Context: an optimization exercise on an open-source flow, tuned for small area, a short achievable clock period and few clock cycles per item. The choices shown serve that exercise and are no tape-out recipe.
At most, simulation tests tie the RTL to the original design; equivalence was not proved.
Not every run is shown, and edits may drop behaviour that the tests do not exercise.
The RTL of runs 3 to 7 was laid out without a check of its function.

[design/flow/config.mk]
export PLATFORM = sky130hd
export DESIGN_NAME = mul_invert_2
export DESIGN_NICKNAME = mul_invert_2
export VERILOG_FILES = /design/flow/design.v
export SDC_FILE = /design/flow/constraint.sdc
export NUM_CORES = 4
export LEC_CHECK = 0
export CAP_MARGIN = 20
export CORE_MARGIN = 2
export CORE_UTILIZATION = 40
export SLEW_MARGIN = 20
[design/flow/constraint.sdc]
create_clock -name core_clock -period 8.5 [get_ports {i_clk}]
set_input_delay 1.7000 -clock core_clock [delete_from_list [all_inputs] [get_ports {i_clk}]]
set_output_delay 1.7000 -clock core_clock [all_outputs]
set_load 0.01 [all_outputs]
[design/flow/design.v]
module mul_invert_2(
input i_clk,i_rst,i_start,
input [31:0] i_operand_a,
input [31:0] i_operand_b,
output reg [31:0] o_operand_o,
output o_exception,o_overflow,o_underflow,
output reg o_done
);
wire overflow,underflow;
reg [8:0] exponent;
wire [8:0] sum_exponent;
reg [22:0] product_mantissa;
wire [23:0] op_a,op_b;
reg [47:0] product;
wire [47:0] product_normalised;
reg [31:0] temp_o;
wire sign,normalised,zero;
wire exception,round;
reg [1:0] cnt;					 
assign o_exception = exception;
assign o_overflow  = overflow;
assign o_underflow = underflow;
assign sign = i_operand_a[31] ^ i_operand_b[31];				 
assign exception = (&i_operand_a[30:23]) | (&i_operand_b[30:23]);  
assign op_a = (|i_operand_a[30:23]) ? {1'b1,i_operand_a[22:0]} : {1'b0,i_operand_a[22:0]};
assign op_b = (|i_operand_b[30:23]) ? {1'b1,i_operand_b[22:0]} : {1'b0,i_operand_b[22:0]};
assign normalised = product[47] ? 1'b1 : 1'b0;
assign product_normalised = normalised ? product : product << 1;
assign round = |product_normalised[22:0];
assign zero = exception ? 1'b0 : (product_mantissa == 23'd0) ? 1'b1 : 1'b0;
assign sum_exponent = i_operand_a[30:23] + i_operand_b[30:23];
assign overflow = ((exponent[8] & !exponent[7]) & !zero); 									 
assign underflow = ((exponent[8] & exponent[7]) & !zero) ? 1'b1 : 1'b0; 							 
always@(posedge i_clk,posedge i_rst) begin
if(i_rst) begin
o_operand_o <= 32'b0;
exponent <= 8'b0;
product_mantissa <= 23'b0;
product <= 48'b0;
end
else begin
 product <= op_a * op_b;
 product_mantissa <= product_normalised[46:24] + (product_normalised[23] & round);
 exponent <= sum_exponent - 8'd127 + normalised;
 o_operand_o <= exception ? 32'd0 : zero ? {sign,31'd0} : overflow ? {sign,8'hFF,23'd0} : underflow ? {sign,31'd0} : {sign,exponent[7:0],product_mantissa};
end
end
always@(posedge i_clk,posedge i_rst) begin
if(i_rst) begin
cnt <= 2'd0;
o_done <= 1'b0;
end
else if(i_start) begin
cnt <= 2'd1;
o_done <= 1'b0;
end
else if(cnt == 2'd2) begin
cnt <= 2'd0;
o_done <= 1'b1;
end
else if(cnt != 2'd0) begin
cnt <= cnt + 2'd1;
end
end
endmodule
[design/flow/run.sh]
#!/bin/bash
# synth_recipe.tcl (not shown) runs the flow's synth.tcl, then flattens the netlist and writes it again
# the make line also repeats each setting of config.mk as NAME=value (left out here)
make -C /OpenROAD-flow-scripts/flow DESIGN_CONFIG=/design/flow/config.mk WORK_HOME=/design/flow/orfs CLKGATE_MAP_FILE= SYNTH_SCRIPT=/design/flow/synth_recipe.tcl finish
Run 1, met1 routing:
Drawn at 3 px/um.
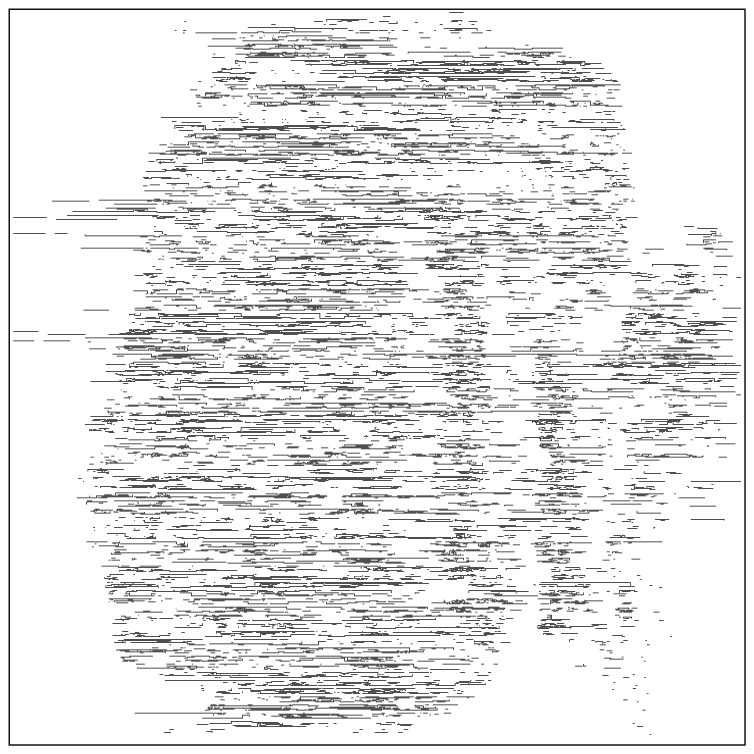
The wires run mostly horizontal. The layer holds 43% of the routed length.

Run 1, met2 routing:
Drawn at 1.5 px/um. Cells faint in the background.
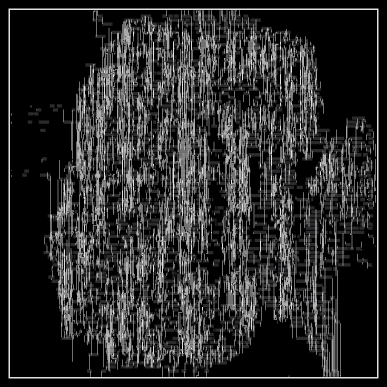
The layer holds 49% of the routed length. The wires run mostly vertical. The longest straight run is 67.5 um.
GR Util met2: 34.3%
final wirelength: 56300 um

Run 1, M3 wires:
Drawn at 1.5 px/um. Cells faint in the background.
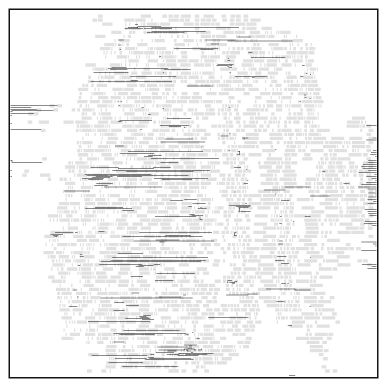
The wires run mostly horizontal. The layer carries 3250 um of wire. 182 nets have wire on it.
met3 usage: 2.79%
routed via count: 16700

==> results.sh, run 1 <==
export IMPL_fin_area_sq_um=26600
export IMPL_cts_tree="yes"
export IMPL_route_met3_wl_um=3250
export IMPL_ys_top_cells_by_area="fa_1, dfrtp_1, ha_1"
export IMPL_grt_pass1_vias=18700
export IMPL_syn2layout_area_growth_pct=14.6
export IMPL_cts_resized=0
export IMPL_layout_area_seq_sq_um=2880
export IMPL_yosys_warnings=1
export IMPL_drt_iter0_markers=861
export IMPL_layout_commonest_cell="inv_1"
export IMPL_cp_depth=24
export IMPL_setup_viol=0
export IMPL_hold_class="flip-flop to flip-flop"
export IMPL_row_count=88
export IMPL_status="no timing/DRC/antenna violations"
export IMPL_ys_dominant_reg_cell="dfrtp_1"
export IMPL_max_stage_delay_ns=0.77
export IMPL_die_h_um=245
export IMPL_diodes=0
export IMPL_ant_nets=0
export IMPL_clk_path_buf_depth=2
export IMPL_gr_total_overflow=0
export IMPL_tightest_slew_ns=0.742
export IMPL_cts_clk_slew_worst_paths_ns=0.06
export IMPL_wire_per_inst_um=16.6
export IMPL_pre_cts_ws_ns=-0.196
export IMPL_place_area_sq_um=25900
export IMPL_final_setup_tns_ns=0
export IMPL_htree_levels=4
export IMPL_fillCellCount=5401
export IMPL_synthesis_nets=3238
export IMPL_worst_slack_ns=0.323
export IMPL_yosysSeqAreaShare_pct=12.4
export IMPL_critPathCaptureType="flip-flop"
export IMPL_cts_made_buffers=17
export IMPL_die_x_um=245
export IMPL_cts_root_buffer="clkbuf_16"
export IMPL_hold_buffers=0
export IMPL_postCtsSetupBuffers=0
export IMPL_synth_seq_cells=115
export IMPL_r2r_cells=15
export IMPL_min_period_ns=8.18
export IMPL_syn_avg_cell_area_sq_um=9.29
export IMPL_slowest_stage="clkdlybuf4s50_1"
export IMPL_critPathKind="input pin to flip-flop"
export IMPL_dieArea_sq_um=59900
export IMPL_most_common_layout_cells="inv_1, fa_1, nand2_1"
export IMPL_multi_input_area_sq_um=17900
export IMPL_wl_met1_um=24500
export IMPL_hold_path_depth=1
export IMPL_cp_required_ns=8.83
export IMPL_path_cells="clkdlybuf4s50_1 -> nand2_1 -> fa_1 -> inv_1 -> fa_1 -> inv_1 -> fa_1 -> inv_1 -> fa_1 -> inv_1 -> fa_1 -> fa_1 -> inv_1 -> fa_1 -> ha_1 -> nand4_1 -> nor4_1 -> a21oi_1 -> a31oi_2 -> o221ai_2 -> a21oi_2 -> a41oi_2 -> o21ai_1 -> xor2_1"
export IMPL_via_per_inst=4.92
export IMPL_synth_cell_types=59
export IMPL_drive_gt1_share_pct=6.63
export IMPL_synth_top_area_share_pct=41.7
export IMPL_critical_path_startpoint_type="input pin"
export IMPL_syn_area_sq_um=23200
export IMPL_core_sq_um=57500
export IMPL_start_util_pct=40.3
export IMPL_synth_edff_count=0
export IMPL_holdPathEnd="cnt[1]"
export IMPL_cts_sinks=115
export IMPL_path_delay_family="adder cells"
export IMPL_slew_headroom_pct=50.5
export IMPL_path_max_fanout=8
export IMPL_gp_congestion=0.902
export IMPL_grt_use_total_pct=19.9
export IMPL_drc=0
export IMPL_crit_path_frequent_cell="fa_1"
export IMPL_worstReg2RegStart="product[47]"
export IMPL_reg2reg_slack_ns=5.10
export IMPL_crit_arrival_ns=8.51
Testbench counts for the RTL of run 1, summed over its fixed seeds: cycles 96,000, items 32,000.
-- run 1: synthesized netlist by cell type, types with 6 or more instances --
master and n:
xor2_1 29, fa_1 483, nand4_1 13, nand3_1 23, inv_1 531, and2_1 269
ha_1 192, dfrtp_1 115, nor3_1 8, xnor2_1 52, nor4_1 16, nor2_1 31
a21oi_1 78, a21o_1 30, o21ai_0 24, nand2_1 389, a31oi_1 8, mux2i_1 6
clkbuf_1 111, nor2b_1 8, o21bai_1 6
-- run 1: sequential cells by signal, indices dropped and copies added (netlist names) --
register,flops
cnt,2
o_operand_o,32
o_done,1
product,48
product_mantissa,23
exponent,9
-- run 1: cell type report --
cell class | instances | area share (%)
Clock buffer | 20 | 1.72
Timing Repair Buffer | 212 | 8.13
Tap cell | 765 | 3.60
Sequential cell | 115 | 10.8
Clock inverter | 12 | 0.759
Multi-Input combinational cell | 1733 | 67.4
Inverter | 531 | 7.51
-- run 1: per-layer routing --
| metal | GRT usage (%) | vias up |
|---|---|---|
| met2 | 34.3 | 457 |
| met5 | 0 | - |
| met4 | 5.18 | 0 |
| met1 | 26.3 | 8497 |
| met3 | 2.79 | 79 |
| li1 | - | 7641 |
-- run 1: per-stage QoR --
step                std cells  hold WS [ns]
detailed placement       3356         0.428
finish                   3388         0.444
CTS                      3388         0.437
global route             3388         0.473
global placement         3356         0.420
floorplan                2496         0.408
-- run 1: kinds of logic after synthesis --
group | count (synthesis) | share of synthesized area (%)
compound gates | 187 | 5.09
xor+xnor | 81 | 3.06
fa+ha+maj | 675 | 52.1
buf+inv | 648 | 10.5
flops | 115 | 12.4
mux | 7 | 0.308
simple gates | 783 | 16.5
-- run 1: worst max path at each step --
| stage | from | slack (ns) | to |
|---|---|---|---|
| 3_5_place_dp | i_operand_a[27] | -0.20 | product[45] |
| 6_report | i_operand_b[11] | 0.32 | product[42] |
| 4_1_cts | i_operand_a[27] | 0.21 | product[45] |
| 2_1_floorplan | i_operand_a[23] | 0.56 | product[42] |
| 3_3_place_gp | i_operand_a[23] | -0.10 | product[42] |
| 5_1_grt | i_operand_a[23] | -0.01 | product[42] |
Run 1, full-chip view from the flow's report step:
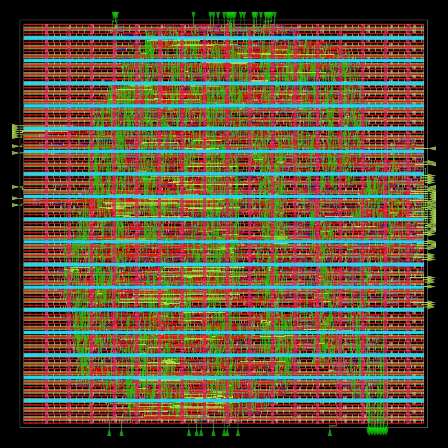

==> run 2, diff against run 1 <==
==> design/flow/design.v (replaced) <==
module mul_invert_2(
input i_clk,i_rst,i_start,
input [31:0] i_operand_a,
input [31:0] i_operand_b,
output [31:0] o_operand_o,
output o_exception,o_overflow,o_underflow,
output reg o_done
);
wire [7:0] ea = i_operand_a[30:23];
wire [7:0] eb = i_operand_b[30:23];
wire [23:0] ma = {|ea, i_operand_a[22:0]};
wire [23:0] mb = {|eb, i_operand_b[22:0]};
wire [47:0] p = ma * mb;
reg [47:22] prod;		 
reg sticky;			 
reg [8:0] exp_sum;		 
reg exc, sgn;
always @(posedge i_clk) begin
  prod <= p[47:22];
  sticky <= |p[21:0];
  exp_sum <= {1'b0,ea} + {1'b0,eb} - 9'd127;
  exc <= (&ea) | (&eb);
  sgn <= i_operand_a[31] ^ i_operand_b[31];
end
always @(posedge i_clk or posedge i_rst) begin
  if (i_rst) o_done <= 1'b0;
  else if (i_start) o_done <= 1'b1;
end
wire n = prod[47];
wire [22:0] mant = n ? prod[46:24] + (prod[23] & (prod[22] | sticky))
                     : prod[45:23] + (prod[22] & sticky);
wire [8:0] e = exp_sum + n;
wire zero = !exc & (mant == 23'd0);
assign o_overflow  = e[8] & !e[7] & !zero;
assign o_underflow = e[8] & e[7] & !zero;
assign o_exception = exc;
assign o_operand_o = exc ? 32'd0 : zero ? {sgn,31'd0} : o_overflow ? {sgn,8'hFF,23'd0} :
                     o_underflow ? {sgn,31'd0} : {sgn,e[7:0],mant};
endmodule
Run 2, full-chip view from the flow's report step:
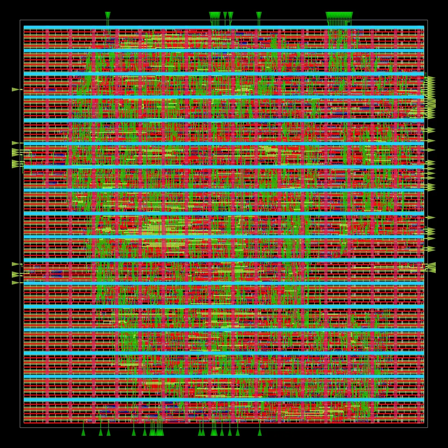
I/O pins: 103
final core occ: 46.8%
die area: 56700 sq um
FP Rows: 85

Run 2, met4 routing:
Drawn at 3 px/um. Cells faint in the background.
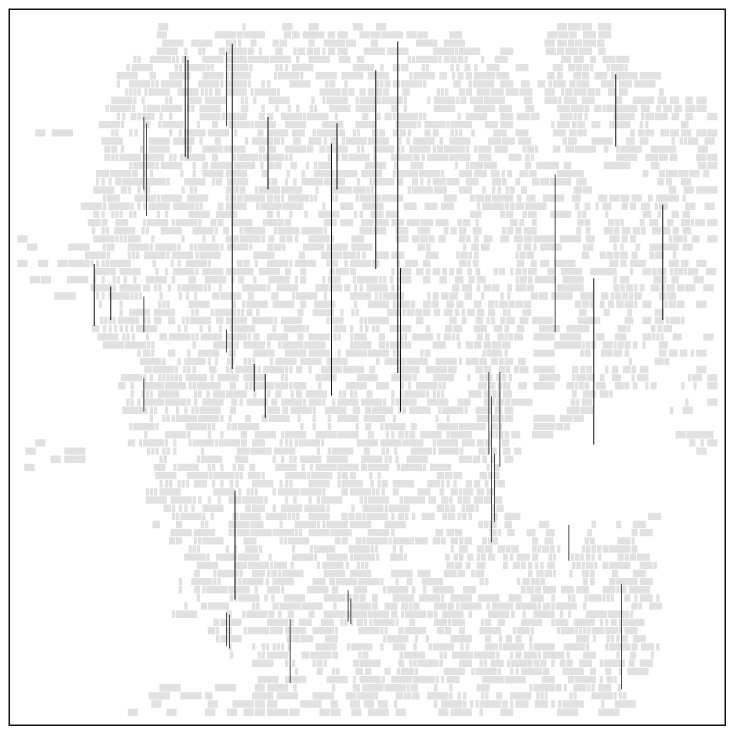
The layer holds 2.0% of the routed length. 30 nets have wire on it. The layer carries 1130 um of wire. The longest straight run is 110 um. The wires run mostly vertical.
routed via count: 17300
final wirelength: 57200 um

Run 2, met2 routing:
Drawn at 1.5 px/um. Cells faint in the background.
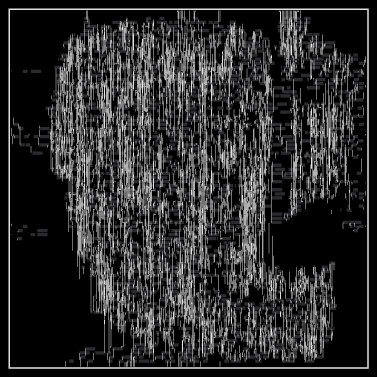
2905 nets have wire on it. The layer carries 26.7 mm of wire.

Run 2, M3 wires:
Drawn at 1.5 px/um. Cells faint in the background.
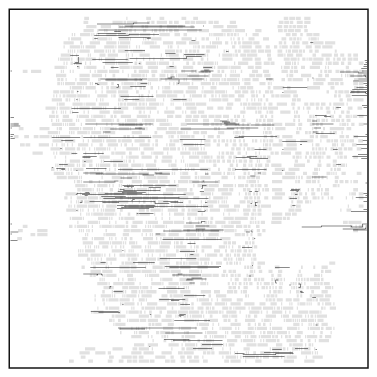
The wires run mostly horizontal. 197 nets have wire on it. The layer carries 3160 um of wire.

==> results.sh, run 2 <==
export IMPL_crit_path_frequent_cell="fa_1"
export IMPL_drt_pass1_iter_count=5
export IMPL_multi_input_area_sq_um=18700
export IMPL_most_common_layout_cells="inv_1, fa_1, nand2_1"
export IMPL_fin_crit_sh_pct=97.0
export IMPL_skew_ns=0
export IMPL_dp_hpwl_um=49600
export IMPL_largest_register="prod"
export IMPL_slowest_stage="fa_1"
export IMPL_gp_congestion=0.936
export IMPL_ant_nets=0
export IMPL_synth_seq_cells=39
export IMPL_cts_tree="yes"
export IMPL_hold_class="flip-flop to flip-flop"
export IMPL_clk_path_buf_depth=2
export IMPL_min_period_ns=8.24
export IMPL_synth_cell_types=74
export IMPL_final_setup_tns_ns=0
export IMPL_maxSlewViolCount=0
export IMPL_fin_area_sq_um=25300
export IMPL_startpoint="i_operand_a[29]"
export IMPL_cp_depth=24
export IMPL_syn2layout_area_growth_pct=15.3
export IMPL_cts_sinks=39
export IMPL_timing_hold_ws_ns=0.470
export IMPL_yosysMostFrequentCell="inv_1"
export IMPL_r2r_cells=1
export IMPL_synth_edff_count=0
export IMPL_critical_path_startpoint_type="input pin"
export IMPL_r2r_end="o_done"
export IMPL_grt_use_total_pct=21.0
export IMPL_gr_total_overflow=0
export IMPL_largest_reg_flops=26
export IMPL_core_sq_um=54000
export IMPL_wire_per_inst_um=16.9
export IMPL_maxCapViolCount=0
export IMPL_cts_made_buffers=5
export IMPL_synthArstFlopShare_pct=2.56
export IMPL_path_delay_family="adder cells"
export IMPL_place_area_sq_um=25000
export IMPL_path_max_fanout=23
export IMPL_endpoint="prod[40]"
export IMPL_htree_levels=2
export IMPL_reg_largest_list="prod: 26 flops, exp_sum: 9 flops"
export IMPL_status="no timing/DRC/antenna violations"
export IMPL_path_cells="clkdlybuf4s50_1 -> nor4_2 -> nand2_2 -> buf_4 -> and2_1 -> ha_1 -> fa_1 -> fa_1 -> inv_1 -> fa_1 -> fa_1 -> inv_1 -> fa_1 -> fa_1 -> ha_1 -> inv_1 -> o21bai_1 -> a2111oi_2 -> o21ai_1 -> nand4b_1 -> nand2_1 -> or2_2 -> a211oi_1 -> nor2_1"
export IMPL_cp_required_ns=8.67
export IMPL_worstReg2RegStart="o_done"
export IMPL_via_per_inst=5.11
export IMPL_antenna_found_initial=0
export IMPL_postSynthCellCount=2537
export IMPL_syn_area_sq_um=21900
export IMPL_diodes=0
export IMPL_fillCellCount=5182
export IMPL_layout_commonest_cell="inv_1"
export IMPL_critPathCaptureType="flip-flop"
export IMPL_reg2reg_slack_ns=7.73
export IMPL_layout_area_seq_sq_um=787
export IMPL_drt_iter0_markers=973
export IMPL_synth_top_cell_by_area="fa_1"
export IMPL_cts_root_buffer="clkbuf_16"
export IMPL_critPathKind="input pin to flip-flop"
export IMPL_hold_buffers=0
export IMPL_yosysSeqAreaShare_pct=3.58
export IMPL_start_util_pct=40.6
export IMPL_max_stage_delay_ns=0.56
export IMPL_cts_clk_slew_worst_paths_ns=0.06
export IMPL_nets=3435
export IMPL_ys_top_cells_by_area="fa_1, ha_1, inv_1"
export IMPL_grt_start_max_net_pins=49
export IMPL_synthTopCellsByCount="inv_1, fa_1, nand2_1"
export IMPL_syn_avg_cell_area_sq_um=8.64
export IMPL_crit_arrival_ns=8.41
export IMPL_die_h_um=238
export IMPL_portBuffers=102
export IMPL_yosys_warnings=1
export IMPL_drc=0
export IMPL_setup_viol=0
export IMPL_slew_headroom_pct=40.7
export IMPL_dp_cells=3375
export IMPL_grt_first_pass_wirelength_um=96600
export IMPL_clkLatencyLatePin_ns=0.28
export IMPL_grt_pass1_vias=19000
export IMPL_ys_dominant_reg_cell="dfxtp_1"
export IMPL_fmax_ghz=0.121
export IMPL_final_cells=3387
export IMPL_die_x_um=238
export IMPL_drive_gt1_share_pct=8.84
export IMPL_synth_top_area_share_pct=44.1
export IMPL_tightest_slew_ns=0.882
export IMPL_critPathBufInv=5
export IMPL_hold_viol=0
export IMPL_synthesis_nets=3282
Testbench counts for the RTL of run 2, summed over its fixed seeds: cycles 32,000, items 32,000.
## run 2: worst min path at each step
stage | start | to | slack [ns] | cells past startpoint
global route | o_done | o_done | 0.50 | 1
finish | o_done | o_done | 0.47 | 1
CTS | o_done | o_done | 0.47 | 1
floorplan | o_done | o_done | 0.51 | 1
detailed placement | o_done | o_done | 0.46 | 1
global placement | o_done | o_done | 0.45 | 1
## run 2: timing repair
item	CTS	global route
endpoints found under the setup margin	6	16
pin swaps	3	19
setup buffers	0	4
resized for setup	5	35
## run 2: logic make-up after synthesis
kind of cell | Yosys count | share of synthesized area [%]
buffers and inverters | 669 | 11.9
XOR/XNOR | 88 | 3.51
AO/OA/AOI/OAI | 212 | 6.34
adder cells (fa/ha/maj) | 678 | 55.2
multiplexers | 12 | 0.559
AND/OR/NAND/NOR | 839 | 18.9
flip-flops | 39 | 3.58
## run 2: layout make-up
type	count	share of cell area [%]
inverters	542	8.05
clock buffers	5	0.495
well taps	696	3.45
clock inverters	3	0.0792
multi-input cells	1829	73.8
flip-flops and latches	39	3.11
repair buffers	273	11.0
## run 2: per-layer routing
layer	vias to the layer above	routed length, um	track usage [%]
li1	7960	-	-
met1	8753	26200	29.5
met2	501	26700	35.1
met3	80	3160	2.08
met4	0	1130	4.70
met5	-	0	0
## run 2: per-stage QoR
step / utilization [%] / worst slack, ns
2_1_floorplan: - / 0.389
3_3_place_gp: 46.2 / -0.344
3_5_place_dp: 46.2 / -0.478
4_1_cts: 46.5 / 0.00444
5_1_grt: 46.8 / -0.0194
6_report: 46.8 / 0.257
Run 2, met1 routing:
Drawn at 3 px/um.
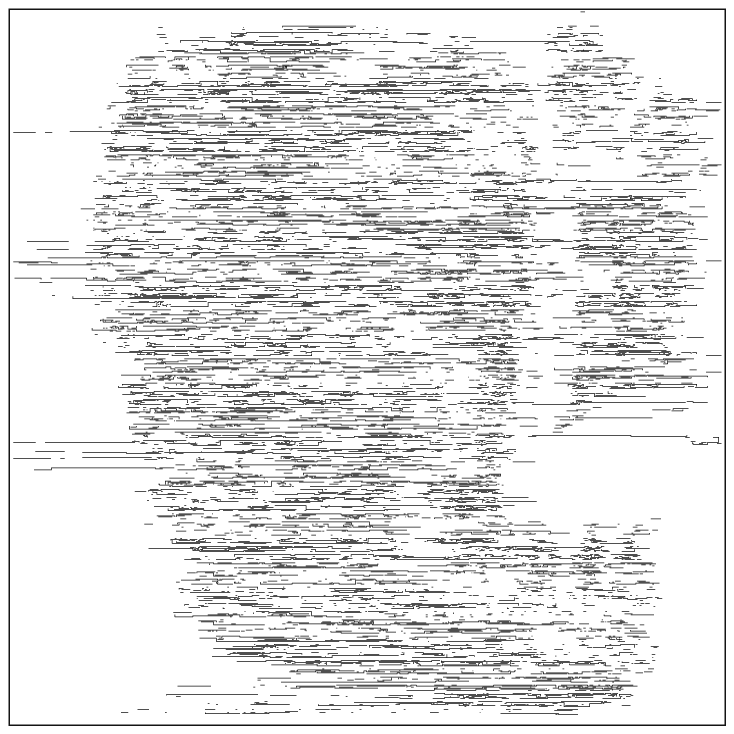

## Run 3: large edit since run 2, in outline
design/flow/design.v: 39 -> 1502 lines; modules unchanged: 0
  mul_invert_2: edited, 39 -> 1502 lines
--- a/design/flow/config.mk
+++ b/design/flow/config.mk
@@ -6,4 +6,5 @@
 export NUM_CORES = 4
 export LEC_CHECK = 0
+export ABC_AREA = 1
 export CAP_MARGIN = 20
 export CORE_MARGIN = 2
Run 3, met1 routing:
Drawn at 3 px/um.
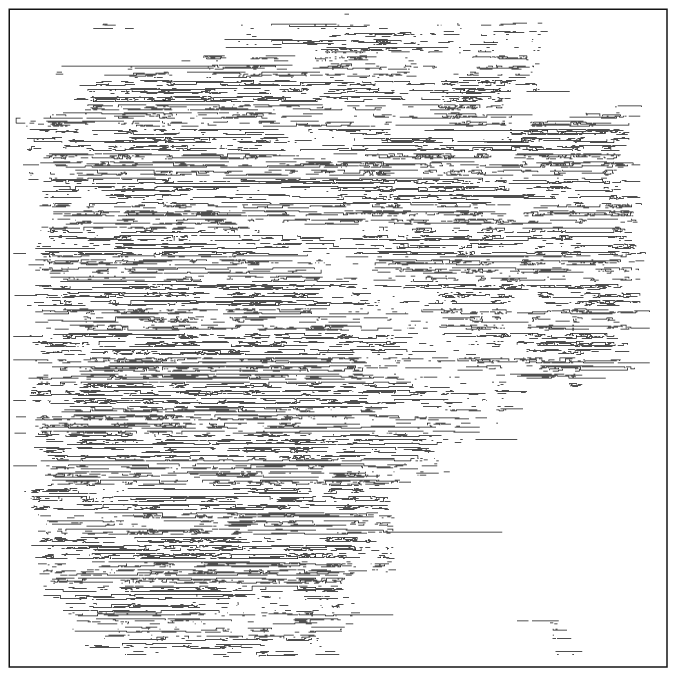
2727 nets have wire on it. The longest straight run is 55.7 um. The layer carries 25.7 mm of wire. The layer holds 43% of the routed length. The wires run mostly horizontal.
routed via count: 16700
met1 Use GR: 33.9%
final wirelength: 59900 um

Run 3, met2 routing:
Drawn at 1.5 px/um. Cells faint in the background.
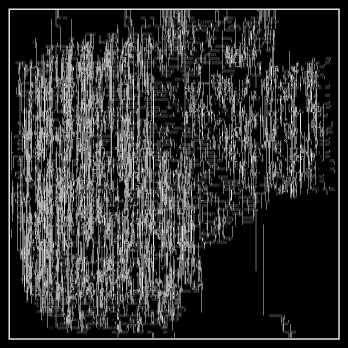
The layer carries 26.3 mm of wire. The wires run mostly vertical. The longest straight run is 113 um.

Run 3, M3 wires:
Drawn at 1.5 px/um. Cells faint in the background.
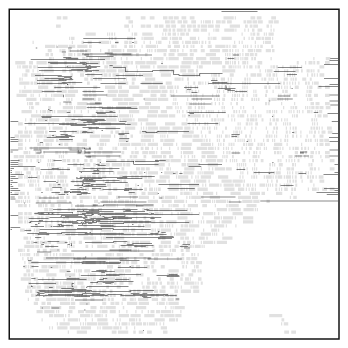
The layer carries 4900 um of wire. The wires run mostly horizontal. The longest straight run is 69.9 um. 261 nets have wire on it.
met3 usage: 4.42%

Run 3, full-chip view from the flow's report step:
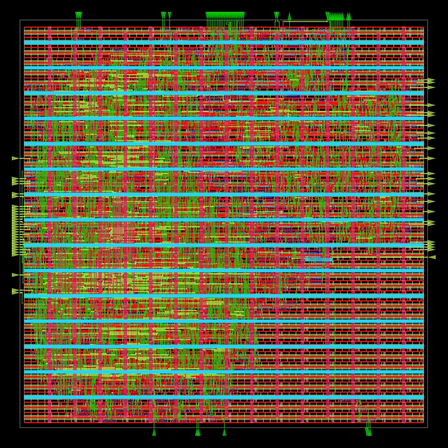
die area: 47900 sq um
die height: 219 um
final core occ: 44.7%
Die W: 219 um

==> results.sh, run 3 <==
export IMPL_cts_sinks=64
export IMPL_most_common_layout_cells="inv_1, nand2_1, xor2_1"
export IMPL_clk_path_buf_depth=2
export IMPL_start_util_pct=40.6
export IMPL_crit_arrival_ns=7.19
export IMPL_postCtsSetupBuffers=0
export IMPL_ys_top_cells_by_area="fa_1, xor2_1, inv_1"
export IMPL_yosysMostFrequentCell="inv_1"
export IMPL_hold_class="flip-flop to flip-flop"
export IMPL_status="no timing/DRC/antenna violations"
export IMPL_clkLatencyLatePin_ns=0.34
export IMPL_grt_use_total_pct=25.4
export IMPL_via_per_inst=5.42
export IMPL_grt_pass1_vias=17000
export IMPL_dp_hpwl_um=46900
export IMPL_drt_iter0_markers=1606
export IMPL_diodes=0
export IMPL_synth_top_cell_by_area="fa_1"
export IMPL_hold_start="o_done"
export IMPL_cts_made_buffers=9
export IMPL_ys_dominant_reg_cell="dfxtp_1"
export IMPL_antenna_found_initial=1
export IMPL_cts_clk_slew_worst_paths_ns=0.07
export IMPL_timing_hold_ws_ns=0.474
export IMPL_cp_required_ns=8.75
export IMPL_nets=2916
export IMPL_synthArstFlopShare_pct=1.56
export IMPL_syn_area_sq_um=18500
export IMPL_skew_ns=0
export IMPL_htree_levels=3
export IMPL_drt_pass1_iter_count=7
export IMPL_synth_cell_types=44
export IMPL_row_count=78
export IMPL_critical_path_startpoint_type="input pin"
export IMPL_syn_avg_cell_area_sq_um=7.52
export IMPL_worstReg2RegStart="o_done"
export IMPL_fmax_ghz=0.144
export IMPL_drc=0
export IMPL_wire_per_inst_um=19.4
export IMPL_maxCapViolCount=0
export IMPL_core_sq_um=45500
export IMPL_final_setup_tns_ns=0
export IMPL_gr_total_overflow=0
export IMPL_fin_crit_sh_pct=81.6
export IMPL_synth_edff_count=0
export IMPL_hold_viol=0
export IMPL_path_max_fanout=18
export IMPL_slew_headroom_pct=36.6
export IMPL_tightest_slew_ns=0.950
export IMPL_drive_gt1_share_pct=6.24
export IMPL_hold_buffers=0
export IMPL_io_pin_count=103
export IMPL_synth_top_area_share_pct=28.8
export IMPL_cts_tree="yes"
export IMPL_maxSlewViolCount=0
export IMPL_yosys_warnings=1
export IMPL_portBuffers=102
export IMPL_setup_viol=0
export IMPL_cts_resized=0
export IMPL_cts_root_buffer="clkbuf_16"
export IMPL_grt_start_max_net_pins=42
export IMPL_layout_commonest_cell="inv_1"
export IMPL_rsz0062_at_grt="false"
export IMPL_startpoint="i_operand_b[1]"
export IMPL_synth_seq_cells=64
export IMPL_gp_congestion=1.01
export IMPL_syn2layout_area_growth_pct=10.2
export IMPL_min_period_ns=6.94
export IMPL_grt_first_pass_wirelength_um=94200
export IMPL_critPathKind="input pin to flip-flop"
export IMPL_reg_largest_list="rx: 25 flops, ry: 25 flops, rexp: 9 flops"
export IMPL_postSynthCellCount=2453
export IMPL_synthTopCellsByCount="inv_1, nand2_1, xor2_1"
export IMPL_ant_nets=0
export IMPL_synthesis_nets=2892
export IMPL_yosysSeqAreaShare_pct=6.97
export IMPL_critPathCaptureType="flip-flop"
==> run 3: path summary, 6_finish.rpt <==
path | slack, ns | to | cells past startpoint
min in group asynchronous | 1.51 | o_done | 2
min | 0.47 | o_done | 1
max reg2reg | 7.72 | o_done | 1
max in group asynchronous | 6.90 | o_done | 2
max | 1.56 | rlc | 17
min reg2reg | 0.47 | o_done | 1
==> run 3: cell type report <==
cell class | count | area [sq um]
fill | 4673 | 25100
multi-input combinational | 1738 | 14700
inverter | 509 | 1910
timing repair buffer | 155 | 1420
sequential | 64 | 1290
tap | 600 | 751
clock buffer | 12 | 246
clock inverter | 4 | 30.0
==> run 3: logic make-up after synthesis <==
kind of cell,count (synthesis),share of synthesized area (%)
muxes,1,0.0543
adders and majority gates,372,36.0
and+or+nand+nor,651,15.5
AOI/OAI and AO/OA,417,13.8
buffers and inverters,651,13.5
xor gates and xnor gates,297,14.1
DFF,64,6.97
==> run 3: routing by layer <==
metal  wire (um)  global-route usage (%)  part of all wire [%]  up-vias
met1       25700                    33.9                    43     7978
met4        2910                    11.2                   4.9        2
met5          12                       0                 0.020        -
met3        4900                    4.42                   8.2      159
met2       26300                    40.3                    44      769
li1            -                       -                     -     7808
==> run 3: critical path: stages <==
cell	delay [ns]
clkdlybuf4s50_1	0.84
nor2_1	0.14
a21oi_1	0.60
buf_4	0.39
o22ai_1	0.12
xor2_1	0.22
fa_1	0.47
fa_1	0.47
fa_1	0.52
inv_1	0.05
fa_1	0.53
inv_1	0.05
ha_1	0.31
nand4_1	0.13
o221ai_1	0.23
a41oi_1	0.12
o41ai_1	0.29
==> run 3: stage by stage <==
stage	area (sq um)	setup slack [ns]	util [%]	instances
floorplan	18500	2.16	-	2453
global placement	20100	1.42	44.1	3066
detailed placement	20100	1.36	44.1	3066
CTS	20300	1.70	44.7	3082
global route	20300	1.27	44.7	3082
finish	20300	1.56	44.7	3082
Run 3, met4 routing:
Drawn at 3 px/um. Cells faint in the background.
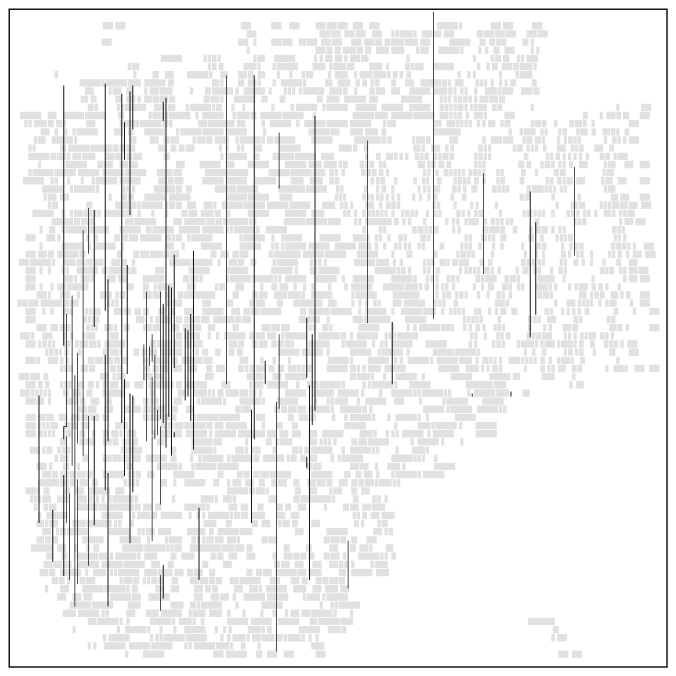

==> run 4, diff against run 3 <==
--- a/design/flow/config.mk
+++ b/design/flow/config.mk
@@ -10,3 +10,4 @@
 export CORE_MARGIN = 2
 export CORE_UTILIZATION = 40
+export SETUP_SLACK_MARGIN = 2.0
 export SLEW_MARGIN = 20
Run 4, met4 routing:
Drawn at 3 px/um. Cells faint in the background.
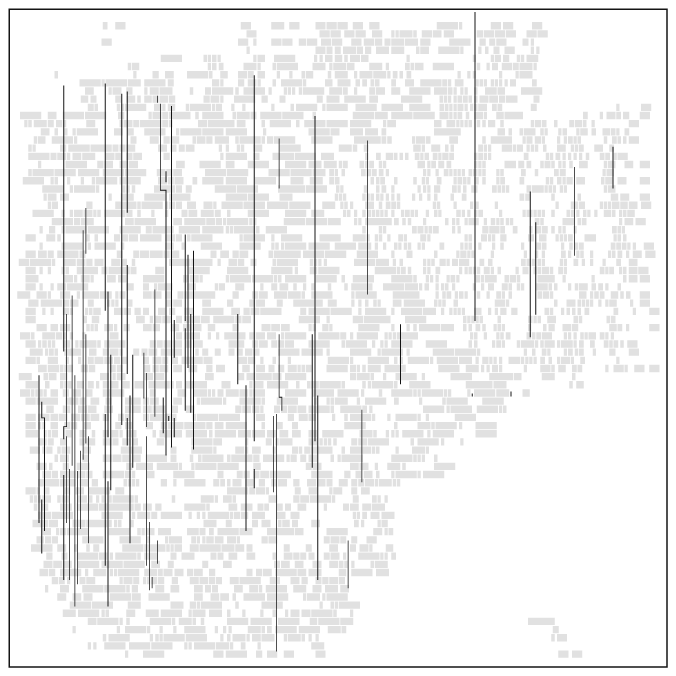
The layer holds 4.5% of the routed length. The layer carries 2750 um of wire. 58 nets have wire on it.

Run 4, met1 routing:
Drawn at 3 px/um.
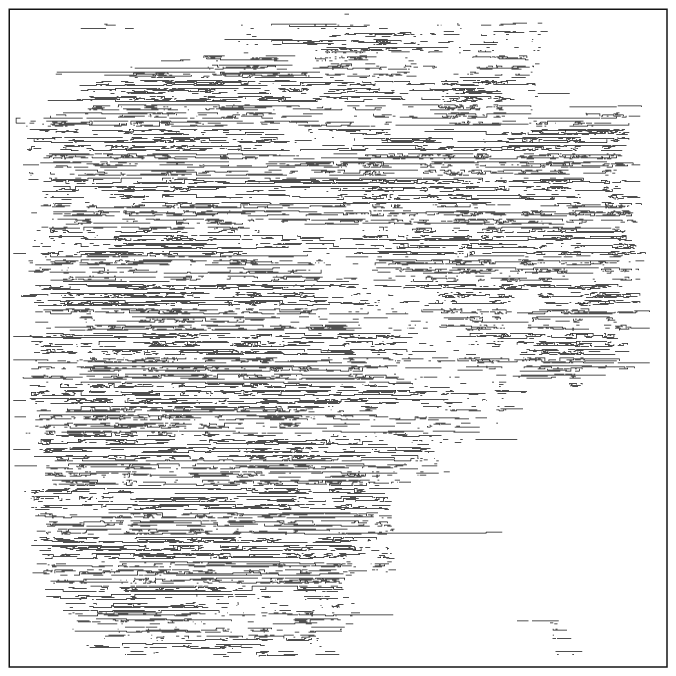
The longest straight run is 55.7 um. The layer carries 25.9 mm of wire.

Run 4, M3 wires:
Drawn at 1.5 px/um. Cells faint in the background.
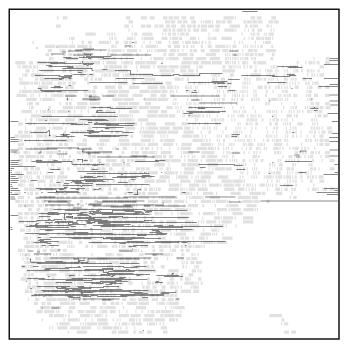
The layer holds 9.0% of the routed length. 283 nets have wire on it. The wires run mostly horizontal.

Run 4, full-chip view from the flow's report step:
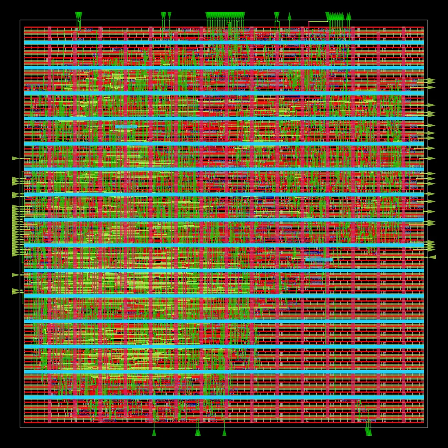
final wirelength: 61500 um
Cell Count, Final, Fillers Out: 3108

==> results.sh, run 4 <==
export IMPL_r2r_cells=1
export IMPL_slew_headroom_pct=43.2
export IMPL_clkLatencyLatePin_ns=0.34
export IMPL_synth_seq_cells=64
export IMPL_timing_hold_ws_ns=0.474
export IMPL_synthesis_nets=2892
export IMPL_max_stage_delay_ns=0.55
export IMPL_crit_path_frequent_cell="inv_1"
export IMPL_die_x_um=219
export IMPL_row_count=78
export IMPL_maxCapViolCount=0
export IMPL_layout_commonest_cell="inv_1"
export IMPL_final_setup_tns_ns=0
export IMPL_syn_avg_cell_area_sq_um=7.52
export IMPL_ys_dominant_reg_cell="dfxtp_1"
export IMPL_setup_viol=0
export IMPL_rsz0062_at_grt="true"
export IMPL_syn2layout_area_growth_pct=12.4
export IMPL_cts_sinks=64
export IMPL_grt_pass1_vias=17100
export IMPL_skew_ns=0
export IMPL_min_period_ns=6.37
export IMPL_drt_pass1_iter_count=6
export IMPL_fillCellCount=4658
export IMPL_critical_path_startpoint_type="input pin"
export IMPL_synthTopCellsByCount="inv_1, nand2_1, xor2_1"
export IMPL_drc=0
export IMPL_gp_congestion=1.01
export IMPL_cp_depth=18
export IMPL_portBuffers=102
export IMPL_die_h_um=219
export IMPL_slowest_stage="fa_1"
export IMPL_grt_use_total_pct=25.6
export IMPL_hold_class="flip-flop to flip-flop"
export IMPL_yosysSeqAreaShare_pct=6.97
export IMPL_antenna_found_initial=2
export IMPL_synth_edff_count=0
export IMPL_grt_first_pass_wirelength_um=94600
export IMPL_core_sq_um=45500
export IMPL_hold_viol=0
export IMPL_critPathBufInv=8
export IMPL_postSynthCellCount=2453
export IMPL_synth_top_area_share_pct=28.8
export IMPL_path_max_fanout=14
export IMPL_grt_start_max_net_pins=42
export IMPL_io_pin_count=103
export IMPL_nets=2942
export IMPL_vias=17000
export IMPL_path_cells="clkdlybuf4s50_1 -> inv_1 -> buf_4 -> o22ai_1 -> xor2_1 -> fa_1 -> inv_1 -> fa_1 -> inv_1 -> fa_1 -> inv_1 -> fa_1 -> inv_1 -> fa_1 -> inv_1 -> ha_1 -> nand4_1 -> o41ai_1"
export IMPL_wire_per_inst_um=19.8
export IMPL_yosys_warnings=1
export IMPL_dp_hpwl_um=46900
export IMPL_path_delay_family="adder cells"
export IMPL_start_util_pct=40.6
export IMPL_fin_crit_sh_pct=74.9
export IMPL_ant_nets=0
export IMPL_clk_path_buf_depth=2
export IMPL_drt_iter0_markers=1663
export IMPL_dieArea_sq_um=47900
export IMPL_tightest_slew_ns=0.851
export IMPL_syn_area_sq_um=18500
export IMPL_status="no timing/DRC/antenna violations"
export IMPL_maxSlewViolCount=0
export IMPL_cts_made_buffers=9
export IMPL_ys_top_cells_by_area="fa_1, xor2_1, inv_1"
export IMPL_cp_required_ns=8.75
export IMPL_synthArstFlopShare_pct=1.56
export IMPL_synth_top_cell_by_area="fa_1"
export IMPL_synth_cell_types=44
export IMPL_drive_gt1_share_pct=8.13
export IMPL_hold_path_depth=1
export IMPL_layout_area_seq_sq_um=1290
export IMPL_htree_levels=3
export IMPL_via_per_inst=5.46
export IMPL_reg_largest_list="rx: 25 flops, ry: 25 flops, rexp: 9 flops"
export IMPL_fmax_ghz=0.157
export IMPL_gr_total_overflow=0
export IMPL_critPathCaptureType="flip-flop"
export IMPL_diodes=0
export IMPL_multi_input_area_sq_um=14800
export IMPL_yosysMostFrequentCell="inv_1"
export IMPL_cts_root_buffer="clkbuf_16"
export IMPL_cts_clk_slew_worst_paths_ns=0.07
export IMPL_most_common_layout_cells="inv_1, nand2_1, xor2_1"
export IMPL_crit_arrival_ns=6.62
export IMPL_cts_tree="yes"
export IMPL_critPathKind="input pin to flip-flop"
-- run 4: per-stage QoR --
stage / cell area, sq um / utilization (%) / setup WS (ns) / std cells
2_1_floorplan: 18500 / - / 2.16 / 2453
3_3_place_gp: 20100 / 44.1 / 1.42 / 3066
3_5_place_dp: 20100 / 44.1 / 1.36 / 3066
4_1_cts: 20400 / 44.9 / 1.93 / 3090
5_1_grt: 20700 / 45.6 / 1.95 / 3108
6_report: 20700 / 45.6 / 2.13 / 3108
-- run 4: worst paths after layout --
path                                      from     end  slack (ns)
worst max-delay path            i_operand_a[9]     rlc        2.13
worst min-delay path                    o_done  o_done        0.47
worst max register to register          o_done  o_done        7.72
worst min register to register          o_done  o_done        0.47
max in group asynchronous                i_rst  o_done        6.90
min in group asynchronous                i_rst  o_done        1.51
-- run 4: routing by layer --
| metal | up-vias | GRT usage, % | wire [um] |
|---|---|---|---|
| li1 | 7861 | - | - |
| met5 | - | 0 | 23 |
| met3 | 146 | 5.17 | 5560 |
| met2 | 847 | 40.4 | 27300 |
| met1 | 8107 | 33.8 | 25900 |
| met4 | 4 | 11.6 | 2750 |
-- run 4: area by class of cell --
| type | instances | area share, % |
|---|---|---|
| multi-input combinational | 1740 | 71.5 |
| inverter | 509 | 9.31 |
| timing repair buffer | 176 | 7.94 |
| sequential | 64 | 6.20 |
| tap | 600 | 3.62 |
| clock buffer | 12 | 1.19 |
| clock inverter | 4 | 0.145 |
| timing repair inverter | 3 | 0.0724 |
-- run 4: cell families (layout without fill, tap and decap cells) --
kind of cell,Yosys count,after routing,share of synthesized area [%]
adder cells (fa/ha/maj),372,372,36.0
flip-flops,64,64,6.97
AO/OA/AOI/OAI,417,417,13.8
multiplexers,1,1,0.0543
buffers and inverters,651,704,13.5
AND/OR/NAND/NOR,651,653,15.5
XOR/XNOR,297,297,14.1
-- run 4: repair_timing --
action,CTS,global route
hold buffers,0,0
resized for setup,10,49
buffers inserted,5,13
cloned,3,5
pin swaps,0,3
endpoints found under the setup margin,10,46
Run 4, met2 routing:
Drawn at 1.5 px/um. Cells faint in the background.
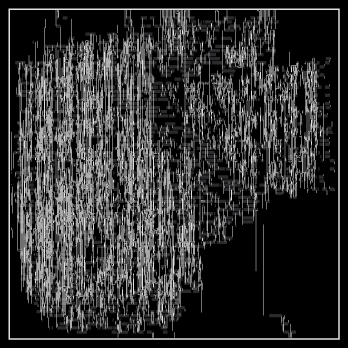

==> run 5, diff against run 4 <==
--- a/design/flow/config.mk
+++ b/design/flow/config.mk
@@ -10,4 +10,4 @@
 export CORE_MARGIN = 2
 export CORE_UTILIZATION = 40
-export SETUP_SLACK_MARGIN = 2.0
+export SETUP_SLACK_MARGIN = 3.0
 export SLEW_MARGIN = 20
Run 5, met2 routing:
Drawn at 1.5 px/um. Cells faint in the background.
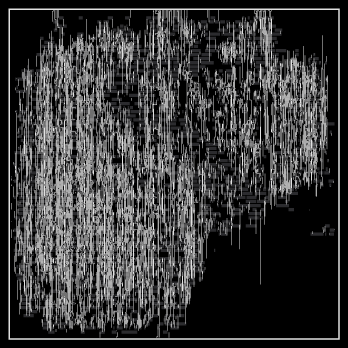
The layer carries 30.9 mm of wire. The layer holds 44% of the routed length.

Run 5, met1 routing:
Drawn at 3 px/um.
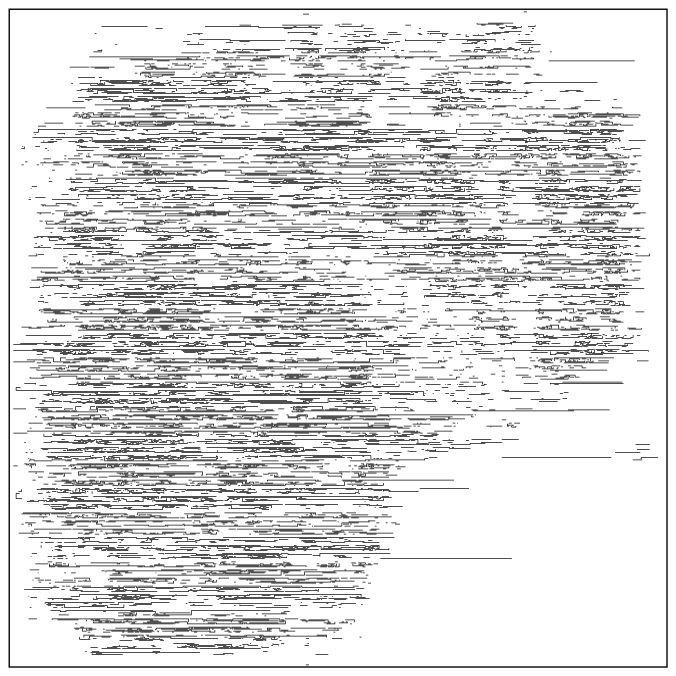
The layer carries 27.3 mm of wire. The wires run mostly horizontal.
final wirelength: 69600 um
routed via count: 18500

Run 5, full-chip view from the flow's report step:
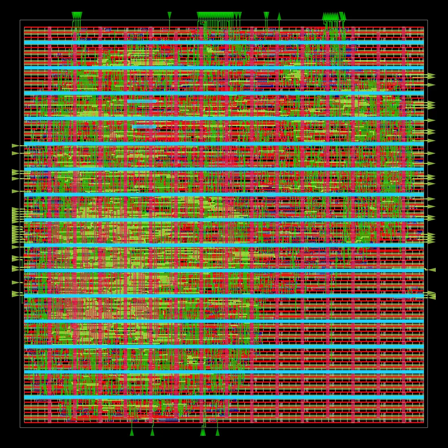
FP Rows: 78
final core occ: 53.1%
cell area after layout: 24100 sq um

Run 5, M3 wires:
Drawn at 1.5 px/um. Cells faint in the background.
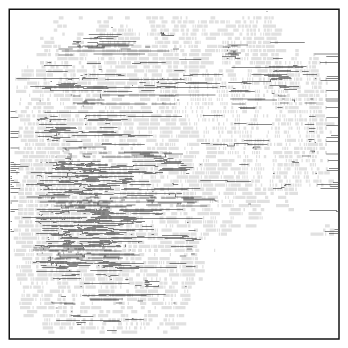
The longest straight run is 73.1 um. The layer holds 10% of the routed length. 387 nets have wire on it. The wires run mostly horizontal.
met3 usage: 5.50%

==> results.sh, run 5 <==
export IMPL_most_common_layout_cells="inv_1, nand2_1, xor2_1"
export IMPL_synth_top_area_share_pct=28.8
export IMPL_cts_root_buffer="clkbuf_16"
export IMPL_path_max_fanout=7
export IMPL_syn_area_sq_um=18500
export IMPL_yosysSeqAreaShare_pct=6.97
export IMPL_fmax_ghz=0.174
export IMPL_die_x_um=219
export IMPL_clkLatencyLatePin_ns=0.33
export IMPL_dp_hpwl_um=47000
export IMPL_layout_commonest_cell="inv_1"
export IMPL_critical_path_startpoint_type="input pin"
export IMPL_maxCapViolCount=0
export IMPL_drive_gt1_share_pct=25.5
export IMPL_yosys_warnings=1
export IMPL_io_pin_count=103
export IMPL_status="no timing/DRC/antenna violations"
export IMPL_dieArea_sq_um=47900
export IMPL_fin_crit_sh_pct=67.6
export IMPL_ys_dominant_reg_cell="dfxtp_1"
export IMPL_reg_largest_list="rx: 25 flops, ry: 25 flops, rexp: 9 flops"
export IMPL_ant_nets=0
export IMPL_syn2layout_area_growth_pct=30.8
export IMPL_tightest_slew_ns=0.885
export IMPL_yosysMostFrequentCell="inv_1"
export IMPL_maxSlewViolCount=0
export IMPL_crit_arrival_ns=5.98
export IMPL_htree_levels=3
export IMPL_synthTopCellsByCount="inv_1, nand2_1, xor2_1"
export IMPL_cts_sinks=64
export IMPL_postSynthCellCount=2453
export IMPL_setup_viol=0
export IMPL_slowest_stage="fa_1"
export IMPL_cts_made_buffers=9
export IMPL_fillCellCount=4205
export IMPL_synthArstFlopShare_pct=1.56
export IMPL_rsz0062_at_grt="true"
export IMPL_synthesis_nets=2892
export IMPL_critPathCaptureType="flip-flop"
export IMPL_path_delay_family="adder cells"
export IMPL_die_h_um=219
export IMPL_hold_class="flip-flop to flip-flop"
export IMPL_grt_use_total_pct=28.2
export IMPL_synth_edff_count=0
export IMPL_cts_clk_slew_worst_paths_ns=0.07
export IMPL_ys_top_cells_by_area="fa_1, xor2_1, inv_1"
export IMPL_min_period_ns=5.74
export IMPL_via_per_inst=5.65
export IMPL_gp_congestion=0.929
export IMPL_critPathKind="input pin to flip-flop"
export IMPL_synth_cell_types=44
export IMPL_final_setup_tns_ns=0
export IMPL_path_cells="buf_4 -> nand2_2 -> inv_2 -> nor2_4 -> clkinvlp_4 -> buf_8 -> buf_4 -> o22ai_1 -> xor2_1 -> fa_1 -> fa_2 -> fa_1 -> fa_1 -> ha_1 -> nand2_2 -> nor2_1 -> a211oi_2 -> o221a_2 -> o41ai_2"
export IMPL_dp_cells=3063
export IMPL_nets=3105
export IMPL_layout_area_seq_sq_um=1290
export IMPL_grt_pass1_vias=18500
export IMPL_core_sq_um=45500
export IMPL_wire_per_inst_um=21.3
export IMPL_start_util_pct=40.6
export IMPL_cp_required_ns=8.73
export IMPL_clk_path_buf_depth=2
export IMPL_max_stage_delay_ns=0.61
export IMPL_antenna_found_initial=3
export IMPL_crit_path_frequent_cell="fa_1"
export IMPL_slew_headroom_pct=41.0
export IMPL_multi_input_area_sq_um=16200
export IMPL_skew_ns=0
export IMPL_hold_viol=0
export IMPL_final_cells=3272
export IMPL_cts_tree="yes"
export IMPL_grt_first_pass_wirelength_um=105000
export IMPL_portBuffers=102
export IMPL_synth_top_cell_by_area="fa_1"
export IMPL_synth_seq_cells=64
export IMPL_drt_pass1_iter_count=6
export IMPL_drc=0
export IMPL_critPathBufInv=5
export IMPL_grt_start_max_net_pins=29
export IMPL_gr_total_overflow=0
export IMPL_drt_iter0_markers=1889
export IMPL_syn_avg_cell_area_sq_um=7.52
==> run 5: final cells by class <==
class / count / area share (%)
Multi-Input combinational cell: 1745 / 67.2
Timing Repair Buffer: 326 / 13.4
Inverter: 509 / 9.21
Sequential cell: 64 / 5.34
Tap cell: 600 / 3.11
Clock buffer: 9 / 0.933
Clock inverter: 7 / 0.425
Timing Repair inverter: 11 / 0.363
Antenna cell: 1 / 0.0104
==> run 5: worst paths after layout <==
kind / startpoint / to / slack (ns) / depth (start not counted)
setup reg to reg: o_done / o_done / 7.73 / 1
hold reg to reg: o_done / o_done / 0.47 / 1
min in group asynchronous: i_rst / o_done / 1.50 / 2
hold / removal: o_done / o_done / 0.47 / 1
max in group asynchronous: i_rst / o_done / 6.91 / 2
setup / recovery: i_operand_b[5] / rlc / 2.76 / 19
==> run 5: routing by layer <==
layer / vias up / global-route usage [%] / part of all wire [%]
met5: - / 0 / 0.034
li1: 8192 / - / -
met2: 1165 / 44.6 / 44
met4: 4 / 14.8 / 6.1
met1: 8832 / 36.6 / 39
met3: 306 / 5.50 / 10
==> run 5: kinds of logic after synthesis <==
kind of cell / after synthesis / share of synthesized area [%]
xor+xnor: 297 / 14.1
buf+inv: 651 / 13.5
mux: 1 / 0.0543
flops: 64 / 6.97
simple gates: 651 / 15.5
fa+ha+maj: 372 / 36.0
compound gates: 417 / 13.8
==> run 5: what timing repair did <==
item                       CTS  global route
hold endpoints to repair     0             0
resized for setup          522           233
setup endpoints to repair   67            57
pin swaps                  111           114
hold buffers                 0             0
cloned                      22             5
setup buffers              122            43
==> run 5: per-stage QoR <==
stage                     worst slack [ns]  utilization, %  hold slack [ns]  cell area (sq um)
after detailed placement              1.14            44.3            0.459              20100
after global routing                  2.59            53.1            0.492              24100
after floorplan                       2.74               -            0.512              18800
after global placement                1.26            44.3            0.450              20100
final                                 2.76            53.1            0.465              24100
after CTS                             2.80            50.3            0.473              22900
Run 5, met4 routing:
Drawn at 3 px/um. Cells faint in the background.
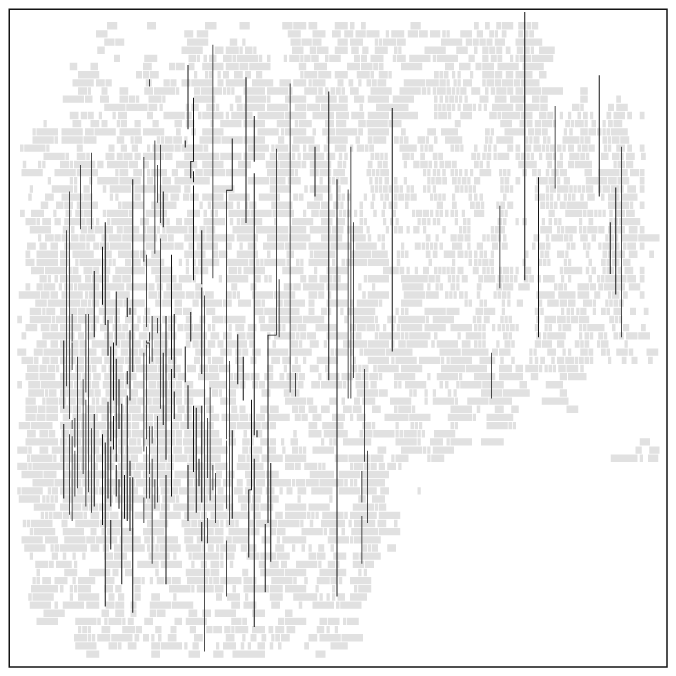

==> run 6, diff against run 5 <==
--- a/design/flow/config.mk
+++ b/design/flow/config.mk
@@ -9,5 +9,6 @@
 export CAP_MARGIN = 20
 export CORE_MARGIN = 2
-export CORE_UTILIZATION = 40
+export CORE_UTILIZATION = 60
+export PLACE_DENSITY = 0.75
 export SETUP_SLACK_MARGIN = 3.0
 export SLEW_MARGIN = 20
Run 6, met4 routing:
Drawn at 4 px/um. Cells faint in the background.
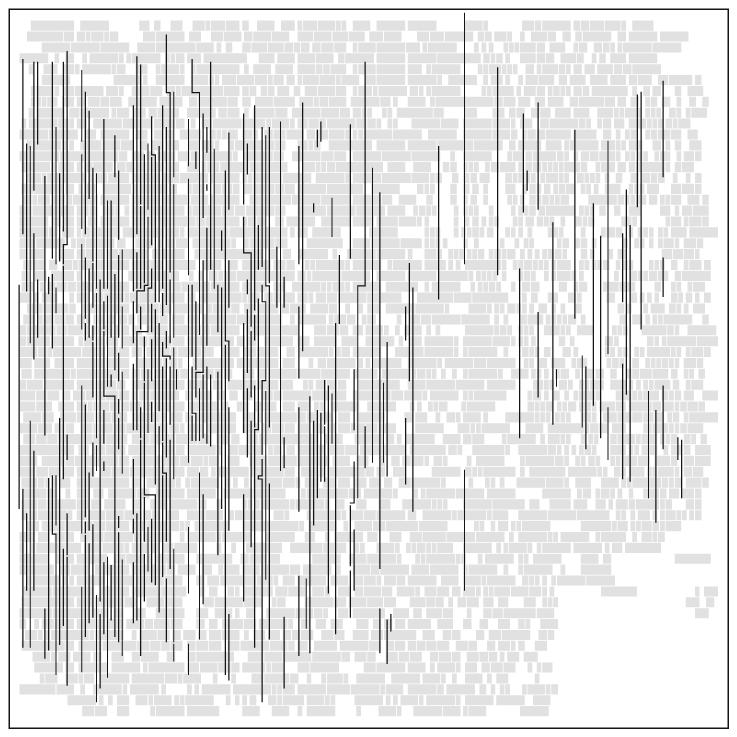
The layer carries 7100 um of wire. 211 nets have wire on it. The longest straight run is 93.8 um. The wires run mostly vertical. The layer holds 9.5% of the routed length.
final wirelength: 74900 um
routed via count: 19600

Run 6, full-chip view from the flow's report step:
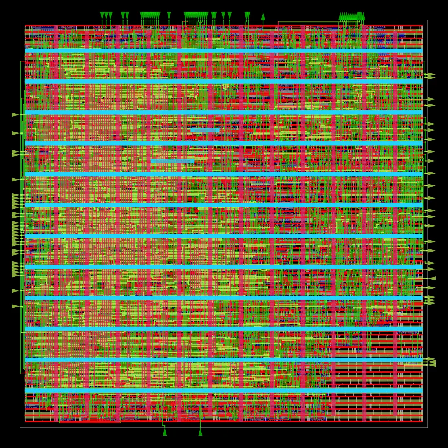
Die W: 179 um
Cell Count, Final, Fillers Out: 3060
final core occ: 78.1%

Run 6, met1 routing:
Drawn at 4 px/um.
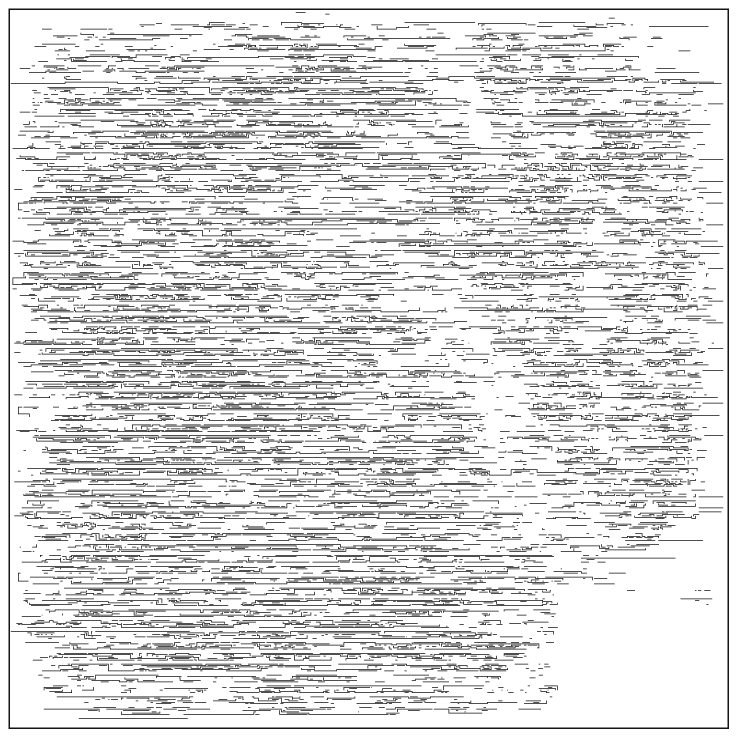
2911 nets have wire on it. The wires run mostly horizontal. The layer carries 25.0 mm of wire. The longest straight run is 54.3 um. The layer holds 33% of the routed length.

Run 6, met2 routing:
Drawn at 2 px/um. Cells faint in the background.
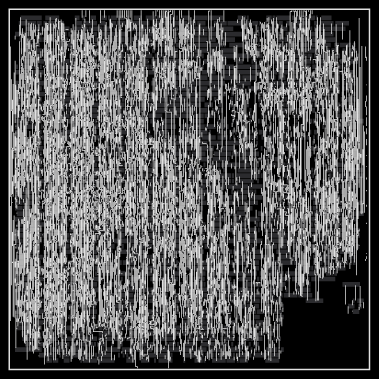
2671 nets have wire on it. The layer carries 31.7 mm of wire. The wires run mostly vertical.

==> results.sh, run 6 <==
export IMPL_status="no timing/DRC/antenna violations"
export IMPL_hold_start="o_done"
export IMPL_reg_largest_list="rx: 25 flops, ry: 25 flops, rexp: 9 flops"
export IMPL_hold_buffers=0
export IMPL_synthArstFlopShare_pct=1.56
export IMPL_drt_pass1_iter_count=11
export IMPL_grt_first_pass_wirelength_um=104000
export IMPL_path_cells="clkdlybuf4s15_1 -> clkinvlp_4 -> buf_12 -> buf_4 -> o22ai_1 -> xor2_1 -> ha_1 -> inv_1 -> fa_1 -> inv_1 -> fa_1 -> inv_1 -> fa_1 -> inv_1 -> ha_1 -> nand4_1 -> nor2_2 -> a41oi_2 -> o41ai_2"
export IMPL_crit_path_frequent_cell="inv_1"
export IMPL_clk_path_buf_depth=2
export IMPL_timing_hold_ws_ns=0.479
export IMPL_synthTopCellsByCount="inv_1, nand2_1, xor2_1"
export IMPL_cp_required_ns=8.75
export IMPL_skew_ns=0
export IMPL_critical_path_startpoint_type="input pin"
export IMPL_synth_seq_cells=64
export IMPL_min_period_ns=5.99
export IMPL_wire_per_inst_um=24.5
export IMPL_dp_cells=2857
export IMPL_clkLatencyLatePin_ns=0.35
export IMPL_portBuffers=102
export IMPL_ant_nets=0
export IMPL_htree_levels=3
export IMPL_row_count=64
export IMPL_syn_avg_cell_area_sq_um=7.52
export IMPL_synth_cell_types=44
export IMPL_cts_sinks=64
export IMPL_maxCapViolCount=0
export IMPL_maxSlewViolCount=0
export IMPL_synthesis_nets=2892
export IMPL_syn_area_sq_um=18500
export IMPL_drive_gt1_share_pct=26.0
export IMPL_path_delay_family="adder cells"
export IMPL_gr_total_overflow=0
export IMPL_hold_viol=0
export IMPL_fmax_ghz=0.167
export IMPL_crit_arrival_ns=6.24
export IMPL_via_per_inst=6.42
export IMPL_antenna_found_initial=4
export IMPL_ys_top_cells_by_area="fa_1, xor2_1, inv_1"
export IMPL_yosysSeqAreaShare_pct=6.97
export IMPL_layout_commonest_cell="inv_1"
export IMPL_io_pin_count=103
export IMPL_rsz0062_at_grt="true"
export IMPL_grt_start_max_net_pins=29
export IMPL_postSynthCellCount=2453
export IMPL_worstReg2RegStart="o_done"
export IMPL_synth_edff_count=0
export IMPL_core_sq_um=30400
export IMPL_max_stage_delay_ns=0.53
export IMPL_final_setup_tns_ns=0
export IMPL_gp_congestion=1.05
export IMPL_cts_root_buffer="clkbuf_16"
export IMPL_dieArea_sq_um=32200
export IMPL_yosys_warnings=1
export IMPL_grt_use_total_pct=42.6
export IMPL_grt_pass1_vias=18700
export IMPL_setup_viol=0
export IMPL_nets=3097
export IMPL_start_util_pct=60.6
export IMPL_cts_clk_slew_worst_paths_ns=0.07
export IMPL_reg2reg_slack_ns=7.71
export IMPL_drc=0
export IMPL_ys_dominant_reg_cell="dfxtp_1"
export IMPL_fin_crit_sh_pct=70.4
export IMPL_dp_hpwl_um=44600
export IMPL_critPathCaptureType="flip-flop"
export IMPL_hold_class="flip-flop to flip-flop"
export IMPL_most_common_layout_cells="inv_1, nand2_1, xor2_1"
export IMPL_path_max_fanout=7
export IMPL_synth_top_cell_by_area="fa_1"
export IMPL_startpoint="i_operand_a[7]"
export IMPL_endpoint="rlc"
export IMPL_slowest_stage="fa_1"
export IMPL_tightest_slew_ns=0.937
export IMPL_critPathKind="input pin to flip-flop"
export IMPL_cp_depth=19
export IMPL_drt_iter0_markers=2670
export IMPL_synth_top_area_share_pct=28.8
export IMPL_yosysMostFrequentCell="inv_1"
export IMPL_r2r_end="o_done"
export IMPL_fillCellCount=1998
export IMPL_cts_made_buffers=9
export IMPL_critPathBufInv=8
export IMPL_cts_tree="yes"
export IMPL_r2r_cells=1
export IMPL_slew_headroom_pct=37.5
export IMPL_syn2layout_area_growth_pct=28.8
-- run 6: cell counts after synthesis --
Identical to the previous run, type by type.
-- run 6: worst min-delay path by stage --
stage                        end  slack [ns]  depth (start not counted)
after global placement    o_done        0.45                          1
after floorplan           o_done        0.51                          1
after global routing      o_done        0.52                          1
after CTS                 o_done        0.49                          1
after detailed placement  o_done        0.48                          1
final                     o_done        0.48                          1
-- run 6: area by class of cell --
class | count | area (sq um) | share of cell area, %
multi-input cells | 1746 | 16300 | 68.7
clock buffers | 9 | 225 | 0.948
clock inverters | 7 | 103 | 0.432
repair inverters | 13 | 103 | 0.432
well taps | 396 | 495 | 2.08
flip-flops and latches | 64 | 1290 | 5.42
repair buffers | 315 | 3000 | 12.6
inverters | 509 | 2220 | 9.34
diodes | 1 | 2.50 | 0.0105
-- run 6: cells by family after synthesis --
group | after synthesis | share of synthesized area (%)
simple gates | 651 | 15.5
buf+inv | 651 | 13.5
compound gates | 417 | 13.8
xor+xnor | 297 | 14.1
mux | 1 | 0.0543
flops | 64 | 6.97
fa+ha+maj | 372 | 36.0
-- run 6: through the flow --
step | worst slack, ns | utilization (%) | area [sq um]
floorplan | 2.74 | - | 18800
global route | 2.40 | 78.1 | 23800
detailed placement | 1.18 | 65.2 | 19900
CTS | 2.82 | 73.8 | 22500
global placement | 1.35 | 65.2 | 19900
finish | 2.51 | 78.1 | 23800
-- run 6: per-layer routing --
layer / global-route usage (%) / routed length [um]
met1: 52.9 / 25000
met2: 65.9 / 31700
met3: 12.4 / 11200
met4: 25.8 / 7100
met5: 0 / 28
-- run 6: repair_timing --
action,CTS,global route
endpoints found under the setup margin,71,62
gates resized for setup,509,264
buffers inserted,124,36
pin swaps,94,112
cloned,22,4
Run 6, M3 wires:
Drawn at 2 px/um. Cells faint in the background.
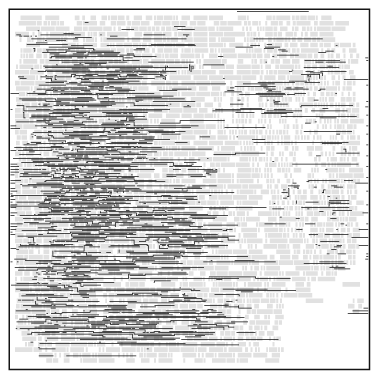

==> run 7: too many edits to list; what changed since run 6 <==
design/flow/design.v: 1502 -> 1794 lines; modules unchanged: 0
  mul_invert_2: edited, 1502 -> 1794 lines
--- a/design/flow/config.mk
+++ b/design/flow/config.mk
@@ -9,6 +9,5 @@
 export CAP_MARGIN = 20
 export CORE_MARGIN = 2
-export CORE_UTILIZATION = 60
-export PLACE_DENSITY = 0.75
-export SETUP_SLACK_MARGIN = 3.0
+export CORE_UTILIZATION = 40
+export SETUP_SLACK_MARGIN = 2.0
 export SLEW_MARGIN = 20
Run 7, M3 wires:
Drawn at 1.5 px/um. Cells faint in the background.
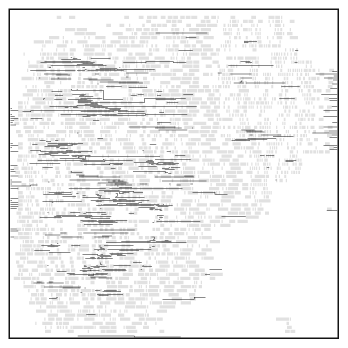
The layer carries 4040 um of wire. The layer holds 7.3% of the routed length. The longest straight run is 70.8 um. The wires run mostly horizontal. 243 nets have wire on it.
met3 usage: 3.15%
routed via count: 15800
final wirelength: 55500 um

Run 7, met4 routing:
Drawn at 3 px/um. Cells faint in the background.
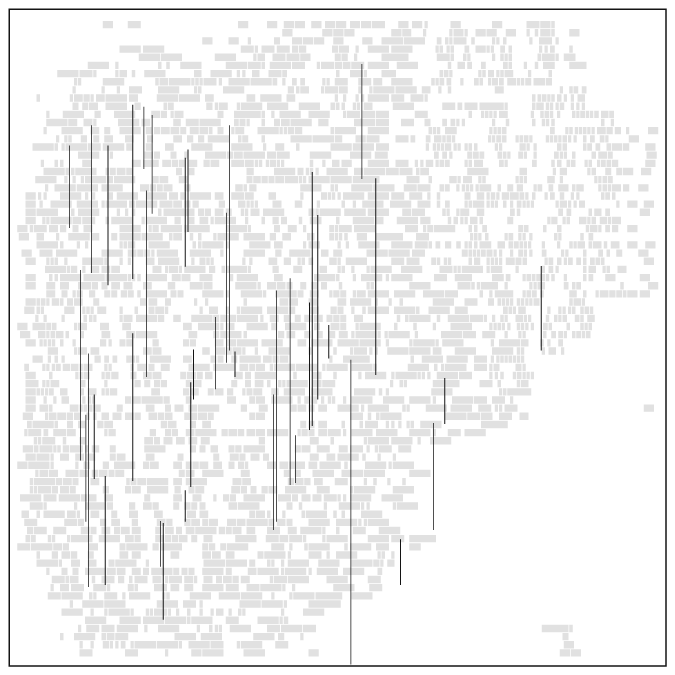
The layer carries 1610 um of wire. 33 nets have wire on it.

==> results.sh, run 7 <==
export IMPL_status="no timing/DRC/antenna violations"
export IMPL_synthesis_nets=2808
export IMPL_ys_dominant_reg_cell="dfxtp_1"
export IMPL_drive_gt1_share_pct=6.24
export IMPL_portBuffers=102
export IMPL_clk_path_buf_depth=2
export IMPL_drc=0
export IMPL_final_cells=2955
export IMPL_yosys_warnings=1
export IMPL_wire_per_inst_um=18.8
export IMPL_row_count=78
export IMPL_start_util_pct=40.5
export IMPL_reg_largest_list="rexp: 9 flops, mx: 8 flops, my: 7 flops"
export IMPL_die_h_um=218
export IMPL_maxCapViolCount=0
export IMPL_place_area_sq_um=19900
export IMPL_critical_path_startpoint_type="input pin"
export IMPL_fin_crit_sh_pct=73.9
export IMPL_timing_hold_ws_ns=0.470
export IMPL_grt_pass1_vias=15900
export IMPL_core_sq_um=45400
export IMPL_nets=2828
export IMPL_ant_nets=0
export IMPL_synthArstFlopShare_pct=1.25
export IMPL_hold_class="flip-flop to flip-flop"
export IMPL_fmax_ghz=0.159
export IMPL_dp_cells=2934
export IMPL_tightest_slew_ns=0.942
export IMPL_cts_root_buffer="clkbuf_16"
export IMPL_min_period_ns=6.28
export IMPL_cp_required_ns=8.73
export IMPL_gp_congestion=0.919
export IMPL_postSynthCellCount=2330
export IMPL_crit_arrival_ns=6.52
export IMPL_diodes=0
export IMPL_grt_use_total_pct=23.7
export IMPL_syn_avg_cell_area_sq_um=7.89
export IMPL_final_setup_tns_ns=0
export IMPL_setup_viol=0
export IMPL_clkLatencyLatePin_ns=0.36
export IMPL_synth_cell_types=43
export IMPL_most_common_layout_cells="inv_1, xor2_1, o22ai_1"
export IMPL_cts_clk_slew_worst_paths_ns=0.06
export IMPL_critPathCaptureType="flip-flop"
export IMPL_yosysMostFrequentCell="inv_1"
export IMPL_io_pin_count=103
export IMPL_drt_pass1_iter_count=5
export IMPL_hold_viol=0
export IMPL_via_per_inst=5.34
export IMPL_slew_headroom_pct=37.1
export IMPL_dieArea_sq_um=47700
export IMPL_maxSlewViolCount=0
export IMPL_drt_iter0_markers=1408
export IMPL_synth_edff_count=0
export IMPL_antenna_found_initial=2
export IMPL_largest_reg_flops=9
export IMPL_synthTopCellsByCount="inv_1, xor2_1, o22ai_1"
export IMPL_fin_area_sq_um=20400
export IMPL_synth_top_area_share_pct=29.1
export IMPL_yosysSeqAreaShare_pct=8.74
export IMPL_synth_seq_cells=80
export IMPL_cts_made_buffers=9
export IMPL_largest_register="rexp"
export IMPL_ys_top_cells_by_area="fa_1, xor2_1, ha_1"
export IMPL_synth_top_cell_by_area="fa_1"
export IMPL_critPathKind="input pin to flip-flop"
export IMPL_hold_buffers=0
export IMPL_rsz0062_at_grt="false"
export IMPL_cts_sinks=80
export IMPL_die_x_um=218
export IMPL_path_max_fanout=23
export IMPL_gr_total_overflow=0
export IMPL_syn2layout_area_growth_pct=10.9
export IMPL_syn_area_sq_um=18400
export IMPL_grt_start_max_net_pins=35
export IMPL_dp_hpwl_um=43800
export IMPL_skew_ns=0
export IMPL_htree_levels=3
export IMPL_layout_commonest_cell="inv_1"
export IMPL_cts_tree="yes"
export IMPL_grt_first_pass_wirelength_um=88400
Run 7, met1 routing:
Drawn at 3 px/um.
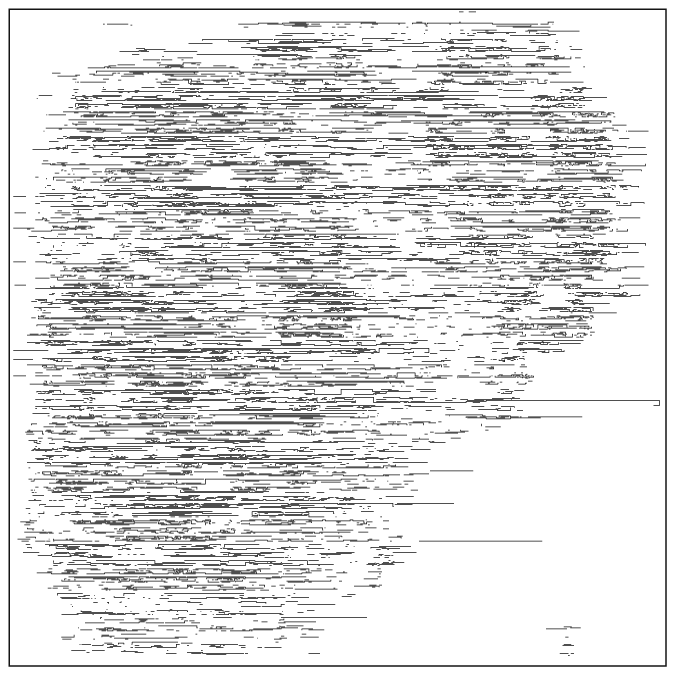
The longest straight run is 57.7 um. 2625 nets have wire on it. The wires run mostly horizontal. The layer holds 46% of the routed length. The layer carries 25.4 mm of wire.

Run 7, met2 routing:
Drawn at 1.5 px/um. Cells faint in the background.
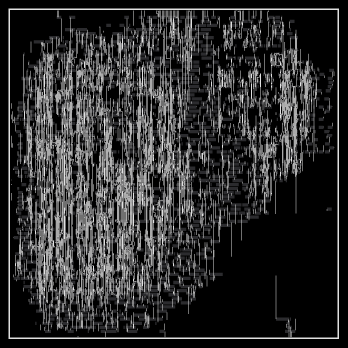
The wires run mostly vertical. The longest straight run is 75.5 um. The layer carries 24.5 mm of wire. 2256 nets have wire on it.

run 7: cell count changes in the layout (fill, tap and decap cells not counted), sizes merged, moves of 16 or more:
cell / before / now
clkinvlp: 21 / 3
clkdlybuf4s50: 14 / 94
buf: 255 / 48
ha: 107 / 144
nor3: 22 / 4
nand2: 394 / 288
dfxtp: 63 / 79
run 7: worst paths after layout:
check                         end             from  slack (ns)  cells after the start
max                        q23[1]  i_operand_b[15]        2.22                     17
max in group asynchronous  o_done            i_rst        6.93                      2
min reg2reg                o_done           o_done        0.47                      1
min in group asynchronous  o_done            i_rst        1.48                      2
max reg2reg                o_done           o_done        7.73                      1
min                        o_done           o_done        0.47                      1
run 7: logic make-up after synthesis:
group	count (synthesis)	share of synthesized area, %
adder cells (fa/ha/maj)	411	38.9
AO/OA/AOI/OAI	410	13.7
AND/OR/NAND/NOR	517	12.2
buffers and inverters	625	12.9
XOR/XNOR	287	13.7
flip-flops	80	8.74
run 7: metrics by stage:
step                      worst slack [ns]  util (%)
after CTS                             2.00      44.7
after floorplan                       2.49         -
final                                 2.22      44.9
after global placement                1.50      43.9
after detailed placement              1.52      43.9
after global routing                  2.03      44.9
run 7: metal layers:
layer / up-vias / GRT usage (%) / wire [um]
li1: 7414 / - / -
met1: 7577 / 34.0 / 25400
met2: 712 / 36.7 / 24500
met3: 86 / 3.15 / 4040
met4: 0 / 8.16 / 1610
met5: - / 0 / 0
run 7: what timing repair did:
action / 4_1_cts / 5_1_grt
gates resized for setup: 6 / 25
setup endpoints to repair: 13 / 62
pin swaps: 1 / 4
setup buffers: 0 / 5
run 7: area by class of cell:
cell class                      count  area [sq um]
Inverter                          484          1840
Sequential cell                    80          1610
Timing Repair Buffer              150          1390
Clock buffer                       10           239
Fill cell                        4524         25000
Multi-Input combinational cell   1625         14500
Tap cell                          600           751
Clock inverter                      6          75.1
run 7: critical path, stage by stage:
cell,delay (ns)
clkdlybuf4s50_1,0.45
buf_4,0.32
nand2_1,0.12
inv_1,0.08
nor2_1,0.06
inv_1,0.67
o22ai_1,0.19
xor2_1,0.20
fa_1,0.53
inv_1,0.05
ha_1,0.18
inv_1,0.07
fa_1,0.44
fa_1,0.52
fa_1,0.42
inv_1,0.09
fa_1,0.41

-- separate check: timing with driven ports --
How much do the figures lean on ideal ports? The routed layouts below were timed once more, with nothing changed but the port constraints.
Step 1 assumes that a clkbuf_16 drives the clock port and a buf_2 every other input.
Step 2 moves the port delays by t, midway between the first and last clock arrival at a register: inputs arrive t later, outputs are due t later. That takes back most of the time a late clock gives input paths.
Slacks: ideal ports / drivers / drivers and shift; pairs: ideal ports / drivers.
run | t (ns) | setup WS [ns] | hold slack, ns | clock arrival spread, ns
run 1 | 0.443 | 0.323 / 0.337 / -0.105 | 0.444 / 0.444 / 0.444 | 0.010 / 0.011
run 2 | 0.316 | 0.257 / 0.271 / -0.045 | 0.470 / 0.470 / 0.470 | 0.006 / 0.007
run 3 | 0.391 | 1.561 / 1.530 / 1.139 | 0.474 / 0.474 / 0.474 | 0.022 / 0.021
run 4 | 0.389 | 2.134 / 2.152 / 1.763 | 0.474 / 0.474 / 0.474 | 0.024 / 0.023
run 5 | 0.389 | 2.757 / 2.773 / 2.385 | 0.465 / 0.465 / 0.465 | 0.013 / 0.013
run 6 | 0.379 | 2.513 / 2.502 / 2.123 | 0.479 / 0.479 / 0.479 | 0.019 / 0.019
run 7 | 0.403 | 2.215 / 2.238 / 1.834 | 0.470 / 0.470 / 0.470 | 0.018 / 0.017
With both steps, setup timing fails in run 1 and run 2, where it was met with ideal ports. For run 1, which loses most, drivers alone change the setup slack by +0.014 ns; drivers and shift together by -0.428 ns.
